Context: an optimization exercise on an open-source flow, tuned for a short achievable clock period and few clock cycles. The choices shown serve that exercise and are no tape-out recipe. Only simulation tests tie the RTL to the original design; equivalence was not proved. Some runs may be left out. An edit can pass the tests and still lose a function that they never use. Power figures rest on the tool's default switching activity, not on a simulated workload.

--- flow/run.sh ---
#!/bin/bash
# synth_recipe.tcl (not shown) runs the flow's synth.tcl, then flattens the netlist and writes it again
# the make line also repeats each setting of config.mk as NAME=value (left out here)
make -C /OpenROAD-flow-scripts/flow DESIGN_CONFIG=/design/flow/config.mk WORK_HOME=/design/flow/orfs CLKGATE_MAP_FILE= SYNTH_SCRIPT=/design/flow/synth_recipe.tcl finish
--- flow/config.mk ---
export PLATFORM = sky130hd
export DESIGN_NAME = mips_core
export DESIGN_NICKNAME = mips_core
export VERILOG_FILES = /design/flow/design.v
export SDC_FILE = /design/flow/constraint.sdc
export NUM_CORES = 4
export LEC_CHECK = 0
export CAP_MARGIN = 20
export CORE_MARGIN = 2
export CORE_UTILIZATION = 40
export SLEW_MARGIN = 20
--- flow/constraint.sdc ---
create_clock -name core_clock -period 10.0 [get_ports {clock}]
set_input_delay 2.0000 -clock core_clock [delete_from_list [all_inputs] [get_ports {clock}]]
set_output_delay 2.0000 -clock core_clock [all_outputs]
set_load 0.01 [all_outputs]
--- flow/design.v ---
module mips_core (
    input             clock,
    input             reset,
    output     [31:2] mem_addr,
    output            mem_we,
    output      [3:0] mem_be,      
    output     [31:0] mem_wdata,
    input      [31:0] mem_rdata
);
    localparam M_NONE = 4'd0, M_LB = 4'd1, M_LH = 4'd2, M_LWL = 4'd3, M_LW = 4'd4,
               M_LBU = 4'd5, M_LHU = 4'd6, M_LWR = 4'd7, M_SB = 4'd8, M_SH = 4'd9,
               M_SWL = 4'd10, M_SW = 4'd11, M_SWR = 4'd12, M_SC = 4'd13;
    reg [31:0] pc;
    reg [31:0] ifid_instr;
    reg [31:0] ifid_pc4;
    reg        idex_wr;
    reg  [4:0] idex_dst;
    reg  [3:0] idex_aluop;
    reg [31:0] idex_a;
    reg [31:0] idex_b;
    reg [31:0] idex_rtval;
    reg  [4:0] idex_shamt;
    reg        idex_ovchk;
    reg  [3:0] idex_mem;
    reg        exmem_wr;
    reg  [4:0] exmem_dst;
    reg [31:0] exmem_val;
    reg [31:0] exmem_rtval;
    reg  [3:0] exmem_mem;
    reg        memwb_wr;
    reg  [4:0] memwb_dst;
    reg [31:0] memwb_val;
    wire exmem_is_load  = (exmem_mem != M_NONE) && (exmem_mem <= M_LWR);
    wire exmem_is_store = (exmem_mem >= M_SB);
    wire exmem_memop    = exmem_is_load | exmem_is_store;
    wire [31:0] ins    = ifid_instr;
    wire  [5:0] op     = ins[31:26];
    wire  [5:0] fn     = ins[5:0];
    wire  [4:0] rs     = ins[25:21];
    wire  [4:0] rt     = ins[20:16];
    wire  [4:0] rd     = ins[15:11];
    wire [31:0] simm   = {{16{ins[15]}}, ins[15:0]};
    wire [31:0] zimm   = {16'd0, ins[15:0]};
    wire [31:0] rf_a, rf_b;
    wire        wb_we = memwb_wr && (memwb_dst != 5'd0);
    mips_regfile REGS (
        .clock(clock), .reset(reset),
        .addra(rs), .dataa(rf_a),
        .addrb(rt), .datab(rf_b),
        .we(wb_we), .addrw(memwb_dst), .dataw(memwb_val)
    );
    wire [31:0] ex_result;
    wire        ex_wr;
    wire [31:0] va = (rs == 5'd0)                         ? 32'd0 :
                     (ex_wr    && idex_dst  == rs)        ? ex_result :
                     (exmem_wr && exmem_dst == rs)        ? exmem_val :
                     (memwb_wr && memwb_dst == rs)        ? memwb_val : rf_a;
    wire [31:0] vb = (rt == 5'd0)                         ? 32'd0 :
                     (ex_wr    && idex_dst  == rt)        ? ex_result :
                     (exmem_wr && exmem_dst == rt)        ? exmem_val :
                     (memwb_wr && memwb_dst == rt)        ? memwb_val : rf_b;
    localparam A_ADD = 4'd0, A_SUB = 4'd1, A_AND = 4'd2, A_OR = 4'd3, A_XOR = 4'd4,
               A_NOR = 4'd5, A_SLT = 4'd6, A_SLTU = 4'd7, A_SLL = 4'd8, A_SRL = 4'd9,
               A_SRA = 4'd10, A_PASSB = 4'd11;
    reg        d_wr;
    reg  [4:0] d_dst;
    reg  [3:0] d_aluop;
    reg        d_useimm;
    reg [31:0] d_imm;
    reg        d_link;
    reg        d_varshift;
    reg        d_ovchk;
    reg  [3:0] d_mem;
    reg        d_branch;    
    reg [31:0] d_target;
    wire [31:0] br_target = ifid_pc4 + {simm[29:0], 2'b00};
    wire [31:0] j_target  = {ifid_pc4[31:28], ins[25:0], 2'b00};
    wire        a_eq_b    = (va == vb);
    wire        a_neg     = va[31];
    wire        a_zero    = (va == 32'd0);
    always @* begin
        d_wr = 1'b0; d_dst = rd; d_aluop = A_ADD; d_useimm = 1'b0; d_imm = simm;
        d_link = 1'b0; d_varshift = 1'b0; d_ovchk = 1'b0; d_mem = M_NONE;
        d_branch = 1'b0; d_target = br_target;
        case (op)
        6'b000000: begin
            case (fn)
            6'b000000: begin d_wr = 1'b1; d_aluop = A_SLL; end
            6'b000010: begin d_wr = 1'b1; d_aluop = A_SRL; end
            6'b000011: begin d_wr = 1'b1; d_aluop = A_SRA; end
            6'b000100: begin d_wr = 1'b1; d_aluop = A_SLL; d_varshift = 1'b1; end
            6'b000110: begin d_wr = 1'b1; d_aluop = A_SRL; d_varshift = 1'b1; end
            6'b000111: begin d_wr = 1'b1; d_aluop = A_SRA; d_varshift = 1'b1; end
            6'b001000: begin d_branch = 1'b1; d_target = va; end                         
            6'b001001: begin d_branch = 1'b1; d_target = va; d_wr = 1'b1; d_link = 1'b1; end  
            6'b100000: begin d_wr = 1'b1; d_aluop = A_ADD; d_ovchk = 1'b1; end
            6'b100001: begin d_wr = 1'b1; d_aluop = A_ADD; end
            6'b100010: begin d_wr = 1'b1; d_aluop = A_SUB; d_ovchk = 1'b1; end
            6'b100011: begin d_wr = 1'b1; d_aluop = A_SUB; end
            6'b100100: begin d_wr = 1'b1; d_aluop = A_AND; end
            6'b100101: begin d_wr = 1'b1; d_aluop = A_OR;  end
            6'b100110: begin d_wr = 1'b1; d_aluop = A_XOR; end
            6'b100111: begin d_wr = 1'b1; d_aluop = A_NOR; end
            6'b101010: begin d_wr = 1'b1; d_aluop = A_SLT; end
            6'b101011: begin d_wr = 1'b1; d_aluop = A_SLTU; end
            default: ;
            endcase
        end
        6'b000001: begin  
            d_dst = 5'd31;
            case (rt)
            5'b00000: d_branch = a_neg;                                    
            5'b00001: d_branch = ~a_neg;                                   
            5'b10000: begin d_branch = a_neg;  d_wr = 1'b1; d_link = 1'b1; end  
            5'b10001: begin d_branch = ~a_neg; d_wr = 1'b1; d_link = 1'b1; end  
            default: ;
            endcase
        end
        6'b000010: begin d_branch = 1'b1; d_target = j_target; end             
        6'b000011: begin d_branch = 1'b1; d_target = j_target; d_wr = 1'b1;    
                         d_link = 1'b1; d_dst = 5'd31; end
        6'b000100: d_branch = a_eq_b;                                          
        6'b000101: d_branch = ~a_eq_b;                                         
        6'b000110: d_branch = a_neg | a_zero;                                  
        6'b000111: d_branch = ~a_neg & ~a_zero;                                
        6'b001000: begin d_wr = 1'b1; d_dst = rt; d_useimm = 1'b1; d_ovchk = 1'b1; end  
        6'b001001: begin d_wr = 1'b1; d_dst = rt; d_useimm = 1'b1; end                
        6'b001010: begin d_wr = 1'b1; d_dst = rt; d_useimm = 1'b1; d_aluop = A_SLT; end
        6'b001011: begin d_wr = 1'b1; d_dst = rt; d_useimm = 1'b1; d_aluop = A_SLTU; end
        6'b001100: begin d_wr = 1'b1; d_dst = rt; d_useimm = 1'b1; d_imm = zimm; d_aluop = A_AND; end
        6'b001101: begin d_wr = 1'b1; d_dst = rt; d_useimm = 1'b1; d_imm = zimm; d_aluop = A_OR;  end
        6'b001110: begin d_wr = 1'b1; d_dst = rt; d_useimm = 1'b1; d_imm = zimm; d_aluop = A_XOR; end
        6'b001111: begin d_wr = 1'b1; d_dst = rt; d_useimm = 1'b1; d_imm = {ins[15:0], 16'd0};
                         d_aluop = A_PASSB; end                                          
        6'b100000: begin d_wr = 1'b1; d_dst = rt; d_useimm = 1'b1; d_mem = M_LB;  end
        6'b100001: begin d_wr = 1'b1; d_dst = rt; d_useimm = 1'b1; d_mem = M_LH;  end
        6'b100010: begin d_wr = 1'b1; d_dst = rt; d_useimm = 1'b1; d_mem = M_LWL; end
        6'b100011: begin d_wr = 1'b1; d_dst = rt; d_useimm = 1'b1; d_mem = M_LW;  end
        6'b100100: begin d_wr = 1'b1; d_dst = rt; d_useimm = 1'b1; d_mem = M_LBU; end
        6'b100101: begin d_wr = 1'b1; d_dst = rt; d_useimm = 1'b1; d_mem = M_LHU; end
        6'b100110: begin d_wr = 1'b1; d_dst = rt; d_useimm = 1'b1; d_mem = M_LWR; end
        6'b101000: begin d_useimm = 1'b1; d_mem = M_SB;  end
        6'b101001: begin d_useimm = 1'b1; d_mem = M_SH;  end
        6'b101010: begin d_useimm = 1'b1; d_mem = M_SWL; end
        6'b101011: begin d_useimm = 1'b1; d_mem = M_SW;  end
        6'b101110: begin d_useimm = 1'b1; d_mem = M_SWR; end
        6'b110000: begin d_wr = 1'b1; d_dst = rt; d_useimm = 1'b1; d_mem = M_LW;  end  
        6'b111000: begin d_wr = 1'b1; d_dst = rt; d_useimm = 1'b1; d_mem = M_SC;  end  
        default: ;
        endcase
    end
    wire idex_is_load = ((idex_mem != M_NONE) && (idex_mem <= M_LWR)) || (idex_mem == M_SC);
    wire load_use = idex_is_load && idex_wr && (idex_dst != 5'd0) &&
                    ((idex_dst == rs) || (idex_dst == rt));
    wire stall = exmem_memop | load_use;
    wire [31:0] pc4 = pc + 32'd4;
    always @(posedge clock) begin
        if (reset) begin
            pc         <= 32'd0;
            ifid_instr <= 32'd0;
            ifid_pc4   <= 32'd0;
        end else if (!stall) begin
            pc         <= d_branch ? d_target : pc4;
            ifid_instr <= mem_rdata;
            ifid_pc4   <= pc4;
        end
    end
    always @(posedge clock) begin
        if (reset || stall) begin
            idex_wr    <= 1'b0;
            idex_dst   <= 5'd0;
            idex_aluop <= A_ADD;
            idex_a     <= 32'd0;
            idex_b     <= 32'd0;
            idex_rtval <= 32'd0;
            idex_shamt <= 5'd0;
            idex_ovchk <= 1'b0;
            idex_mem   <= M_NONE;
        end else begin
            idex_wr    <= d_wr;
            idex_dst   <= d_dst;
            idex_aluop <= d_link ? A_PASSB : d_aluop;
            idex_a     <= va;
            idex_b     <= d_link ? (ifid_pc4 + 32'd4) : (d_useimm ? d_imm : vb);
            idex_rtval <= vb;
            idex_shamt <= d_varshift ? va[4:0] : ins[10:6];
            idex_ovchk <= d_ovchk;
            idex_mem   <= d_mem;
        end
    end
    wire        ovf;
    mips_alu ALU (
        .op(idex_aluop), .a(idex_a), .b(idex_b), .rtval(idex_rtval),
        .shamt(idex_shamt), .result(ex_result), .overflow(ovf)
    );
    assign ex_wr = idex_wr && !(idex_ovchk && ovf);
    always @(posedge clock) begin
        if (reset) begin
            exmem_wr    <= 1'b0;
            exmem_dst   <= 5'd0;
            exmem_val   <= 32'd0;
            exmem_rtval <= 32'd0;
            exmem_mem   <= M_NONE;
        end else begin
            exmem_wr    <= ex_wr;
            exmem_dst   <= idex_dst;
            exmem_val   <= ex_result;
            exmem_rtval <= idex_rtval;
            exmem_mem   <= idex_mem;
        end
    end
    wire  [1:0] ba = exmem_val[1:0];
    wire [31:0] ld_val;
    wire  [3:0] st_be;
    wire [31:0] st_data;
    mips_lsu LSU (
        .kind(exmem_mem), .ba(ba), .rdata(mem_rdata), .rtval(exmem_rtval),
        .ld_val(ld_val), .st_be(st_be), .st_data(st_data)
    );
    assign mem_addr  = exmem_memop ? exmem_val[31:2] : pc[31:2];
    assign mem_we    = exmem_is_store;
    assign mem_be    = exmem_is_store ? st_be : 4'b0000;
    assign mem_wdata = st_data;
    always @(posedge clock) begin
        if (reset) begin
            memwb_wr  <= 1'b0;
            memwb_dst <= 5'd0;
            memwb_val <= 32'd0;
        end else begin
            memwb_wr  <= exmem_wr;
            memwb_dst <= exmem_dst;
            memwb_val <= (exmem_is_load) ? ld_val :
                         (exmem_mem == M_SC) ? 32'd1 : exmem_val;
        end
    end
endmodule
module mips_regfile (
    input             clock,
    input             reset,
    input       [4:0] addra,
    output     [31:0] dataa,
    input       [4:0] addrb,
    output     [31:0] datab,
    input             we,
    input       [4:0] addrw,
    input      [31:0] dataw
);
    reg [31:0] regs [1:31];
    integer i;
    always @(posedge clock) begin
        if (reset) begin
            for (i = 1; i < 32; i = i + 1)
                regs[i] <= 32'd0;
        end else if (we && addrw != 5'd0) begin
            regs[addrw] <= dataw;
        end
    end
    assign dataa = (addra == 5'd0) ? 32'd0 : regs[addra];
    assign datab = (addrb == 5'd0) ? 32'd0 : regs[addrb];
endmodule
module mips_alu (
    input       [3:0] op,
    input      [31:0] a,
    input      [31:0] b,
    input      [31:0] rtval,
    input       [4:0] shamt,
    output reg [31:0] result,
    output            overflow
);
    wire [31:0] sum  = a + b;
    wire [31:0] diff = a - b;
    wire        is_sub = (op == 4'd1);
    assign overflow = is_sub ? ((a[31] != b[31]) && (diff[31] != a[31]))
                             : ((a[31] == b[31]) && (sum[31]  != a[31]));
    wire        slt  = (a[31] != b[31]) ? a[31] : diff[31];
    wire        sltu = (a < b);
    always @* begin
        case (op)
        4'd0:  result = sum;
        4'd1:  result = diff;
        4'd2:  result = a & b;
        4'd3:  result = a | b;
        4'd4:  result = a ^ b;
        4'd5:  result = ~(a | b);
        4'd6:  result = {31'd0, slt};
        4'd7:  result = {31'd0, sltu};
        4'd8:  result = rtval << shamt;
        4'd9:  result = rtval >> shamt;
        4'd10: result = $signed(rtval) >>> shamt;
        default: result = b;
        endcase
    end
endmodule
module mips_lsu (
    input       [3:0] kind,
    input       [1:0] ba,
    input      [31:0] rdata,
    input      [31:0] rtval,
    output reg [31:0] ld_val,
    output reg  [3:0] st_be,
    output reg [31:0] st_data
);
    reg  [7:0] byte_sel;
    reg [15:0] half_sel;
    always @* begin
        case (ba)
        2'd0: byte_sel = rdata[31:24];
        2'd1: byte_sel = rdata[23:16];
        2'd2: byte_sel = rdata[15:8];
        default: byte_sel = rdata[7:0];
        endcase
        half_sel = ba[1] ? rdata[15:0] : rdata[31:16];
        case (kind)
        4'd1: ld_val = {{24{byte_sel[7]}}, byte_sel};
        4'd2: ld_val = {{16{half_sel[15]}}, half_sel};
        4'd3: case (ba)                                     
              2'd0: ld_val = rdata;
              2'd1: ld_val = {rdata[23:0], rtval[7:0]};
              2'd2: ld_val = {rdata[15:0], rtval[15:0]};
              default: ld_val = {rdata[7:0], rtval[23:0]};
              endcase
        4'd5: ld_val = {24'd0, byte_sel};
        4'd6: ld_val = {16'd0, half_sel};
        4'd7: case (ba)                                     
              2'd0: ld_val = {rtval[31:8], rdata[31:24]};
              2'd1: ld_val = {rtval[31:16], rdata[31:16]};
              2'd2: ld_val = {rtval[31:24], rdata[31:8]};
              default: ld_val = rdata;
              endcase
        default: ld_val = rdata;                            
        endcase
        case (kind)
        4'd8: begin                                         
            st_be   = 4'b1000 >> ba;
            st_data = {4{rtval[7:0]}};
        end
        4'd9: begin                                         
            st_be   = ba[1] ? 4'b0011 : 4'b1100;
            st_data = {2{rtval[15:0]}};
        end
        4'd10: begin                                        
            st_be   = 4'b1111 >> ba;
            st_data = rtval >> {ba, 3'b000};
        end
        4'd12: begin                                        
            st_be   = 4'b1111 << (2'd3 - ba);
            st_data = rtval << {(2'd3 - ba), 3'b000};
        end
        default: begin                                      
            st_be   = 4'b1111;
            st_data = rtval;
        end
        endcase
    end
endmodule
==> impl_metrics.py, run 1 <==
metrics = {
    "place": {
        "preCtsSetupSlack_ns": 1.186,
        "place_inst": 10020,
        "place_area_um2": 90660,
    },
    "timing": {
        "rsz0062_at_grt": "false",
        "slew_viol_final": 0,
        "worstMarginPinSlew_ns": 1.259,
        "setup_viol_count_final": 0,
    },
    "min_path": {
        "worstHoldStart": "pc[0]$_SDFFE_PP0P_",
        "hold_path_class": "register to register",
        "min_path_cells": 2,
    },
    "detailed_routing": {
        "drc_errors": 0,
        "final_antenna_net_count": 0,
        "dr.pass1.iters": 8,
        "dr_total_vias": 67500,
    },
    "grt": {
        "antenna_found_initial": 14,
        "grt_pass1_wl_mm": 508.2,
        "track_usage_pct": 32.47,
        "grt_max_degree": 85,
    },
    "cells_and_area": {
        "final_cells": 10320,
        "mostFrequentLayoutCells": "1024 x edfxtp_1, 1021 x and2_1, 706 x mux4_2",
        "mostFrequentLayoutCell": "edfxtp_1",
    },
    "setup_path": {
        "r2r_start": "idex_b[4]$_SDFF_PP0_",
        "worstPathArrival_ns": 9.67,
        "critPathRequiredTime_ns": 10.64,
        "crit_family": "compound AO/OA/AOI/OAI gates",
        "r2r-end": "pc[26]$_SDFFE_PP0N_",
    },
    "clock_network": {
        "cts_tree": "done",
        "clk_latency_ns": 0.84,
        "path_clk_slew_ns": 0.06,
        "clock-sinks": 1358,
        "cts-root-buf": "clkbuf_16",
        "post_cts_resized": 0,
    },
    "synthesis": {
        "ys_seq_area_share_pct": 43.40,
        "synth-xor-area-share_pct": 1.543,
        "ys_types": 101,
        "synth_top_cell_by_area": "edfxtp_1",
        "avgSynthCellArea_um2": 11.42,
        "synth_common_cells": "1024 x edfxtp_1, 1022 x and2_1, 706 x mux4_2, 568 x clkbuf_1, 511 x nor2_1",
        "synth_top_family_by_area": "multiplexers",
        "synth-edff-count": 1024,
        "yosys_most_used_dff": "edfxtp_1",
    },
    "outcome": {
        "outcome": "complete, no violations",
    },
    "die": {
        "rows": 170,
        "coreArea_um2": 214400,
    },
    "power": {
        "switching_share_pct": 34.50,
        "comb-power_mw": 4.43,
        "p_seq_share_pct": 40.4,
        "seq_power_mw": 6.98,
    },
    "run": {
        "cap_violations": 0,
    },
}
Testbench counts for the RTL of run 1, summed over its fixed seeds: cycles 29,227.
[run 1: layer usage]
| metal | global-route usage [%] | wire length [µm] | up-vias |
|---|---|---|---|
| li1 | - | - | 28180 |
| met1 | 40.87 | 133400 | 34200 |
| met2 | 50.94 | 165900 | 4186 |
| met3 | 6.741 | 35020 | 918 |
| met4 | 20.92 | 27580 | 10 |
| met5 | 0 | 55 | - |
[run 1: state kept, by name (all words and copies together), names as in the netlist, 5 cells and up, named ones only]
| name | count |
|---|---|
| REGS.regs | 1024 |
| exmem_dst | 5 |
| exmem_rtval | 32 |
| exmem_val | 32 |
| idex_a | 32 |
| idex_b | 32 |
| idex_dst | 5 |
| idex_rtval | 32 |
| idex_shamt | 5 |
| ifid_instr | 32 |
| ifid_pc4 | 32 |
| memwb_dst | 5 |
| memwb_val | 32 |
| pc | 32 |
[run 1: final cells by class]
| type | instances | area [µm²] |
|---|---|---|
| tap | 2838 | 3551 |
| antenna | 12 | 30.03 |
| clock inverter | 81 | 937.1 |
| fill | 19560 | 118500 |
| multi-input combinational | 5348 | 46150 |
| inverter | 136 | 511.7 |
| sequential | 1358 | 37520 |
| timing repair buffer | 343 | 2979 |
| clock buffer | 204 | 4248 |
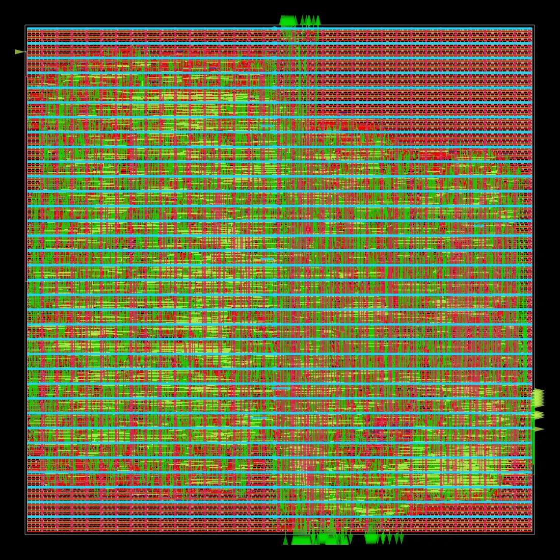
run_1/layout.png
Die Area: 219400 µm²
final core utilization: 44.74%
io pins: 101
final WL: 362.0 mm
Die Ht: 468.4 µm

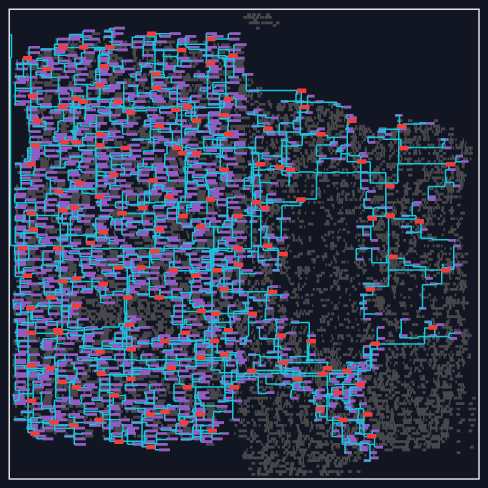
run_1/clock_map.png
Drawn at 1 px/µm.
Key: cyan = clock wires [length 19000 µm]; red = cells driving clock nets [count 156]; purple = flip-flops [count 1358]
Position of the flops: all over the die. There are 157 routed clock nets.

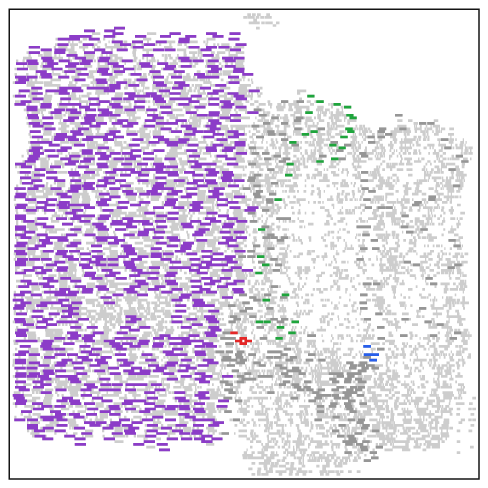
run_1/registers.png
Drawn at 1 px/µm.
Key: blue = idex_aluop [placed flops 4, where bottom right]; green = ifid_pc4 [placed flops 32]; red = exmem_dst [placed flops 5]; purple = REGS.regs [placed flops 1024]
Another 293 sequential cells are not coloured.

run_1/zoom.png
Window x 222 to 247, y 222 to 247 µm. Cells in grey, sequential cells in the stronger grey; small squares are vias.
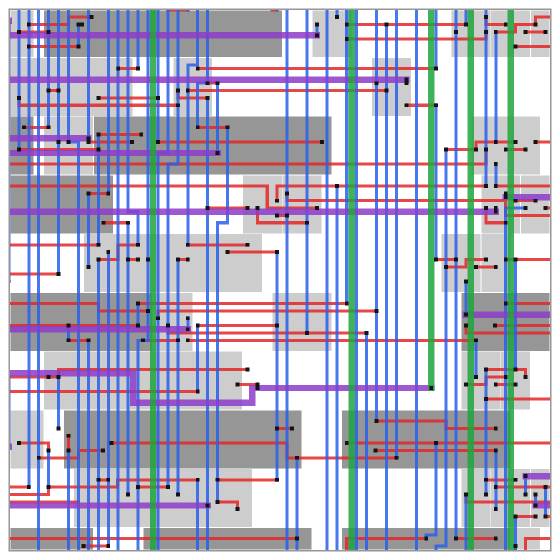

==> run 2: a larger rewrite; changed files in full <==
==> flow/design.v <==
module mips_core (
    input             clock,
    input             reset,
    output     [31:2] mem_addr,
    output            mem_we,
    output      [3:0] mem_be,      
    output     [31:0] mem_wdata,
    input      [31:0] mem_rdata
);
    localparam L_B = 3'd0, L_H = 3'd1, L_WL = 3'd2, L_W = 3'd3, L_BU = 3'd4,
               L_HU = 3'd5, L_WR = 3'd6;
    localparam S_B = 3'd0, S_H = 3'd1, S_WL = 3'd2, S_W = 3'd3, S_WR = 3'd4;
    localparam B_EQ = 3'd0, B_NE = 3'd1, B_LEZ = 3'd2, B_GTZ = 3'd3,
               B_LTZ = 3'd4, B_GEZ = 3'd5;
    reg [31:2] maddr;
    reg        o_we;
    reg  [3:0] o_be;
    reg [31:0] o_wdata;
    reg [31:2] fpc;
    reg        d_valid;
    reg [31:0] d_ir;
    reg [31:2] d_pc;
    reg        e_wr;         
    reg  [4:0] e_dst;
    reg [31:0] e_a;
    reg [31:0] e_b;
    reg [31:0] e_rt;
    reg  [4:0] e_shamt;
    reg        e_s_add, e_s_sub, e_s_and, e_s_or, e_s_xor, e_s_nor,
               e_s_slt, e_s_sltu, e_s_sll, e_s_srl, e_s_sra, e_s_b, e_s_one;
    reg        e_ovadd, e_ovsub;
    reg        e_load;       
    reg        e_memop;      
    reg        e_store;
    reg  [2:0] e_lkind;
    reg  [2:0] e_skind;
    reg        e_br;         
    reg  [2:0] e_bkind;
    reg        e_pred;       
    reg        e_jr;         
    reg [31:2] e_alt;        
    reg        m_memop;
    reg        m_load;
    reg        m_wr;
    reg  [4:0] m_dst;
    reg [31:0] m_val;
    reg [31:0] m_rt;
    reg  [1:0] m_ba;
    reg  [2:0] m_lkind;
    assign mem_addr  = maddr;
    assign mem_we    = o_we;
    assign mem_be    = o_be;
    assign mem_wdata = o_wdata;
    wire [31:0] ins = d_ir;
    wire  [5:0] op  = ins[31:26];
    wire  [5:0] fn  = ins[5:0];
    wire  [4:0] rs  = ins[25:21];
    wire  [4:0] rt  = ins[20:16];
    wire  [4:0] rd  = ins[15:11];
    wire [31:0] simm = {{16{ins[15]}}, ins[15:0]};
    wire [31:0] zimm = {16'd0, ins[15:0]};
    reg        d_wr;
    reg  [4:0] d_dst;
    reg        d_use_rs, d_use_rt;
    reg        d_useimm;
    reg [31:0] d_imm;
    reg        d_link;
    reg        d_varshift;
    reg        s_add, s_sub, s_and, s_or, s_xor, s_nor, s_slt, s_sltu,
               s_sll, s_srl, s_sra, s_b, s_one;
    reg        d_ovadd, d_ovsub;
    reg        d_load, d_store;
    reg  [2:0] d_lkind, d_skind;
    reg        d_br;
    reg  [2:0] d_bkind;
    reg        d_j;          
    reg        d_jr;
    always @* begin
        d_wr = 1'b0; d_dst = rd; d_use_rs = 1'b0; d_use_rt = 1'b0;
        d_useimm = 1'b0; d_imm = simm; d_link = 1'b0; d_varshift = 1'b0;
        s_add = 1'b0; s_sub = 1'b0; s_and = 1'b0; s_or = 1'b0; s_xor = 1'b0;
        s_nor = 1'b0; s_slt = 1'b0; s_sltu = 1'b0; s_sll = 1'b0; s_srl = 1'b0;
        s_sra = 1'b0; s_b = 1'b0; s_one = 1'b0;
        d_ovadd = 1'b0; d_ovsub = 1'b0;
        d_load = 1'b0; d_store = 1'b0; d_lkind = L_W; d_skind = S_W;
        d_br = 1'b0; d_bkind = B_EQ; d_j = 1'b0; d_jr = 1'b0;
        case (op)
        6'b000000: begin
            d_use_rs = 1'b1; d_use_rt = 1'b1;
            case (fn)
            6'b000000: begin d_wr = 1'b1; s_sll = 1'b1; d_use_rs = 1'b0; end
            6'b000010: begin d_wr = 1'b1; s_srl = 1'b1; d_use_rs = 1'b0; end
            6'b000011: begin d_wr = 1'b1; s_sra = 1'b1; d_use_rs = 1'b0; end
            6'b000100: begin d_wr = 1'b1; s_sll = 1'b1; d_varshift = 1'b1; end
            6'b000110: begin d_wr = 1'b1; s_srl = 1'b1; d_varshift = 1'b1; end
            6'b000111: begin d_wr = 1'b1; s_sra = 1'b1; d_varshift = 1'b1; end
            6'b001000: begin d_jr = 1'b1; d_use_rt = 1'b0; end                      
            6'b001001: begin d_jr = 1'b1; d_use_rt = 1'b0; d_wr = 1'b1; d_link = 1'b1; s_b = 1'b1; end  
            6'b100000: begin d_wr = 1'b1; s_add = 1'b1; d_ovadd = 1'b1; end
            6'b100001: begin d_wr = 1'b1; s_add = 1'b1; end
            6'b100010: begin d_wr = 1'b1; s_sub = 1'b1; d_ovsub = 1'b1; end
            6'b100011: begin d_wr = 1'b1; s_sub = 1'b1; end
            6'b100100: begin d_wr = 1'b1; s_and = 1'b1; end
            6'b100101: begin d_wr = 1'b1; s_or  = 1'b1; end
            6'b100110: begin d_wr = 1'b1; s_xor = 1'b1; end
            6'b100111: begin d_wr = 1'b1; s_nor = 1'b1; end
            6'b101010: begin d_wr = 1'b1; s_slt = 1'b1; end
            6'b101011: begin d_wr = 1'b1; s_sltu = 1'b1; end
            default: begin d_use_rs = 1'b0; d_use_rt = 1'b0; end
            endcase
        end
        6'b000001: begin  
            d_dst = 5'd31; d_use_rs = 1'b1;
            case (rt)
            5'b00000: begin d_br = 1'b1; d_bkind = B_LTZ; end
            5'b00001: begin d_br = 1'b1; d_bkind = B_GEZ; end
            5'b10000: begin d_br = 1'b1; d_bkind = B_LTZ; d_wr = 1'b1; d_link = 1'b1; s_b = 1'b1; end
            5'b10001: begin d_br = 1'b1; d_bkind = B_GEZ; d_wr = 1'b1; d_link = 1'b1; s_b = 1'b1; end
            default: d_use_rs = 1'b0;
            endcase
        end
        6'b000010: d_j = 1'b1;                                                    
        6'b000011: begin d_j = 1'b1; d_wr = 1'b1; d_link = 1'b1; s_b = 1'b1; d_dst = 5'd31; end  
        6'b000100: begin d_br = 1'b1; d_bkind = B_EQ;  d_use_rs = 1'b1; d_use_rt = 1'b1; end
        6'b000101: begin d_br = 1'b1; d_bkind = B_NE;  d_use_rs = 1'b1; d_use_rt = 1'b1; end
        6'b000110: begin d_br = 1'b1; d_bkind = B_LEZ; d_use_rs = 1'b1; end
        6'b000111: begin d_br = 1'b1; d_bkind = B_GTZ; d_use_rs = 1'b1; end
        6'b001000: begin d_wr = 1'b1; d_dst = rt; d_use_rs = 1'b1; d_useimm = 1'b1; s_add = 1'b1; d_ovadd = 1'b1; end
        6'b001001: begin d_wr = 1'b1; d_dst = rt; d_use_rs = 1'b1; d_useimm = 1'b1; s_add = 1'b1; end
        6'b001010: begin d_wr = 1'b1; d_dst = rt; d_use_rs = 1'b1; d_useimm = 1'b1; s_slt = 1'b1; end
        6'b001011: begin d_wr = 1'b1; d_dst = rt; d_use_rs = 1'b1; d_useimm = 1'b1; s_sltu = 1'b1; end
        6'b001100: begin d_wr = 1'b1; d_dst = rt; d_use_rs = 1'b1; d_useimm = 1'b1; d_imm = zimm; s_and = 1'b1; end
        6'b001101: begin d_wr = 1'b1; d_dst = rt; d_use_rs = 1'b1; d_useimm = 1'b1; d_imm = zimm; s_or  = 1'b1; end
        6'b001110: begin d_wr = 1'b1; d_dst = rt; d_use_rs = 1'b1; d_useimm = 1'b1; d_imm = zimm; s_xor = 1'b1; end
        6'b001111: begin d_wr = 1'b1; d_dst = rt; d_useimm = 1'b1; d_imm = {ins[15:0], 16'd0}; s_b = 1'b1; end  
        6'b100000: begin d_wr = 1'b1; d_dst = rt; d_use_rs = 1'b1; d_useimm = 1'b1; d_load = 1'b1; d_lkind = L_B;  end
        6'b100001: begin d_wr = 1'b1; d_dst = rt; d_use_rs = 1'b1; d_useimm = 1'b1; d_load = 1'b1; d_lkind = L_H;  end
        6'b100010: begin d_wr = 1'b1; d_dst = rt; d_use_rs = 1'b1; d_use_rt = 1'b1; d_useimm = 1'b1; d_load = 1'b1; d_lkind = L_WL; end
        6'b100011: begin d_wr = 1'b1; d_dst = rt; d_use_rs = 1'b1; d_useimm = 1'b1; d_load = 1'b1; d_lkind = L_W;  end
        6'b100100: begin d_wr = 1'b1; d_dst = rt; d_use_rs = 1'b1; d_useimm = 1'b1; d_load = 1'b1; d_lkind = L_BU; end
        6'b100101: begin d_wr = 1'b1; d_dst = rt; d_use_rs = 1'b1; d_useimm = 1'b1; d_load = 1'b1; d_lkind = L_HU; end
        6'b100110: begin d_wr = 1'b1; d_dst = rt; d_use_rs = 1'b1; d_use_rt = 1'b1; d_useimm = 1'b1; d_load = 1'b1; d_lkind = L_WR; end
        6'b101000: begin d_use_rs = 1'b1; d_use_rt = 1'b1; d_useimm = 1'b1; d_store = 1'b1; d_skind = S_B;  end
        6'b101001: begin d_use_rs = 1'b1; d_use_rt = 1'b1; d_useimm = 1'b1; d_store = 1'b1; d_skind = S_H;  end
        6'b101010: begin d_use_rs = 1'b1; d_use_rt = 1'b1; d_useimm = 1'b1; d_store = 1'b1; d_skind = S_WL; end
        6'b101011: begin d_use_rs = 1'b1; d_use_rt = 1'b1; d_useimm = 1'b1; d_store = 1'b1; d_skind = S_W;  end
        6'b101110: begin d_use_rs = 1'b1; d_use_rt = 1'b1; d_useimm = 1'b1; d_store = 1'b1; d_skind = S_WR; end
        6'b110000: begin d_wr = 1'b1; d_dst = rt; d_use_rs = 1'b1; d_useimm = 1'b1; d_load = 1'b1; d_lkind = L_W; end  
        6'b111000: begin d_wr = 1'b1; d_dst = rt; d_use_rs = 1'b1; d_use_rt = 1'b1; d_useimm = 1'b1;              
                         d_store = 1'b1; d_skind = S_W; s_one = 1'b1; end
        default: ;
        endcase
    end
    reg [31:0] regs [1:31];
    wire [31:0] rf_a = (rs == 5'd0) ? 32'd0 : regs[rs];
    wire [31:0] rf_b = (rt == 5'd0) ? 32'd0 : regs[rt];
    wire [31:0] sum    = e_a + e_b;
    wire [32:0] diff   = {1'b0, e_a} - {1'b0, e_b};
    wire        ovf    = (e_ovadd & (e_a[31] == e_b[31]) & (sum[31] != e_a[31])) |
                         (e_ovsub & (e_a[31] != e_b[31]) & (diff[31] != e_a[31]));
    wire        slt    = (e_a[31] != e_b[31]) ? e_a[31] : diff[31];
    wire        sltu   = diff[32];
    wire [31:0] shl    = e_b << e_shamt;
    wire [31:0] shr    = e_b >> e_shamt;
    wire [31:0] sha    = $signed(e_b) >>> e_shamt;
    wire [31:0] ex_result =
        ({32{e_s_add}}  & sum)          |
        ({32{e_s_sub}}  & diff[31:0])   |
        ({32{e_s_and}}  & (e_a & e_b))  |
        ({32{e_s_or}}   & (e_a | e_b))  |
        ({32{e_s_xor}}  & (e_a ^ e_b))  |
        ({32{e_s_nor}}  & ~(e_a | e_b)) |
        ({32{e_s_sll}}  & shl)          |
        ({32{e_s_srl}}  & shr)          |
        ({32{e_s_sra}}  & sha)          |
        ({32{e_s_b}}    & e_b)          |
        {31'd0, (e_s_slt & slt) | (e_s_sltu & sltu)};
    wire ex_wr = e_wr & ~ovf;
    wire a_eq  = (e_a == e_rt);
    wire a_neg = e_a[31];
    wire a_zero = (e_a == 32'd0);
    reg  taken;
    always @* begin
        case (e_bkind)
        B_EQ:    taken = a_eq;
        B_NE:    taken = ~a_eq;
        B_LEZ:   taken = a_neg | a_zero;
        B_GTZ:   taken = ~a_neg & ~a_zero;
        B_LTZ:   taken = a_neg;
        default: taken = ~a_neg;
        endcase
    end
    wire        redirect   = e_jr | (e_br & (taken != e_pred));
    wire [31:2] redir_addr = e_jr ? e_a[31:2] : e_alt;
    wire  [1:0] ba = e_a[1:0] + e_b[1:0];
    reg   [3:0] st_be;
    reg  [31:0] st_data;
    always @* begin
        case (e_skind)
        S_B: begin
            st_be   = 4'b1000 >> ba;
            st_data = {4{e_rt[7:0]}};
        end
        S_H: begin
            st_be   = ba[1] ? 4'b0011 : 4'b1100;
            st_data = {2{e_rt[15:0]}};
        end
        S_WL: begin
            st_be   = 4'b1111 >> ba;
            st_data = e_rt >> {ba, 3'b000};
        end
        S_WR: begin
            st_be   = 4'b1111 << (2'd3 - ba);
            st_data = e_rt << {(2'd3 - ba), 3'b000};
        end
        default: begin
            st_be   = 4'b1111;
            st_data = e_rt;
        end
        endcase
    end
    wire fe_a = e_wr & (e_dst == rs);
    wire fe_b = e_wr & (e_dst == rt);
    wire fm_a = m_wr & (m_dst == rs);
    wire fm_b = m_wr & (m_dst == rt);
    wire [31:0] va_old = fm_a ? m_val : rf_a;
    wire [31:0] vb_old = fm_b ? m_val : rf_b;
    wire [31:0] va = (fe_a & ~ovf) ? ex_result : va_old;
    wire [31:0] vb = (fe_b & ~ovf) ? ex_result : vb_old;
    wire load_use = d_valid & e_load & e_wr &
                    ((d_use_rs & (e_dst == rs)) | (d_use_rt & (e_dst == rt)));
    wire fetch_ok = ~m_memop;
    wire adv      = fetch_ok & ~load_use;
    wire [31:2] d_pc1     = d_pc + 30'd1;
    wire [31:2] d_pc2     = d_pc + 30'd2;
    wire [31:2] br_target = d_pc1 + simm[29:0];
    wire [31:2] j_target  = {d_pc1[31:28], ins[25:0]};
    wire        d_back    = ins[15];
    wire        d_ptaken  = d_valid & (d_j | (d_br & d_back));
    wire [31:2] d_ptarget = d_j ? j_target : br_target;
    wire [31:2] fpc_n = redirect ? redir_addr :
                        (adv & d_ptaken) ? d_ptarget :
                        adv ? fpc + 30'd1 : fpc;
    reg  [7:0] byte_sel;
    reg [31:0] ld_val;
    wire [15:0] half_sel = m_ba[1] ? mem_rdata[15:0] : mem_rdata[31:16];
    always @* begin
        case (m_ba)
        2'd0: byte_sel = mem_rdata[31:24];
        2'd1: byte_sel = mem_rdata[23:16];
        2'd2: byte_sel = mem_rdata[15:8];
        default: byte_sel = mem_rdata[7:0];
        endcase
        case (m_lkind)
        L_B:  ld_val = {{24{byte_sel[7]}}, byte_sel};
        L_H:  ld_val = {{16{half_sel[15]}}, half_sel};
        L_WL: case (m_ba)
              2'd0: ld_val = mem_rdata;
              2'd1: ld_val = {mem_rdata[23:0], m_rt[7:0]};
              2'd2: ld_val = {mem_rdata[15:0], m_rt[15:0]};
              default: ld_val = {mem_rdata[7:0], m_rt[23:0]};
              endcase
        L_BU: ld_val = {24'd0, byte_sel};
        L_HU: ld_val = {16'd0, half_sel};
        L_WR: case (m_ba)
              2'd0: ld_val = {m_rt[31:8], mem_rdata[31:24]};
              2'd1: ld_val = {m_rt[31:16], mem_rdata[31:16]};
              2'd2: ld_val = {m_rt[31:24], mem_rdata[31:8]};
              default: ld_val = mem_rdata;
              endcase
        default: ld_val = mem_rdata;
        endcase
    end
    wire [31:0] wb_val = m_load ? ld_val : m_val;
    integer i;
    always @(posedge clock) begin
        if (reset) begin
            for (i = 1; i < 32; i = i + 1)
                regs[i] <= 32'd0;
        end else if (m_wr) begin
            regs[m_dst] <= wb_val;
        end
    end
    always @(posedge clock) begin
        if (reset) begin
            fpc     <= 30'd0;
            maddr   <= 30'd0;
            o_we    <= 1'b0;
            o_be    <= 4'd0;
        end else begin
            fpc     <= fpc_n;
            maddr   <= e_memop ? sum[31:2] : fpc_n;
            o_we    <= e_store;
            o_be    <= e_store ? st_be : 4'd0;
        end
        o_wdata <= st_data;
    end
    always @(posedge clock) begin
        if (reset) begin
            d_valid <= 1'b0;
        end else if (redirect) begin
            if (adv) d_valid <= 1'b0;
        end else if (adv) begin
            d_valid <= 1'b1;
        end
        if (adv) begin
            d_ir <= mem_rdata;
            d_pc <= fpc;
        end
    end
    wire go = adv & d_valid;
    always @(posedge clock) begin
        if (reset || !go) begin
            e_wr    <= 1'b0;
            e_load  <= 1'b0;
            e_memop <= 1'b0;
            e_store <= 1'b0;
            e_br    <= 1'b0;
            e_jr    <= 1'b0;
        end else begin
            e_wr    <= d_wr & (d_dst != 5'd0);
            e_load  <= d_load | (d_store & s_one);
            e_memop <= d_load | d_store;
            e_store <= d_store;
            e_br    <= d_br;
            e_jr    <= d_jr;
        end
        if (go) begin
            e_dst    <= d_dst;
            e_a      <= va;
            e_b      <= d_link ? {d_pc2, 2'b00} : (d_useimm ? d_imm : vb);
            e_rt     <= vb;
            e_shamt  <= d_varshift ? va[4:0] : ins[10:6];
            e_s_add  <= s_add | d_load | d_store;
            e_s_sub  <= s_sub;
            e_s_and  <= s_and;
            e_s_or   <= s_or;
            e_s_xor  <= s_xor;
            e_s_nor  <= s_nor;
            e_s_slt  <= s_slt;
            e_s_sltu <= s_sltu;
            e_s_sll  <= s_sll;
            e_s_srl  <= s_srl;
            e_s_sra  <= s_sra;
            e_s_b    <= s_b;
            e_s_one  <= s_one;
            e_ovadd  <= d_ovadd;
            e_ovsub  <= d_ovsub;
            e_lkind  <= d_lkind;
            e_skind  <= d_skind;
            e_bkind  <= d_bkind;
            e_pred   <= d_back;
            e_alt    <= d_back ? d_pc2 : br_target;
        end
    end
    always @(posedge clock) begin
        if (reset) begin
            m_memop <= 1'b0;
            m_load  <= 1'b0;
            m_wr    <= 1'b0;
        end else begin
            m_memop <= e_memop;
            m_load  <= e_memop & ~e_store;
            m_wr    <= ex_wr;
        end
        m_dst   <= e_dst;
        m_val   <= e_s_one ? 32'd1 : ex_result;
        m_rt    <= e_rt;
        m_ba    <= ba;
        m_lkind <= e_lkind;
    end
endmodule
==> flow/config.mk <==
export PLATFORM = sky130hd
export DESIGN_NAME = mips_core
export DESIGN_NICKNAME = mips_core
export VERILOG_FILES = /design/flow/design.v
export SDC_FILE = /design/flow/constraint.sdc
export NUM_CORES = 4
export LEC_CHECK = 0
export ABC_CLOCK_PERIOD_IN_PS = 2500
export CAP_MARGIN = 20
export CORE_MARGIN = 2
export CORE_UTILIZATION = 40
export SETUP_SLACK_MARGIN = 5
export SLEW_MARGIN = 20
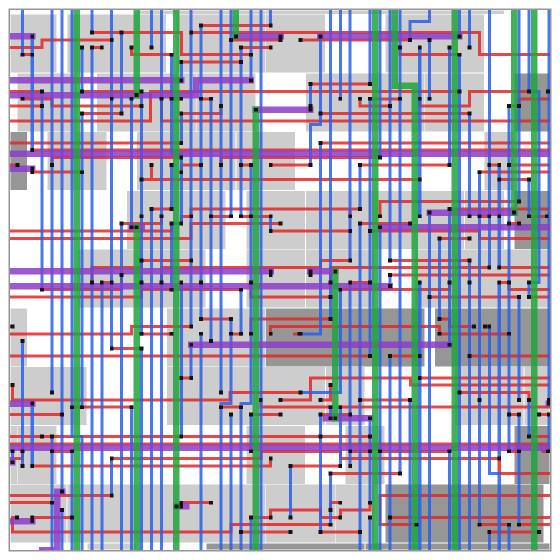
run_2/zoom.png
Window x 220 to 245, y 220 to 245 µm. Cells in grey, sequential cells in the stronger grey; small squares are vias.
Key: green = met4; blue = met2; red = met1; purple = met3
39 logic cells have their middle in the window. Netlist names of flops here include m_rt (2). Most frequent: buf_4 (10), o22ai_2 (7). Sequential cells in the window: 2.

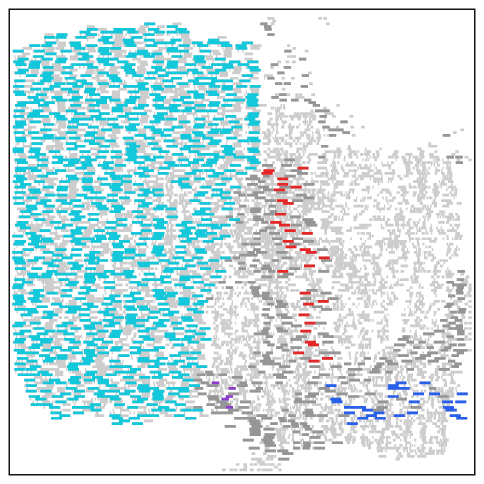
run_2/registers.png
Drawn at 1 px/µm.
Key: red = e_rt [placed flops 32]; cyan = regs [placed flops 1024]; blue = d_pc [placed flops 30, where bottom right]; purple = m_dst [placed flops 5, where bottom middle]
Another 366 sequential cells are not coloured.

==> impl_metrics.py, run 2 <==
metrics = {
    "cells_and_area": {
        "multi_input_area_um2": 41440,
        "register_area_um2": 41690,
        "mostFrequentLayoutCells": "1347 x nor2_1, 1247 x edfxtp_1, 729 x mux4_2",
        "mostFrequentLayoutCell": "nor2_1",
        "top_register": "regs",
    },
    "setup_path": {
        "r2r_start": "e_a[7]$_DFFE_PP_",
        "r2r-end": "e_shamt[3]$_DFFE_PP_",
        "critPathRequiredTime_ns": 10.57,
        "crit_family": "compound AO/OA/AOI/OAI gates",
    },
    "grt": {
        "globalRouteMet1Util_pct": 39.63,
        "use_met2_pct": 49.84,
        "track_usage_pct": 31.94,
    },
    "synthesis": {
        "ys_seq_area_share_pct": 49.20,
        "synth-xor-area-share_pct": 1.975,
        "synth-edff-count": 1247,
        "synth_top_family_by_area": "multiplexers",
        "synth_top_cell_by_area": "edfxtp_1",
        "yosys_most_used_dff": "edfxtp_1",
        "avgSynthCellArea_um2": 12.10,
        "ys_types": 94,
    },
    "die": {
        "rows": 168,
        "dieArea_um2": 215300,
        "pin_count": 101,
        "coreArea_um2": 210000,
    },
    "detailed_routing": {
        "drc_errors": 0,
        "dr_wl_met3_mm": 39.07,
        "wl_met1_mm": 123.8,
    },
    "timing": {
        "slew_viol_final": 0,
        "setup_viol_count_final": 0,
    },
    "outcome": {
        "outcome": "complete, no violations",
    },
    "min_path": {
        "worstHoldStart": "e_lkind[0]$_SDFFCE_PN1P_",
        "min_path_cells": 0,
        "hold_path_class": "register to register",
    },
    "power": {
        "seq_power_mw": 7.36,
        "switching_share_pct": 32.93,
        "p_seq_share_pct": 41.8,
    },
    "clock_network": {
        "clock-sinks": 1457,
        "post_cts_resized": 132,
    },
    "run": {
        "cap_violations": 0,
    },
}
Testbench counts for the RTL of run 2, summed over its fixed seeds: cycles 30,061.
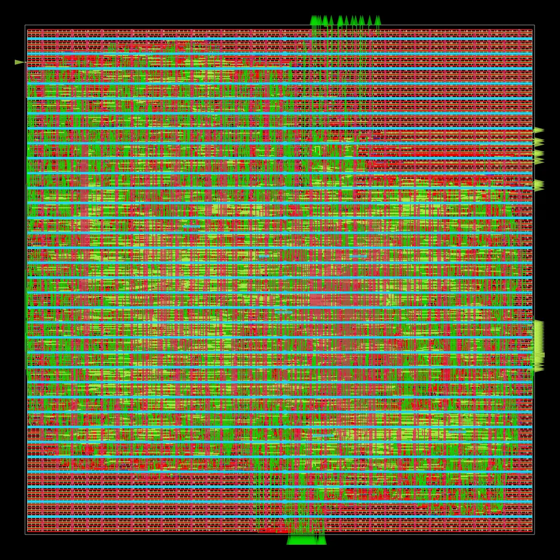
run_2/layout.png
final core utilization: 45.85%
Final Instance Area: 96280 µm²

==> run 2: changes by cell type in the layout (fill, tap and decap cells not counted), moves of 51 or more <==
cell / before / now
a211oi_1: 117 / 48
a21oi_2: 1 / 74
and2_1: 1021 / 8
dfxtp_1: 296 / 198
edfxtp_1: 1024 / 1247
nand2_1: 471 / 403
nand2_2: 4 / 55
nand3_1: 178 / 83
nor2_1: 478 / 1347
nor2b_1: 91 / 32
o21ai_0: 274 / 205
xnor2_1: 77 / 131
==> run 2: final cells by class <==
type,count,area share [%]
diodes,5,0.01300
clock buffers,217,4.546
clock inverters,79,0.7940
inverters,179,0.7018
multi-input cells,4714,43.04
flip-flops and latches,1457,43.30
well taps,2805,3.645
repair buffers,414,3.960
repair inverters,1,0.005198
==> run 2: stage by stage <==
stage | hold WS (ns) | instance area [µm²] | power (mW) | instances
floorplan | 0.3233 | 84660 | 9.730 | 6993
global placement | 0.3324 | 88690 | 11.38 | 9464
detailed placement | 0.3300 | 88730 | 11.40 | 9466
CTS | 0.3482 | 95200 | 17.39 | 9827
global route | 0.3593 | 96260 | 18.03 | 9866
finish | 0.3403 | 96280 | 17.59 | 9871
run_2/clock_map.png
Drawn at 1 px/µm.
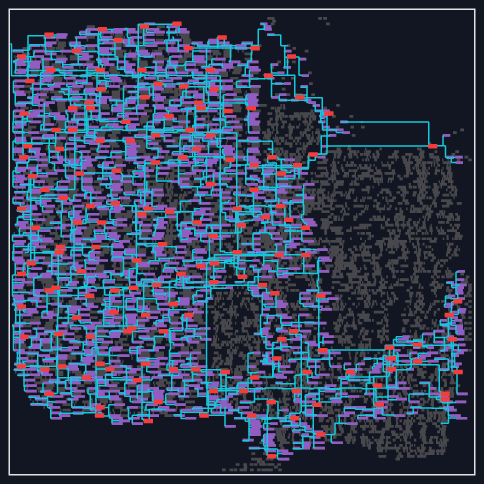

## Run 3: what changed since run 2
--- a/flow/design.v
+++ b/flow/design.v
@@ -31,3 +31,3 @@
     reg        e_ovadd, e_ovsub;
-    reg        e_load;       
+    reg        e_late;       
     reg        e_memop;      
@@ -156,4 +156,7 @@
     wire [31:0] rf_b = (rt == 5'd0) ? 32'd0 : regs[rt];
-    wire [31:0] sum    = e_a + e_b;
-    wire [32:0] diff   = {1'b0, e_a} - {1'b0, e_b};
+    wire [31:0] sum;
+    wire [31:0] diff;
+    wire        sum_co, diff_co;
+    mips_add32 ADD (.a(e_a), .b(e_b),  .cin(1'b0), .s(sum),  .cout(sum_co));
+    mips_add32 SUB (.a(e_a), .b(~e_b), .cin(1'b1), .s(diff), .cout(diff_co));
     wire        ovf    = (e_ovadd & (e_a[31] == e_b[31]) & (sum[31] != e_a[31])) |
@@ -161,3 +164,3 @@
     wire        slt    = (e_a[31] != e_b[31]) ? e_a[31] : diff[31];
-    wire        sltu   = diff[32];
+    wire        sltu   = ~diff_co;
     wire [31:0] shl    = e_b << e_shamt;
@@ -167,3 +170,3 @@
         ({32{e_s_add}}  & sum)          |
-        ({32{e_s_sub}}  & diff[31:0])   |
+        ({32{e_s_sub}}  & diff)   |
         ({32{e_s_and}}  & (e_a & e_b))  |
@@ -227,5 +230,5 @@
     wire [31:0] vb_old = fm_b ? m_val : rf_b;
-    wire [31:0] va = (fe_a & ~ovf) ? ex_result : va_old;
-    wire [31:0] vb = (fe_b & ~ovf) ? ex_result : vb_old;
-    wire load_use = d_valid & e_load & e_wr &
+    wire [31:0] va = fe_a ? ex_result : va_old;
+    wire [31:0] vb = fe_b ? ex_result : vb_old;
+    wire load_use = d_valid & e_late & e_wr &
                     ((d_use_rs & (e_dst == rs)) | (d_use_rt & (e_dst == rt)));
@@ -238,3 +241,19 @@
     wire        d_back    = ins[15];
-    wire        d_ptaken  = d_valid & (d_j | (d_br & d_back));
+    wire        d_edep    = e_wr & ((d_use_rs & (e_dst == rs)) | (d_use_rt & (e_dst == rt)));
+    wire        d_eq      = (va_old == vb_old);
+    wire        d_neg     = va_old[31];
+    wire        d_zero    = (va_old == 32'd0);
+    reg         d_taken;
+    always @* begin
+        case (d_bkind)
+        B_EQ:    d_taken = d_eq;
+        B_NE:    d_taken = ~d_eq;
+        B_LEZ:   d_taken = d_neg | d_zero;
+        B_GTZ:   d_taken = ~d_neg & ~d_zero;
+        B_LTZ:   d_taken = d_neg;
+        default: d_taken = ~d_neg;
+        endcase
+    end
+    wire        d_bpred   = d_back;
+    wire        d_ptaken  = d_valid & (d_j | (d_br & d_bpred));
     wire [31:2] d_ptarget = d_j ? j_target : br_target;
@@ -314,3 +333,3 @@
             e_wr    <= 1'b0;
-            e_load  <= 1'b0;
+            e_late  <= 1'b0;
             e_memop <= 1'b0;
@@ -321,3 +340,3 @@
             e_wr    <= d_wr & (d_dst != 5'd0);
-            e_load  <= d_load | (d_store & s_one);
+            e_late  <= d_load | (d_store & s_one) | d_ovadd | d_ovsub;
             e_memop <= d_load | d_store;
@@ -327,6 +346,7 @@
         end
-        if (go) begin
+        begin
             e_dst    <= d_dst;
             e_a      <= va;
-            e_b      <= d_link ? {d_pc2, 2'b00} : (d_useimm ? d_imm : vb);
+            e_b      <= (fe_b & ~d_link & ~d_useimm) ? ex_result :
+                        d_link ? {d_pc2, 2'b00} : (d_useimm ? d_imm : vb_old);
             e_rt     <= vb;
@@ -352,3 +372,3 @@
             e_pred   <= d_back;
-            e_alt    <= d_back ? d_pc2 : br_target;
+            e_alt    <= d_back ? d_pc2 : br_target;    
         end
@@ -372 +392,54 @@
 endmodule
+module mips_add32 (
+    input  [31:0] a,
+    input  [31:0] b,
+    input         cin,
+    output [31:0] s,
+    output        cout
+);
+    wire [31:0] p0 = a ^ b;
+    wire [31:0] g0 = (a & b) | {31'd0, p0[0] & cin};
+    wire [31:0] g1, p1, g2, p2, g3, p3, g4, p4, g5, p5;
+    genvar i;
+    generate
+        for (i = 0; i < 32; i = i + 1) begin : pfx
+            if (i >= 1) begin : l1
+                assign g1[i] = g0[i] | (p0[i] & g0[i-1]);
+                assign p1[i] = p0[i] & p0[i-1];
+            end else begin : l1n
+                assign g1[i] = g0[i];
+                assign p1[i] = p0[i];
+            end
+            if (i >= 2) begin : l2
+                assign g2[i] = g1[i] | (p1[i] & g1[i-2]);
+                assign p2[i] = p1[i] & p1[i-2];
+            end else begin : l2n
+                assign g2[i] = g1[i];
+                assign p2[i] = p1[i];
+            end
+            if (i >= 4) begin : l3
+                assign g3[i] = g2[i] | (p2[i] & g2[i-4]);
+                assign p3[i] = p2[i] & p2[i-4];
+            end else begin : l3n
+                assign g3[i] = g2[i];
+                assign p3[i] = p2[i];
+            end
+            if (i >= 8) begin : l4
+                assign g4[i] = g3[i] | (p3[i] & g3[i-8]);
+                assign p4[i] = p3[i] & p3[i-8];
+            end else begin : l4n
+                assign g4[i] = g3[i];
+                assign p4[i] = p3[i];
+            end
+            if (i >= 16) begin : l5
+                assign g5[i] = g4[i] | (p4[i] & g4[i-16]);
+                assign p5[i] = p4[i] & p4[i-16];
+            end else begin : l5n
+                assign g5[i] = g4[i];
+                assign p5[i] = p4[i];
+            end
+        end
+    endgenerate
+    assign s    = p0 ^ {g5[30:0], cin};
+    assign cout = g5[31];
+endmodule
==> flow/flow/run.sh (new file) <==
#!/bin/bash
# The standard ORFS layout (standard.sh: standard synthesis, floorplan,
# placement, CTS, routing), with timing repair asked to aim for a 3.2 ns
# period: ORFS only repairs paths whose slack is below SETUP_SLACK_MARGIN, so
# at the design's 10 ns clock its default effort stops well short of what
# the design can reach. The clock, constraints and everything else are the
# standard flow's. make's full output goes to standard.log here; ORFS keeps
# each step's own log under orfs/logs.
set -euo pipefail
bash standard.sh SETUP_SLACK_MARGIN=6.8 finish > standard.log 2>&1
==> flow/standard.sh (new file) <==
#!/bin/bash
# synth_recipe.tcl (not shown) runs the flow's synth.tcl, then flattens the netlist and writes it again
# the make line also repeats each setting of config.mk as NAME=value (left out here)
make -C /OpenROAD-flow-scripts/flow DESIGN_CONFIG=/design/flow/config.mk WORK_HOME=/design/flow/orfs CLKGATE_MAP_FILE= SYNTH_SCRIPT=/design/flow/synth_recipe.tcl "${@:-finish}"
--- a/flow/config.mk
+++ b/flow/config.mk
@@ -7,3 +7,2 @@
 export LEC_CHECK = 0
-export ABC_CLOCK_PERIOD_IN_PS = 2500
 export CAP_MARGIN = 20
@@ -11,3 +10,2 @@
 export CORE_UTILIZATION = 40
-export SETUP_SLACK_MARGIN = 5
 export SLEW_MARGIN = 20
removed: flow/run.sh
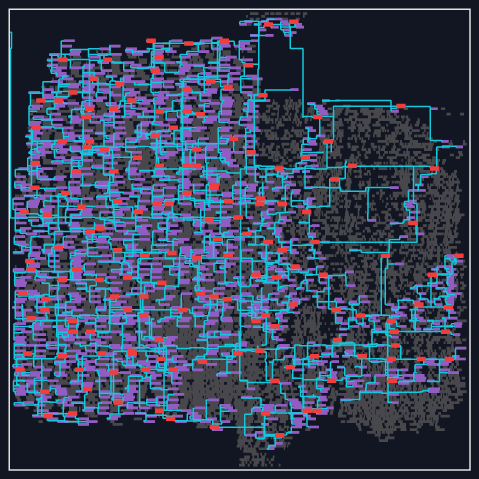
run_3/clock_map.png
Drawn at 1 px/µm.
Key: cyan = clock wires [length 19900 µm]; red = cells driving clock nets [count 162]; purple = flip-flops [count 1457]
There are 163 routed clock nets. Position of the flops: all over the die.

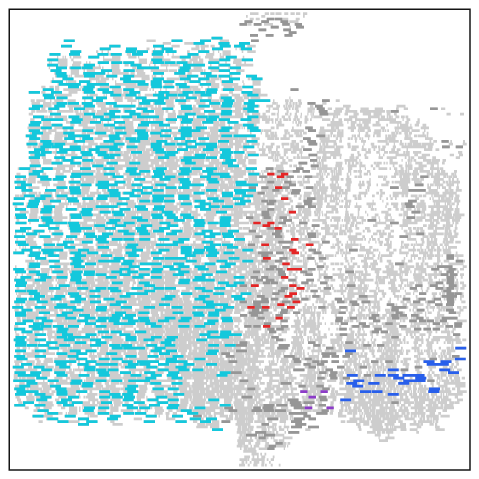
run_3/registers.png
Drawn at 1 px/µm.
Key: purple = m_dst [placed flops 5]; blue = d_pc [placed flops 30, where bottom right]; red = e_rt [placed flops 32, where middle]; cyan = regs [placed flops 1024]

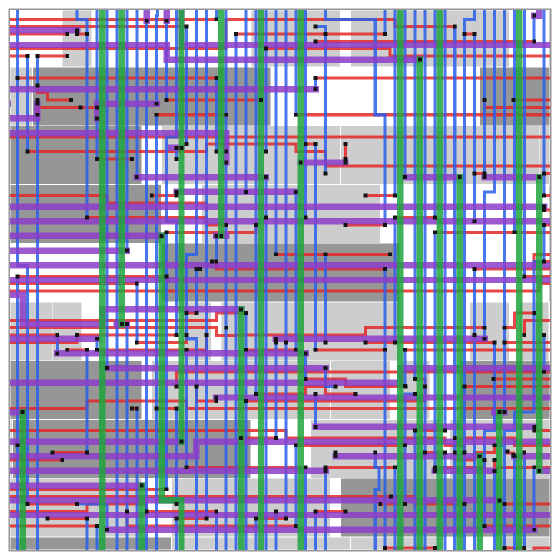
run_3/zoom.png
Window x 217 to 242, y 217 to 242 µm. Cells in grey, sequential cells in the stronger grey; small squares are vias.
Key: blue = met2; purple = met3; red = met1; green = met4
Most frequent: edfxtp_1 (7), nor2_1 (4), mux4_2 (3). 26 logic cells have their middle in the window. Sequential cells in the window: 8. Netlist names of flops here include regs (7), m_val (1).

==> impl_metrics.py, run 3 <==
metrics = {
    "outcome": {
        "outcome": "complete, but fails checks",
        "violations": "capacitance limit, slew limit",
    },
    "timing": {
        "setup_viol_count_final": 0,
        "slew_viol_final": 12,
        "holdWs_ns": 0.3265,
    },
    "cells_and_area": {
        "nFlopsAndLatches": 1457,
        "n_all_inverters": 171,
        "multi_input_area_share_pct": 43.79,
        "register_area_um2": 40310,
        "n_all_buffers": 1012,
        "top_register": "regs",
        "seq_area_share_pct": 35.50,
        "multi_input_cells": 4801,
        "final_cells": 10450,
        "final-clk-cell-share_pct": 4.587,
        "largest_class": "multi-input gates",
        "multi_input_area_um2": 49740,
        "mostFrequentLayoutCells": "1086 x edfxtp_1, 799 x nor2_1, 706 x mux4_2",
        "finalCoreUtilization_pct": 55.01,
    },
    "grt": {
        "track_usage_pct": 37.24,
        "use_met2_pct": 54.59,
        "globalRouteMet1Util_pct": 43.01,
    },
    "min_path": {
        "worstHoldStart": "e_lkind[1]$_SDFF_PN1_",
        "min_path_cells": 0,
    },
    "die": {
        "tap_cells": 2704,
        "rows": 167,
        "fp.dieW_um": 459.2,
        "coreArea_um2": 206400,
        "dieArea_um2": 210800,
        "pin_count": 101,
    },
    "synthesis": {
        "avgSynthCellArea_um2": 11.83,
        "synth-xor-area-share_pct": 1.902,
        "synth_top_cell_by_area": "edfxtp_1",
        "synth-edff-count": 1086,
        "synth_top_family_by_area": "multiplexers",
        "ys_types": 91,
        "yosys_most_used_dff": "edfxtp_1",
    },
    "clock_network": {
        "path_clk_slew_ns": 0.06,
        "clock-sinks": 1457,
    },
    "detailed_routing": {
        "drc_errors": 0,
        "wl_met1_mm": 133.8,
    },
    "setup_path": {
        "r2r_start": "e_a[1]$_DFF_P_",
        "path_class": "register to register",
    },
    "place": {
        "place_inst": 9324,
        "place_area_um2": 87180,
        "preCtsSetupSlack_ns": 4.482,
    },
    "run": {
        "cap_violations": 2,
    },
    "power": {
        "p_total_mw": 21.41,
    },
}
Testbench counts for the RTL of run 3, summed over its fixed seeds: cycles 30,161.
[run 3: worst max-delay path, stage by stage, from the launching register on]
cell and delay, ns:
dfxtp_4 0.41, inv_4 0.05, ha_4 0.22, o21ba_4 0.23
or4_4 0.44, a311oi_4 0.34, o22ai_4 0.15, nor4_4 0.31
o31ai_4 0.17, a221oi_2 0.28, a21oi_1 0.11, nor2_1 0.10
nor2_1 0.06, fa_2 0.55, o21ai_2 0.06, a21oi_2 0.11
nand3_1 0.09, a31oi_1 0.19, nand2_1 0.13, a21oi_4 0.20
a221oi_2 0.08
[run 3: path summary, 6_finish.rpt]
path / endpoint / slack, ns
max: e_b[31]$_DFF_P_ / 5.54
min: m_lkind[1]$_DFF_P_ / 0.33
max reg2reg: e_b[31]$_DFF_P_ / 5.54
min reg2reg: m_lkind[1]$_DFF_P_ / 0.33
[run 3: what timing repair did]
action | in CTS | in global routing
resized for setup | 1626 | 1387
buffers inserted | 448 | 201
pin swaps | 177 | 216
endpoints found under the setup margin | 2426 | 2192
gates cloned | 126 | 45
[run 3: power by group]
group	total (mW)	internal [mW]	switching [mW]
logic	7.81	3.23	4.59
registers	7.54	6.89	0.652
clock network	6.06	3.33	2.74
total	21.4	13.4	7.98
run_3/layout.png
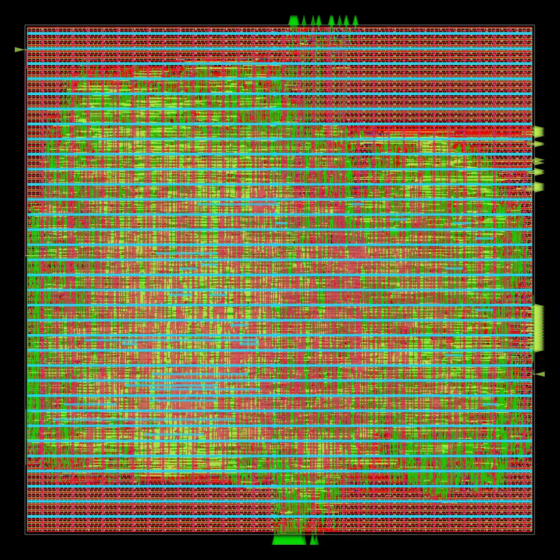

## Run 4: what changed since run 3
--- a/flow/design.v
+++ b/flow/design.v
@@ -21,3 +21,4 @@
     reg [31:0] d_ir;
-    reg [31:2] d_pc;
+    reg [31:2] d_pc1;       
+    reg [31:2] d_pc2;       
     reg        e_wr;         
@@ -168,5 +169,3 @@
     wire [31:0] sha    = $signed(e_b) >>> e_shamt;
-    wire [31:0] ex_result =
-        ({32{e_s_add}}  & sum)          |
-        ({32{e_s_sub}}  & diff)   |
+    wire [31:0] ex_other =
         ({32{e_s_and}}  & (e_a & e_b))  |
@@ -178,4 +177,5 @@
         ({32{e_s_sra}}  & sha)          |
-        ({32{e_s_b}}    & e_b)          |
-        {31'd0, (e_s_slt & slt) | (e_s_sltu & sltu)};
+        ({32{e_s_b}}    & e_b);
+    wire        ex_cmp    = (e_s_slt & slt) | (e_s_sltu & sltu);
+    wire [31:0] ex_result = ({32{e_s_add}} & sum) | ({32{e_s_sub}} & diff) | ex_other | {31'd0, ex_cmp};
     wire ex_wr = e_wr & ~ovf;
@@ -232,2 +232,14 @@
     wire [31:0] vb = fe_b ? ex_result : vb_old;
+    wire        fb_sel  = fe_b & ~d_link & ~d_useimm;
+    wire        fs_sel  = fe_a & d_varshift;
+    wire [31:0] b_old   = d_link ? {d_pc2, 2'b00} : (d_useimm ? d_imm : vb_old);
+    wire  [4:0] sh_old  = d_varshift ? va_old[4:0] : ins[10:6];
+    wire [31:0] nx_a  = ({32{fe_a & e_s_add}} & sum) | ({32{fe_a & e_s_sub}} & diff) |
+                        ({32{fe_a}} & ex_other) | {31'd0, fe_a & ex_cmp} | ({32{~fe_a}} & va_old);
+    wire [31:0] nx_b  = ({32{fb_sel & e_s_add}} & sum) | ({32{fb_sel & e_s_sub}} & diff) |
+                        ({32{fb_sel}} & ex_other) | {31'd0, fb_sel & ex_cmp} | ({32{~fb_sel}} & b_old);
+    wire [31:0] nx_rt = ({32{fe_b & e_s_add}} & sum) | ({32{fe_b & e_s_sub}} & diff) |
+                        ({32{fe_b}} & ex_other) | {31'd0, fe_b & ex_cmp} | ({32{~fe_b}} & vb_old);
+    wire  [4:0] nx_sh = ({5{fs_sel & e_s_add}} & sum[4:0]) | ({5{fs_sel & e_s_sub}} & diff[4:0]) |
+                        ({5{fs_sel}} & ex_other[4:0]) | {4'd0, fs_sel & ex_cmp} | ({5{~fs_sel}} & sh_old);
     wire load_use = d_valid & e_late & e_wr &
@@ -236,4 +248,2 @@
     wire adv      = fetch_ok & ~load_use;
-    wire [31:2] d_pc1     = d_pc + 30'd1;
-    wire [31:2] d_pc2     = d_pc + 30'd2;
     wire [31:2] br_target = d_pc1 + simm[29:0];
@@ -259,5 +269,6 @@
     wire [31:2] d_ptarget = d_j ? j_target : br_target;
+    wire [31:2] fpc1  = fpc + 30'd1;
     wire [31:2] fpc_n = redirect ? redir_addr :
                         (adv & d_ptaken) ? d_ptarget :
-                        adv ? fpc + 30'd1 : fpc;
+                        adv ? fpc1 : fpc;
     reg  [7:0] byte_sel;
@@ -326,3 +337,4 @@
             d_ir <= mem_rdata;
-            d_pc <= fpc;
+            d_pc1 <= fpc1;
+            d_pc2 <= fpc + 30'd2;
         end
@@ -348,7 +360,6 @@
             e_dst    <= d_dst;
-            e_a      <= va;
-            e_b      <= (fe_b & ~d_link & ~d_useimm) ? ex_result :
-                        d_link ? {d_pc2, 2'b00} : (d_useimm ? d_imm : vb_old);
-            e_rt     <= vb;
-            e_shamt  <= d_varshift ? va[4:0] : ins[10:6];
+            e_a      <= nx_a;
+            e_b      <= nx_b;
+            e_rt     <= nx_rt;
+            e_shamt  <= nx_sh;
             e_s_add  <= s_add | d_load | d_store;
@@ -399,47 +410,15 @@
 );
-    wire [31:0] p0 = a ^ b;
-    wire [31:0] g0 = (a & b) | {31'd0, p0[0] & cin};
-    wire [31:0] g1, p1, g2, p2, g3, p3, g4, p4, g5, p5;
-    genvar i;
-    generate
-        for (i = 0; i < 32; i = i + 1) begin : pfx
-            if (i >= 1) begin : l1
-                assign g1[i] = g0[i] | (p0[i] & g0[i-1]);
-                assign p1[i] = p0[i] & p0[i-1];
-            end else begin : l1n
-                assign g1[i] = g0[i];
-                assign p1[i] = p0[i];
-            end
-            if (i >= 2) begin : l2
-                assign g2[i] = g1[i] | (p1[i] & g1[i-2]);
-                assign p2[i] = p1[i] & p1[i-2];
-            end else begin : l2n
-                assign g2[i] = g1[i];
-                assign p2[i] = p1[i];
-            end
-            if (i >= 4) begin : l3
-                assign g3[i] = g2[i] | (p2[i] & g2[i-4]);
-                assign p3[i] = p2[i] & p2[i-4];
-            end else begin : l3n
-                assign g3[i] = g2[i];
-                assign p3[i] = p2[i];
-            end
-            if (i >= 8) begin : l4
-                assign g4[i] = g3[i] | (p3[i] & g3[i-8]);
-                assign p4[i] = p3[i] & p3[i-8];
-            end else begin : l4n
-                assign g4[i] = g3[i];
-                assign p4[i] = p3[i];
-            end
-            if (i >= 16) begin : l5
-                assign g5[i] = g4[i] | (p4[i] & g4[i-16]);
-                assign p5[i] = p4[i] & p4[i-16];
-            end else begin : l5n
-                assign g5[i] = g4[i];
-                assign p5[i] = p4[i];
-            end
-        end
-    endgenerate
-    assign s    = p0 ^ {g5[30:0], cin};
-    assign cout = g5[31];
+    wire [8:0] b0  = {1'b0, a[7:0]}   + {1'b0, b[7:0]}   + {8'd0, cin};
+    wire [8:0] b10 = {1'b0, a[15:8]}  + {1'b0, b[15:8]};
+    wire [8:0] b11 = {1'b0, a[15:8]}  + {1'b0, b[15:8]}  + 9'd1;
+    wire [8:0] b20 = {1'b0, a[23:16]} + {1'b0, b[23:16]};
+    wire [8:0] b21 = {1'b0, a[23:16]} + {1'b0, b[23:16]} + 9'd1;
+    wire [8:0] b30 = {1'b0, a[31:24]} + {1'b0, b[31:24]};
+    wire [8:0] b31 = {1'b0, a[31:24]} + {1'b0, b[31:24]} + 9'd1;
+    wire c8  = b0[8];
+    wire c16 = b10[8] | (b11[8] & c8);
+    wire c24 = b20[8] | (b21[8] & c16);
+    assign cout = b30[8] | (b31[8] & c24);
+    assign s = {c24 ? b31[7:0] : b30[7:0], c16 ? b21[7:0] : b20[7:0],
+                c8 ? b11[7:0] : b10[7:0], b0[7:0]};
 endmodule
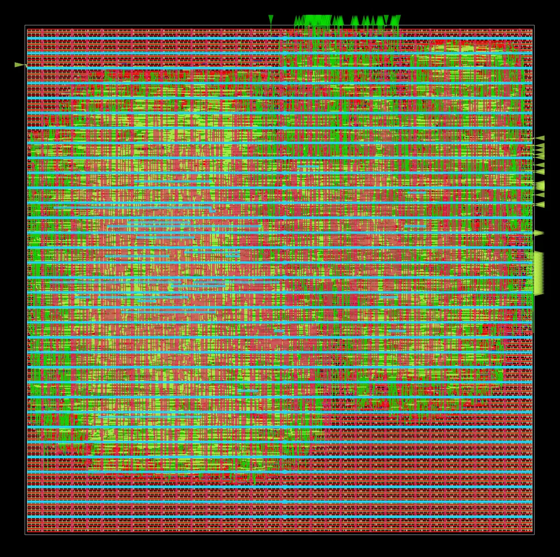
run_4/layout.png
Die Ht: 463.4 µm
non-filler instance count after layout: 10730
Chip Width: 463.4 µm

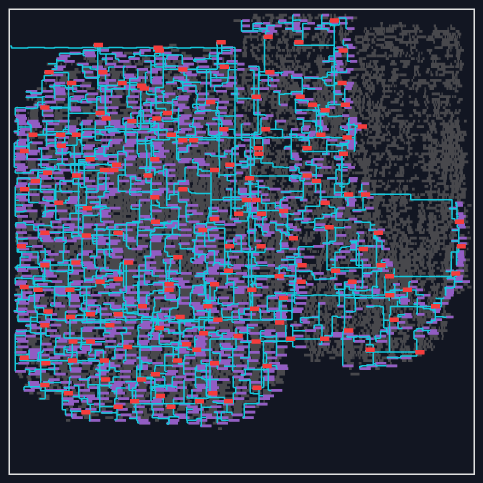
run_4/clock_map.png
Drawn at 1 px/µm.
Key: cyan = clock wires [length 20.4 mm]; purple = flip-flops [count 1487]; red = cells driving clock nets [count 163]
There are 164 routed clock nets.

==> impl_metrics.py, run 4 <==
metrics = {
    "cells_and_area": {
        "finalCoreUtilization_pct": 55.38,
        "mostFrequentLayoutCells": "1116 x edfxtp_1, 714 x mux4_2, 640 x nor2_1",
    },
    "synthesis": {
        "yosys_most_used_dff": "edfxtp_1",
        "avgSynthCellArea_um2": 11.83,
        "synth_top_cell_by_area": "edfxtp_1",
    },
    "setup_path": {
        "crit_chain": "inv_1 > ha_4 > or2_2 > a2111o_1 > o211ai_2 > nor4_1 > a211o_2 > a311o_2 > buf_6 > buf_6 > nand3b_1 > and4bb_4 > a21oi_4 > mux2_4",
        "cpMostUsedCell": "buf_6",
        "crit_cells": 14,
        "critical_path.endpoint": "e_shamt[0]$_DFF_P_",
        "r2r_setup_slack_ns": 6.15,
        "cp_num_buf_inv": 3,
        "r2r_start": "e_a[13]$_DFF_P_",
    },
    "clock_network": {
        "path_clk_slew_ns": 0.06,
        "post-cts-setup-buffers": 485,
        "post_cts_resized": 1791,
    },
    "place": {
        "preCtsSetupSlack_ns": 4.562,
        "place_area_um2": 88710,
        "place_inst": 9539,
    },
    "timing": {
        "setup_viol_count_final": 0,
        "holdWs_ns": 0.3395,
    },
    "min_path": {
        "whs_endpoint": "m_lkind[2]$_DFF_P_",
        "min_path_cells": 0,
        "worstHoldStart": "e_lkind[2]$_SDFF_PN0_",
    },
    "die": {
        "dieArea_um2": 214700,
        "pin_count": 101,
    },
    "grt": {
        "track_usage_pct": 37.15,
    },
    "detailed_routing": {
        "drc_errors": 0,
        "wl_met1_mm": 136.4,
    },
    "power": {
        "p_total_mw": 21.72,
    },
    "outcome": {
        "outcome": "complete, no violations",
    },
}
Testbench counts for the RTL of run 4, summed over its fixed seeds: cycles 30,161.
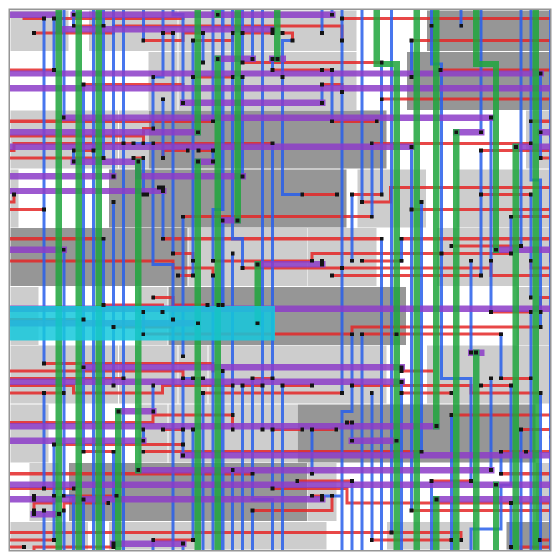
run_4/zoom.png
Window x 219 to 244, y 219 to 244 µm. Cells in grey, sequential cells in the stronger grey; small squares are vias.
Key: cyan = met5; red = met1; blue = met2; purple = met3; green = met4
30 logic cells have their middle in the window. Sequential cells in the window: 8. Netlist names of flops here include regs (6), m_val (1). Most frequent: nor2_1 (6), edfxtp_1 (6), mux4_2 (4).

-- run 4: final cells by class --
class                      count  area (µm²)
fill                       16470       93610
multi-input combinational   4868       51010
clock inverter                76       785.8
timing repair inverter         2       20.02
tap                         2805        3510
timing repair buffer        1053       14220
clock buffer                 224        4539
antenna                       40       100.1
inverter                     174       733.2
sequential                  1487       41250
-- run 4: logic make-up (layout without fill, tap and decap cells) --
group | Yosys count | count (layout) | synth area share [%]
XOR/XNOR | 211 | 211 | 2.189
adder cells (fa/ha/maj) | 142 | 142 | 2.185
AO/OA/AOI/OAI | 1184 | 1196 | 9.417
buffers and inverters | 835 | 1529 | 3.830
flip-flops | 1487 | 1487 | 48.49
multiplexers | 958 | 959 | 22.10
AND/OR/NAND/NOR | 2320 | 2360 | 11.79
other | 0 | 40 | 0
-- run 4: power breakdown --
| part | switching [mW] | leakage [nW] | internal (mW) |
|---|---|---|---|
| logic | 4.59 | 23.7 | 3.28 |
| registers | 0.625 | 14.7 | 7.04 |
| clock network | 2.81 | 2.59 | 3.38 |
| total | 8.02 | 41.0 | 13.7 |
run_4/registers.png
Drawn at 1 px/µm.
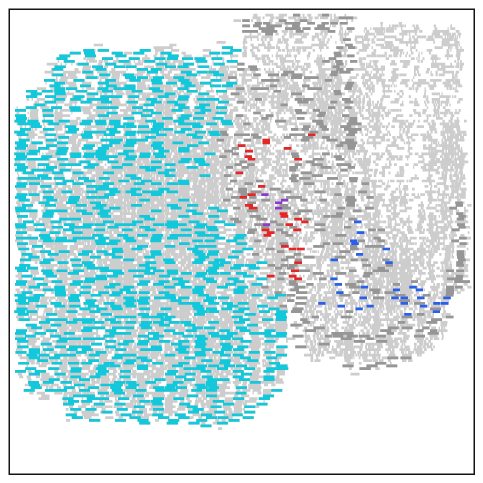

## Run 5: what changed since run 4
--- a/flow/design.v
+++ b/flow/design.v
@@ -23,2 +23,4 @@
     reg [31:2] d_pc2;       
+    reg [31:18] d_hi_p1;    
+    reg [31:18] d_hi_m1;    
     reg        e_wr;         
@@ -50,2 +52,10 @@
     reg  [2:0] m_lkind;
+    reg        w_wr;
+    reg        w_load;
+    reg  [4:0] w_dst;
+    reg [31:0] w_val;
+    reg [31:0] w_raw;
+    reg [31:0] w_rt;
+    reg  [1:0] w_ba;
+    reg  [2:0] w_lkind;
     assign mem_addr  = maddr;
@@ -224,2 +234,33 @@
     end
+    reg  [7:0] byte_sel;
+    reg [31:0] ld_val;
+    wire [15:0] half_sel = w_ba[1] ? w_raw[15:0] : w_raw[31:16];
+    always @* begin
+        case (w_ba)
+        2'd0: byte_sel = w_raw[31:24];
+        2'd1: byte_sel = w_raw[23:16];
+        2'd2: byte_sel = w_raw[15:8];
+        default: byte_sel = w_raw[7:0];
+        endcase
+        case (w_lkind)
+        L_B:  ld_val = {{24{byte_sel[7]}}, byte_sel};
+        L_H:  ld_val = {{16{half_sel[15]}}, half_sel};
+        L_WL: case (w_ba)
+              2'd0: ld_val = w_raw;
+              2'd1: ld_val = {w_raw[23:0], w_rt[7:0]};
+              2'd2: ld_val = {w_raw[15:0], w_rt[15:0]};
+              default: ld_val = {w_raw[7:0], w_rt[23:0]};
+              endcase
+        L_BU: ld_val = {24'd0, byte_sel};
+        L_HU: ld_val = {16'd0, half_sel};
+        L_WR: case (w_ba)
+              2'd0: ld_val = {w_rt[31:8], w_raw[31:24]};
+              2'd1: ld_val = {w_rt[31:16], w_raw[31:16]};
+              2'd2: ld_val = {w_rt[31:24], w_raw[31:8]};
+              default: ld_val = w_raw;
+              endcase
+        default: ld_val = w_raw;
+        endcase
+    end
+    wire [31:0] wb_val = w_load ? ld_val : w_val;
     wire fe_a = e_wr & (e_dst == rs);
@@ -228,4 +269,6 @@
     wire fm_b = m_wr & (m_dst == rt);
-    wire [31:0] va_old = fm_a ? m_val : rf_a;
-    wire [31:0] vb_old = fm_b ? m_val : rf_b;
+    wire fw_a = w_wr & (w_dst == rs);
+    wire fw_b = w_wr & (w_dst == rt);
+    wire [31:0] va_old = fm_a ? m_val : fw_a ? wb_val : rf_a;
+    wire [31:0] vb_old = fm_b ? m_val : fw_b ? wb_val : rf_b;
     wire [31:0] va = fe_a ? ex_result : va_old;
@@ -248,3 +291,6 @@
     wire adv      = fetch_ok & ~load_use;
-    wire [31:2] br_target = d_pc1 + simm[29:0];
+    wire [16:0] br_lo     = {1'b0, d_pc1[17:2]} + {1'b0, ins[15:0]};
+    wire [31:18] br_hi    = (br_lo[16] == ins[15]) ? d_pc1[31:18] :
+                            br_lo[16] ? d_hi_p1 : d_hi_m1;
+    wire [31:2] br_target = {br_hi, br_lo[15:0]};
     wire [31:2] j_target  = {d_pc1[31:28], ins[25:0]};
@@ -273,33 +319,2 @@
                         adv ? fpc1 : fpc;
-    reg  [7:0] byte_sel;
-    reg [31:0] ld_val;
-    wire [15:0] half_sel = m_ba[1] ? mem_rdata[15:0] : mem_rdata[31:16];
-    always @* begin
-        case (m_ba)
-        2'd0: byte_sel = mem_rdata[31:24];
-        2'd1: byte_sel = mem_rdata[23:16];
-        2'd2: byte_sel = mem_rdata[15:8];
-        default: byte_sel = mem_rdata[7:0];
-        endcase
-        case (m_lkind)
-        L_B:  ld_val = {{24{byte_sel[7]}}, byte_sel};
-        L_H:  ld_val = {{16{half_sel[15]}}, half_sel};
-        L_WL: case (m_ba)
-              2'd0: ld_val = mem_rdata;
-              2'd1: ld_val = {mem_rdata[23:0], m_rt[7:0]};
-              2'd2: ld_val = {mem_rdata[15:0], m_rt[15:0]};
-              default: ld_val = {mem_rdata[7:0], m_rt[23:0]};
-              endcase
-        L_BU: ld_val = {24'd0, byte_sel};
-        L_HU: ld_val = {16'd0, half_sel};
-        L_WR: case (m_ba)
-              2'd0: ld_val = {m_rt[31:8], mem_rdata[31:24]};
-              2'd1: ld_val = {m_rt[31:16], mem_rdata[31:16]};
-              2'd2: ld_val = {m_rt[31:24], mem_rdata[31:8]};
-              default: ld_val = mem_rdata;
-              endcase
-        default: ld_val = mem_rdata;
-        endcase
-    end
-    wire [31:0] wb_val = m_load ? ld_val : m_val;
     integer i;
@@ -309,4 +324,4 @@
                 regs[i] <= 32'd0;
-        end else if (m_wr) begin
-            regs[m_dst] <= wb_val;
+        end else if (w_wr) begin
+            regs[w_dst] <= wb_val;
         end
@@ -339,2 +354,4 @@
             d_pc2 <= fpc + 30'd2;
+            d_hi_p1 <= fpc1[31:18] + 14'd1;
+            d_hi_m1 <= fpc1[31:18] - 14'd1;
         end
@@ -402,2 +419,16 @@
     end
+    always @(posedge clock) begin
+        if (reset) begin
+            w_wr    <= 1'b0;
+        end else begin
+            w_wr    <= m_wr;
+        end
+        w_load  <= m_load;
+        w_dst   <= m_dst;
+        w_val   <= m_val;
+        w_raw   <= mem_rdata;
+        w_rt    <= m_rt;
+        w_ba    <= m_ba;
+        w_lkind <= m_lkind;
+    end
 endmodule
@@ -410,15 +441,26 @@
 );
-    wire [8:0] b0  = {1'b0, a[7:0]}   + {1'b0, b[7:0]}   + {8'd0, cin};
-    wire [8:0] b10 = {1'b0, a[15:8]}  + {1'b0, b[15:8]};
-    wire [8:0] b11 = {1'b0, a[15:8]}  + {1'b0, b[15:8]}  + 9'd1;
-    wire [8:0] b20 = {1'b0, a[23:16]} + {1'b0, b[23:16]};
-    wire [8:0] b21 = {1'b0, a[23:16]} + {1'b0, b[23:16]} + 9'd1;
-    wire [8:0] b30 = {1'b0, a[31:24]} + {1'b0, b[31:24]};
-    wire [8:0] b31 = {1'b0, a[31:24]} + {1'b0, b[31:24]} + 9'd1;
-    wire c8  = b0[8];
-    wire c16 = b10[8] | (b11[8] & c8);
-    wire c24 = b20[8] | (b21[8] & c16);
-    assign cout = b30[8] | (b31[8] & c24);
-    assign s = {c24 ? b31[7:0] : b30[7:0], c16 ? b21[7:0] : b20[7:0],
-                c8 ? b11[7:0] : b10[7:0], b0[7:0]};
+    wire [7:0] bg, bp;               
+    wire [3:0] s0 [0:7];
+    wire [3:0] s1 [0:7];
+    genvar k;
+    generate
+        for (k = 0; k < 8; k = k + 1) begin : blk
+            assign {bg[k], s0[k]} = {1'b0, a[4*k+3:4*k]} + {1'b0, b[4*k+3:4*k]};
+            assign {bp[k], s1[k]} = {1'b0, a[4*k+3:4*k]} + {1'b0, b[4*k+3:4*k]} + 5'd1;
+        end
+    endgenerate
+    wire [7:0] g0 = {bg[7:1], bg[0] | (bp[0] & cin)};
+    wire [7:0] p0 = {bp[7:1], 1'b0};
+    wire [7:0] g1 = {g0[7:1] | (p0[7:1] & g0[6:0]), g0[0]};
+    wire [7:0] p1 = {p0[7:1] & p0[6:0], p0[0]};
+    wire [7:0] g2 = {g1[7:2] | (p1[7:2] & g1[5:0]), g1[1:0]};
+    wire [7:0] p2 = {p1[7:2] & p1[5:0], p1[1:0]};
+    wire [7:0] g3 = {g2[7:4] | (p2[7:4] & g2[3:0]), g2[3:0]};
+    wire [8:0] c  = {g3, cin};       
+    generate
+        for (k = 0; k < 8; k = k + 1) begin : sel
+            assign s[4*k+3:4*k] = c[k] ? s1[k] : s0[k];
+        end
+    endgenerate
+    assign cout = c[8];
 endmodule
==> flow/flow/run.sh (replaced) <==
#!/bin/bash
# The standard ORFS layout (standard.sh: standard synthesis, floorplan,
# placement, CTS, routing), with timing repair asked to aim for a 3.2 ns
# period: ORFS only repairs paths whose slack is below SETUP_SLACK_MARGIN, so
# at the design's 10 ns clock its default effort stops well short of what
# the design can reach. Slew and capacitance repair aim further below the
# library limits, so that the heavier timing repair leaves no violation.
# The clock, constraints and everything else are the standard flow's.
# make's full output goes to standard.log here; ORFS keeps each step's own
# log under orfs/logs.
set -euo pipefail
bash standard.sh SETUP_SLACK_MARGIN=6.8 SLEW_MARGIN=40 CAP_MARGIN=40 finish > standard.log 2>&1
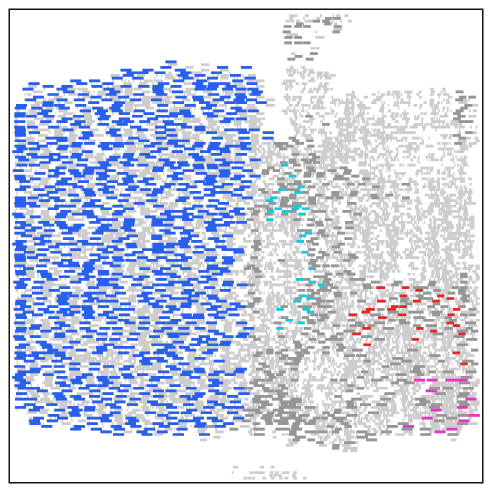
run_5/registers.png
Drawn at 1 px/µm.
Key: magenta = d_hi_p1 [placed flops 14, where bottom right]; cyan = w_rt [placed flops 32, where middle]; blue = regs [placed flops 1024]; red = fpc [placed flops 30]
Another 522 sequential cells are not coloured.

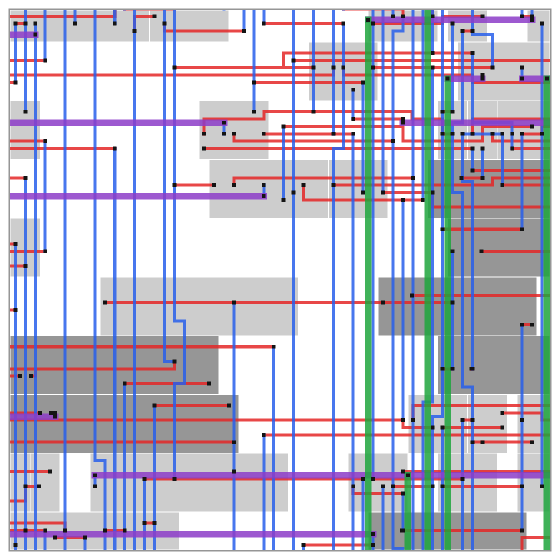
run_5/zoom.png
Window x 224 to 249, y 224 to 249 µm. Cells in grey, sequential cells in the stronger grey; small squares are vias.
Key: blue = met2; purple = met3; green = met4; red = met1
Sequential cells in the window: 7. Netlist names of flops here include w_val (3), m_val (2), regs (2). Most frequent: dfxtp_1 (5), nor2_1 (3), buf_4 (3). 30 logic cells have their middle in the window.

==> impl_metrics.py, run 5 <==
metrics = {
    "synthesis": {
        "muxShareOfSynthArea_pct": 21.75,
        "synth_top_cell_by_area": "edfxtp_1",
        "synth-compound-area-share_pct": 8.926,
        "yosys.area_share.simple_pct": 10.77,
        "synth-xor-area-share_pct": 2.287,
        "yosys_most_used_dff": "edfxtp_1",
        "synth_top_family_by_area": "multiplexers",
        "avgSynthCellArea_um2": 12.11,
        "synthAdderAreaFrac_pct": 2.273,
    },
    "detailed_routing": {
        "wl_met1_mm": 130.2,
        "drc_errors": 0,
    },
    "power": {
        "peakVddDrop_v": 0.0002154,
        "power.switching_mw": 7.411,
        "comb_power_share_pct": 30.3,
        "top_power_group": "registers",
        "p_clk_mw": 6.66,
        "p_seq_share_pct": 38.7,
        "switching_share_pct": 34.53,
        "p_total_mw": 21.46,
        "p_clk_share_pct": 31.0,
        "seq_power_mw": 8.30,
    },
    "place": {
        "place_inst": 9705,
        "place_area_um2": 92350,
        "preCtsSetupSlack_ns": 4.672,
    },
    "cells_and_area": {
        "nFlopsAndLatches": 1622,
        "multi_input_area_um2": 45650,
        "n_all_inverters": 204,
        "largest_class": "multi-input gates",
        "seq_area_share_pct": 41.07,
        "final_cell_area_um2": 107800,
        "multi_input_cells": 4779,
        "register_area_um2": 44250,
        "mostFrequentLayoutCells": "1307 x nor2_1, 1143 x edfxtp_1, 709 x mux4_2",
        "finalCoreUtilization_pct": 49.57,
        "n_all_buffers": 655,
        "multi_input_area_share_pct": 42.36,
        "clock_buffers": 222,
        "fillers": 18740,
        "final-clk-cell-share_pct": 5.369,
    },
    "run": {
        "cap_violations": 0,
    },
    "die": {
        "pin_count": 101,
        "die_h_um": 472.1,
        "tap_cells": 2854,
    },
    "outcome": {
        "outcome": "complete, no violations",
    },
    "min_path": {
        "min_path_cells": 0,
        "worstHoldStart": "m_rt[31]$_DFF_P_",
    },
    "clock_network": {
        "post_cts_resized": 1105,
        "path_clk_slew_ns": 0.06,
        "post-cts-setup-buffers": 254,
    },
    "setup_path": {
        "crit_cells": 14,
        "r2r_start": "e_b[0]$_DFF_P_",
        "cp_num_buf_inv": 3,
        "r2r_setup_slack_ns": 6.22,
    },
    "timing": {
        "holdWs_ns": 0.3074,
        "fin_ws_ns": 6.223,
        "setup_viol_count_final": 0,
    },
}
Testbench counts for the RTL of run 5, summed over its fixed seeds: cycles 30,161.
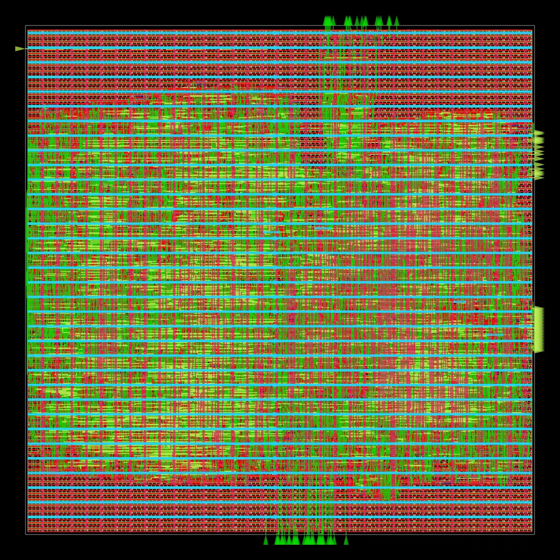
run_5/layout.png
non-filler instance count after layout: 10440
Die Area: 222900 µm²
row count: 171

-- run 5: how the worst max path moves through the flow --
stage | startpoint | end
after global placement | reset | regs[23][15]$_SDFFCE_PN0P_
final | e_b[0]$_DFF_P_ | e_b[28]$_DFF_P_
after CTS | e_b[0]$_DFF_P_ | e_b[28]$_DFF_P_
after detailed placement | reset | regs[19][6]$_SDFFCE_PN0P_
after floorplan | e_b[16]$_DFF_P_ | e_b[28]$_DFF_P_
after global routing | e_b[20]$_DFF_P_ | e_b[28]$_DFF_P_
-- run 5: cell families (layout without fill, tap and decap cells) --
| family | after synthesis | after routing |
|---|---|---|
| compound gates | 1138 | 1139 |
| xor+xnor | 228 | 228 |
| fa+ha+maj | 149 | 149 |
| buf+inv | 862 | 1177 |
| flops | 1622 | 1622 |
| mux | 1010 | 1010 |
| other cells | 0 | 3 |
| simple gates | 2229 | 2253 |
-- run 5: worst reg2reg max path: stages (launching register included) --
cell,delay [ns]
dfxtp_4,0.40
inv_4,0.05
ha_4,0.16
fa_1,0.52
ha_2,0.20
o211ai_1,0.10
buf_4,0.18
a211oi_4,0.23
buf_12,0.16
o2111ai_4,0.17
and3_4,0.25
o211a_1,0.20
a2111o_1,0.48
mux2_4,0.36
a31o_4,0.22
run_5/clock_map.png
Drawn at 1 px/µm.
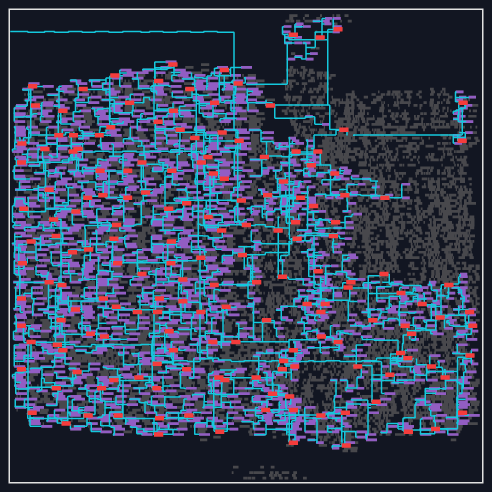

## Run 6: what changed since run 5
--- a/flow/design.v
+++ b/flow/design.v
@@ -287,5 +287,14 @@
                         ({5{fs_sel}} & ex_other[4:0]) | {4'd0, fs_sel & ex_cmp} | ({5{~fs_sel}} & sh_old);
-    wire load_use = d_valid & e_late & e_wr &
-                    ((d_use_rs & (e_dst == rs)) | (d_use_rt & (e_dst == rt)));
-    wire fetch_ok = ~m_memop;
+    wire load_use = d_valid & ((e_late & e_wr &
+                    ((d_use_rs & (e_dst == rs)) | (d_use_rt & (e_dst == rt)))) |
+                    (m_load & m_wr &
+                    ((d_use_rs & (m_dst == rs)) | (d_use_rt & (m_dst == rt)))));
+    localparam IC_N = 3;
+    reg  [31:IC_N+2] ic_tag [0:(1<<IC_N)-1];
+    reg       [31:0] ic_word [0:(1<<IC_N)-1];
+    reg  [(1<<IC_N)-1:0] ic_valid;
+    wire [IC_N-1:0] ic_idx  = fpc[IC_N+1:2];
+    reg             f_hit;
+    wire     [31:0] f_word  = m_memop ? ic_word[ic_idx] : mem_rdata;
+    wire fetch_ok = ~m_memop | f_hit;
     wire adv      = fetch_ok & ~load_use;
@@ -316,2 +325,8 @@
     wire [31:2] fpc1  = fpc + 30'd1;
+    wire [IC_N-1:0] ic_idx1 = fpc1[IC_N+1:2];
+    wire            ic_hit1 = ic_valid[ic_idx1] & (ic_tag[ic_idx1] == fpc1[31:IC_N+2]) &
+                              ~(o_we & (maddr[IC_N+1:2] == ic_idx1));
+    wire            f_hit_n = redirect ? 1'b0 :
+                              adv ? (~d_ptaken & ic_hit1) :
+                              (~m_memop | (f_hit & ~(o_we & (maddr[IC_N+1:2] == ic_idx))));
     wire [31:2] fpc_n = redirect ? redir_addr :
@@ -331,2 +346,3 @@
             fpc     <= 30'd0;
+            f_hit   <= 1'b0;
             maddr   <= 30'd0;
@@ -336,2 +352,3 @@
             fpc     <= fpc_n;
+            f_hit   <= f_hit_n;
             maddr   <= e_memop ? sum[31:2] : fpc_n;
@@ -344,2 +361,15 @@
         if (reset) begin
+            ic_valid <= {(1<<IC_N){1'b0}};
+        end else if (m_memop) begin
+            if (o_we) ic_valid[maddr[IC_N+1:2]] <= 1'b0;
+        end else begin
+            ic_valid[ic_idx] <= 1'b1;
+        end
+        if (!m_memop) begin
+            ic_tag[ic_idx]  <= fpc[31:IC_N+2];
+            ic_word[ic_idx] <= mem_rdata;
+        end
+    end
+    always @(posedge clock) begin
+        if (reset) begin
             d_valid <= 1'b0;
@@ -351,3 +381,3 @@
         if (adv) begin
-            d_ir <= mem_rdata;
+            d_ir <= f_word;
             d_pc1 <= fpc1;
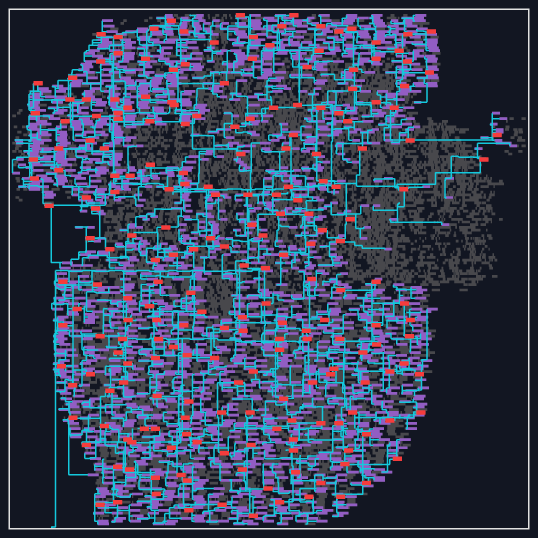
run_6/clock_map.png
Drawn at 1 px/µm.
Key: purple = flip-flops [count 2074]; red = cells driving clock nets [count 217]; cyan = clock wires [length 26.3 mm]
There are 218 routed clock nets.

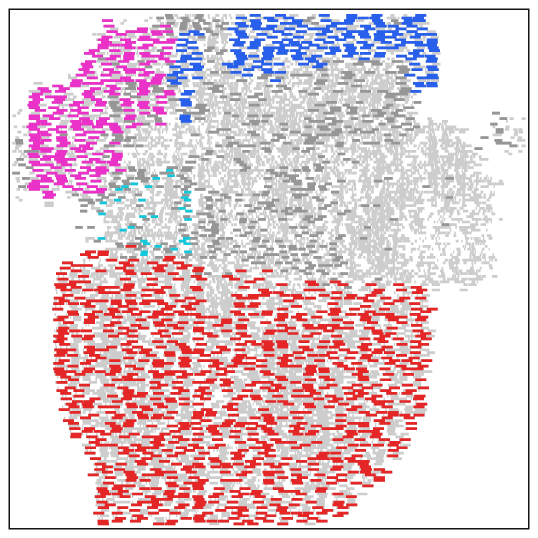
run_6/registers.png
Drawn at 1 px/µm.
Key: magenta = ic_word [placed flops 256, where top left]; red = regs [placed flops 1024]; blue = ic_tag [placed flops 216]; cyan = w_rt [placed flops 32, where left middle]
Another 546 sequential cells are not coloured.

==> impl_metrics.py, run 6 <==
metrics = {
    "setup_path": {
        "critical_path.endpoint": "e_a[23]$_DFF_P_",
        "r2r_setup_slack_ns": 6.18,
        "r2r-end": "e_a[23]$_DFF_P_",
        "cp_num_buf_inv": 7,
        "crit_start": "e_a[8]$_DFF_P_",
        "crit_cells": 18,
        "r2r_start": "e_a[8]$_DFF_P_",
    },
    "place": {
        "place_inst": 11230,
        "preCtsSetupSlack_ns": 4.731,
        "place_area_um2": 111000,
    },
    "grt": {
        "grt_util_met3_pct": 12.66,
        "grt_pass1_vias": 76220,
        "use_met2_pct": 45.12,
    },
    "min_path": {
        "worstHoldStart": "m_lkind[2]$_DFF_P_",
        "min_path_cells": 0,
    },
    "die": {
        "pin_count": 101,
    },
    "synthesis": {
        "yosys_most_used_dff": "edfxtp_1",
        "syn_inst": 8072,
        "avgSynthCellArea_um2": 13.09,
        "synth_top_family_by_area": "multiplexers",
        "muxShareOfSynthArea_pct": 20.75,
        "synth_top_cell_by_area": "edfxtp_1",
        "synthAdderAreaFrac_pct": 1.980,
        "yosys.area_share.simple_pct": 9.900,
        "synth-xor-area-share_pct": 2.154,
        "synth-compound-area-share_pct": 7.282,
        "synth_area_um2": 105700,
    },
    "timing": {
        "holdWs_ns": 0.3157,
        "slew_viol_final": 7,
        "setup_viol_count_final": 0,
        "fin_ws_ns": 6.178,
    },
    "cells_and_area": {
        "largestRegisters": "regs x1024, ic_word x256, ic_tag x216",
        "mostFrequentLayoutCells": "1615 x edfxtp_1, 1312 x nor2_1, 820 x mux4_2",
        "largest_reg_flops": 1024,
        "finalCoreUtilization_pct": 50.75,
        "final_cell_area_um2": 133200,
        "final_cells": 12330,
    },
    "power": {
        "p_total_mw": 28.15,
        "comb-power_mw": 8.73,
        "p_clk_share_pct": 30.8,
        "switching_share_pct": 34.33,
        "p_clk_mw": 8.66,
        "power.switching_mw": 9.663,
        "peakVddDrop_v": 0.0002048,
        "top_power_group": "registers",
        "p_seq_share_pct": 38.2,
        "comb_power_share_pct": 31.0,
        "seq_power_mw": 10.8,
        "power_leakage_nw": 48.23,
    },
    "detailed_routing": {
        "wl_met1_mm": 158.9,
        "top_layer": "met5",
        "drc_errors": 0,
    },
    "clock_network": {
        "cts-root-buf": "clkbuf_16",
        "path_clk_slew_ns": 0.06,
    },
    "run": {
        "cap_violations": 1,
    },
    "outcome": {
        "violations": "capacitance limit, slew limit",
        "outcome": "complete, but fails checks",
    },
}
Testbench counts for the RTL of run 6, summed over its fixed seeds: cycles 29,450.
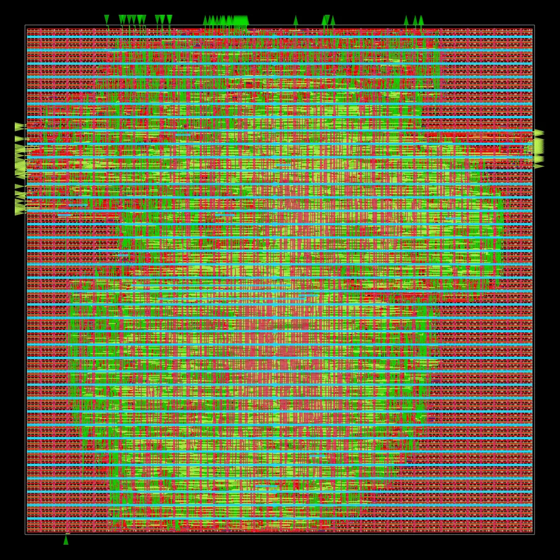
run_6/layout.png
row count: 188
Die Area: 268300 µm²
Die Ht: 518.0 µm

[run 6: cell types whose count changed in the layout (fill, tap and decap cells not counted), moves of 24 or more]
cell,delta
a21oi_1,+34
nand2_8,-51
nand3_1,+24
nand2_1,+74
xor2_1,+37
buf_4,+77
mux4_2,+111
o21ai_2,+24
clkbuf_16,+55
buf_6,+65
nand2b_4,+63
buf_12,+118
a31oi_1,+34
edfxtp_1,+472
[run 6: area by class of cell]
class | instances | area (µm²) | area share [%]
Timing Repair inverter | 4 | 56.30 | 0.04227
Timing Repair Buffer | 958 | 12510 | 9.388
Tap cell | 3515 | 4398 | 3.301
Sequential cell | 2074 | 58030 | 43.56
Inverter | 193 | 792.0 | 0.5945
Multi-Input combinational cell | 5158 | 49820 | 37.39
Antenna cell | 14 | 35.03 | 0.02630
Clock buffer | 270 | 5858 | 4.397
Clock inverter | 139 | 1724 | 1.294
[run 6: repair_timing]
action,CTS,global route
hold endpoints to repair,0,0
gates resized for setup,1324,494
gates cloned,94,19
buffers inserted,353,207
endpoints found under the setup margin,2300,1208
pin swaps,200,175
run_6/zoom.png
Window x 246 to 271, y 246 to 271 µm. Cells in grey, sequential cells in the stronger grey; small squares are vias.
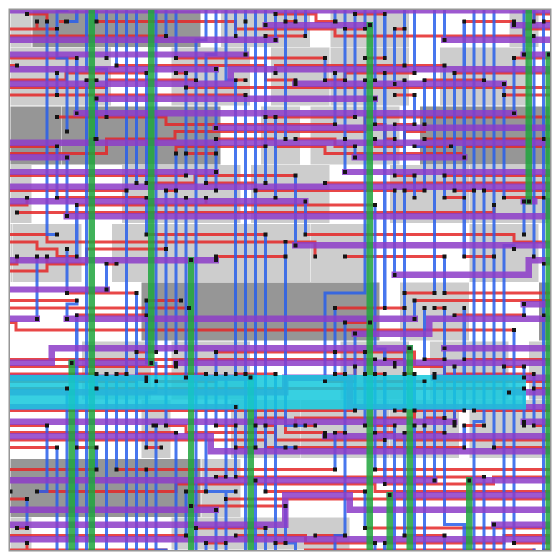

## Run 7: what changed since run 6
--- a/flow/flow/run.sh
+++ b/flow/flow/run.sh
@@ -2,3 +2,3 @@
 # The standard ORFS layout (standard.sh: standard synthesis, floorplan,
-# placement, CTS, routing), with timing repair asked to aim for a 3.2 ns
+# placement, CTS, routing), with timing repair asked to aim for a 2.8 ns
 # period: ORFS only repairs paths whose slack is below SETUP_SLACK_MARGIN, so
@@ -11,2 +11,2 @@
 set -euo pipefail
-bash standard.sh SETUP_SLACK_MARGIN=6.8 SLEW_MARGIN=40 CAP_MARGIN=40 finish > standard.log 2>&1
+bash standard.sh SETUP_SLACK_MARGIN=7.2 SLEW_MARGIN=40 CAP_MARGIN=40 finish > standard.log 2>&1
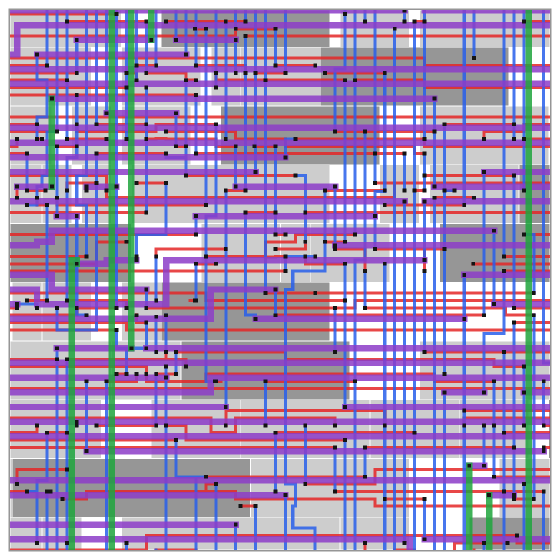
run_7/zoom.png
Window x 246 to 271, y 246 to 271 µm. Cells in grey, sequential cells in the stronger grey; small squares are vias.
Key: red = met1; green = met4; blue = met2; purple = met3
Netlist names of flops here include e_a (2), m_val (2). Most frequent: mux2i_1 (5), nor2_1 (4). Sequential cells in the window: 8. 43 logic cells have their middle in the window.

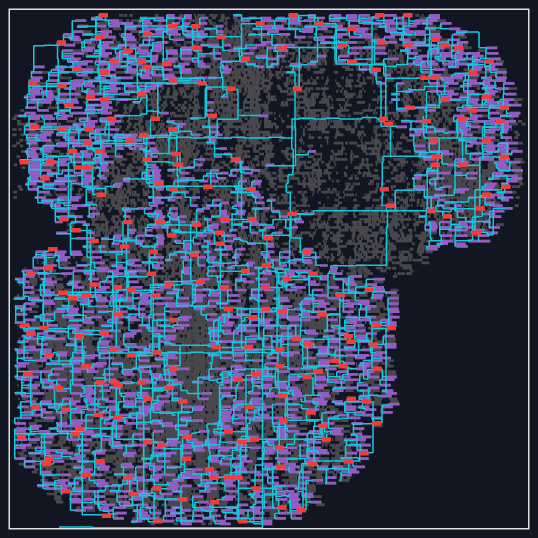
run_7/clock_map.png
Drawn at 1 px/µm.
Key: cyan = clock wires [length 28.0 mm]; red = cells driving clock nets [count 226]; purple = flip-flops [count 2074]
Position of the flops: all over the die.

==> impl_metrics.py, run 7 <==
metrics = {
    "synthesis": {
        "avgSynthCellArea_um2": 13.09,
        "synth-xor-area-share_pct": 2.154,
        "synth_most_common_cell": "edfxtp_1",
        "yosys.area_share.simple_pct": 9.900,
        "synth_top_family_by_area": "multiplexers",
        "synth_area_um2": 105700,
        "muxShareOfSynthArea_pct": 20.75,
        "synth_top_cell_by_area": "edfxtp_1",
        "yosys_most_used_dff": "edfxtp_1",
        "ys_types": 110,
        "syn_inst": 8072,
        "synthAdderAreaFrac_pct": 1.980,
        "synth-compound-area-share_pct": 7.282,
    },
    "cells_and_area": {
        "largest_reg_flops": 1024,
        "top_register": "regs",
        "final_cell_area_um2": 143200,
        "finalCoreUtilization_pct": 54.56,
        "final_cells": 12840,
        "largestRegisters": "regs x1024, ic_word x256, ic_tag x216",
        "syn_to_final_growth_pct": 35.53,
        "mostFrequentLayoutCells": "1615 x edfxtp_1, 1087 x nor2_1, 820 x mux4_2",
    },
    "detailed_routing": {
        "wl_met1_mm": 176.0,
        "top_layer": "met5",
        "drc_errors": 0,
    },
    "clock_network": {
        "path_clk_slew_ns": 0.06,
        "clock-sinks": 2074,
        "cts-root-buf": "clkbuf_16",
    },
    "timing": {
        "slew_viol_final": 7,
        "slew_headroom_pct": -39.26,
        "fin_ws_ns": 5.359,
        "rsz0062_at_grt": "true",
        "holdWs_ns": 0.2893,
        "setup_viol_count_final": 0,
    },
    "setup_path": {
        "r2r_setup_slack_ns": 5.36,
        "r2r-end": "e_a[28]$_DFF_P_",
        "crit_start": "d_ir[21]$_DFFE_PN_",
        "critical_path.endpoint": "e_a[28]$_DFF_P_",
        "cp-start-kind": "register",
        "r2r_start": "d_ir[21]$_DFFE_PN_",
    },
    "die": {
        "die_h_um": 518.0,
        "dieArea_um2": 268300,
        "pin_count": 101,
        "rows": 188,
    },
    "power": {
        "power_leakage_nw": 52.57,
        "peakVddDrop_v": 0.0001645,
        "p_total_mw": 28.90,
    },
    "min_path": {
        "worstHoldStart": "m_rt[24]$_DFF_P_",
        "min_path_cells": 0,
    },
    "grt": {
        "use_met2_pct": 49.83,
        "top_usage_layer": "met2",
        "grt_util_met3_pct": 13.07,
        "grt_pass1_vias": 80220,
    },
    "outcome": {
        "outcome": "complete, but fails checks",
        "violations": "capacitance limit, slew limit",
    },
    "place": {
        "gp_congestion": 1.017,
        "preCtsSetupSlack_ns": 4.975,
        "place_area_um2": 111500,
        "place_inst": 11230,
    },
    "run": {
        "cap_violations": 3,
    },
}
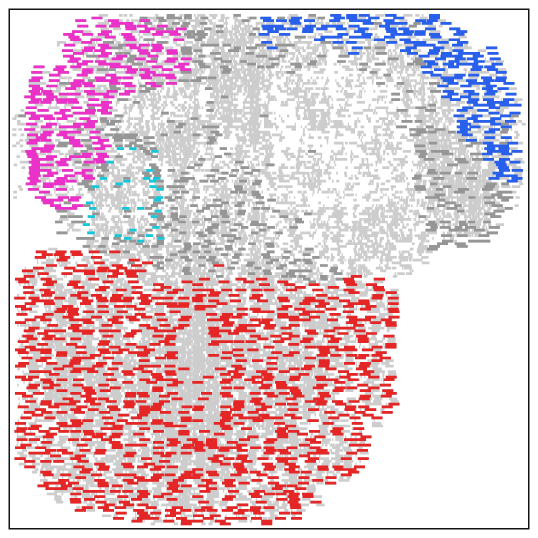
run_7/registers.png
Drawn at 1 px/µm.
Key: magenta = ic_word [placed flops 256, where top left]; blue = ic_tag [placed flops 216, where top right]; cyan = w_rt [placed flops 32]; red = regs [placed flops 1024]
Another 546 sequential cells are not coloured.

## run 7: cell counts after synthesis
Identical to the previous run, type by type.
## run 7: what timing repair did
action | CTS | global route
gates resized for setup | 1661 | 1032
setup buffers | 555 | 357
cloned | 140 | 102
pin swaps | 214 | 232
setup endpoints to repair | 2744 | 2059
## run 7: final cells by class
cell class                      count  area (µm²)
Fill cell                       20630      119300
Sequential cell                  2074       58090
Multi-Input combinational cell   5168       52200
Timing Repair Buffer             1416       19930
Clock buffer                      298        6367
Tap cell                         3515        4398
Clock inverter                    112        1046
Inverter                          193       823.3
Timing Repair inverter             14       240.2
Antenna cell                       48       120.1
## run 7: power breakdown
part	leakage (nW)	internal, mW	switching [mW]
Clock	3.67	4.89	3.75
Sequential	20.1	9.98	0.806
Combinational	28.8	3.95	5.52
Total	52.6	18.8	10.1
## run 7: critical path: stages, from the launching register on
cell,delay [ns]
edfxtp_1,0.39
buf_12,0.16
buf_6,0.31
buf_12,0.26
mux4_2,0.56
mux4_2,0.49
mux2i_1,1.55
o221ai_1,0.35
o21ai_0,0.17
nor2_1,0.06
a21o_1,0.18

## re-timing with driven ports
How much do the figures lean on ideal ports? The routed layouts below were timed once more, with nothing changed but the port constraints. Step 1 (the two cells are an assumption about what drives the block):
set clk [get_ports {clock}]
set_driving_cell -lib_cell sky130_fd_sc_hd__clkbuf_16 $clk
set_driving_cell -lib_cell sky130_fd_sc_hd__buf_2 [delete_from_list [all_inputs] $clk]
Step 2 adds t to the input delays and takes it off the output delays; t is the mean of the earliest and latest rising clock arrival at the registers after step 1. Input paths then give back, and output paths get back, about the clock's delay inside the block. Slacks: ideal / step 1 / step 2; pairs: ideal / step 1.
run	t (ns)	setup slack, ns	worst hold slack (ns)	worst setup path at the end
run 1	0.898	0.968 / 0.968 / 0.968	0.457 / 0.457 / 0.457	register to register
run 2	0.901	4.487 / 4.487 / 4.201	0.340 / 0.340 / 0.340	input to register
run 3	0.924	5.542 / 5.542 / 5.443	0.326 / 0.326 / 0.326	input to register
run 4	0.914	6.149 / 6.149 / 5.513	0.339 / 0.339 / 0.339	input to register
run 5	0.923	6.223 / 6.223 / 5.895	0.307 / 0.307 / 0.307	input to register
run 6	0.991	6.178 / 6.178 / 5.673	0.316 / 0.316 / 0.316	input to register
run 7	0.997	5.359 / 5.359 / 5.309	0.289 / 0.289 / 0.289	input to register
The setup slack of run 4, which loses most, moves by 0.000 ns with the drivers and by -0.636 ns with both steps.
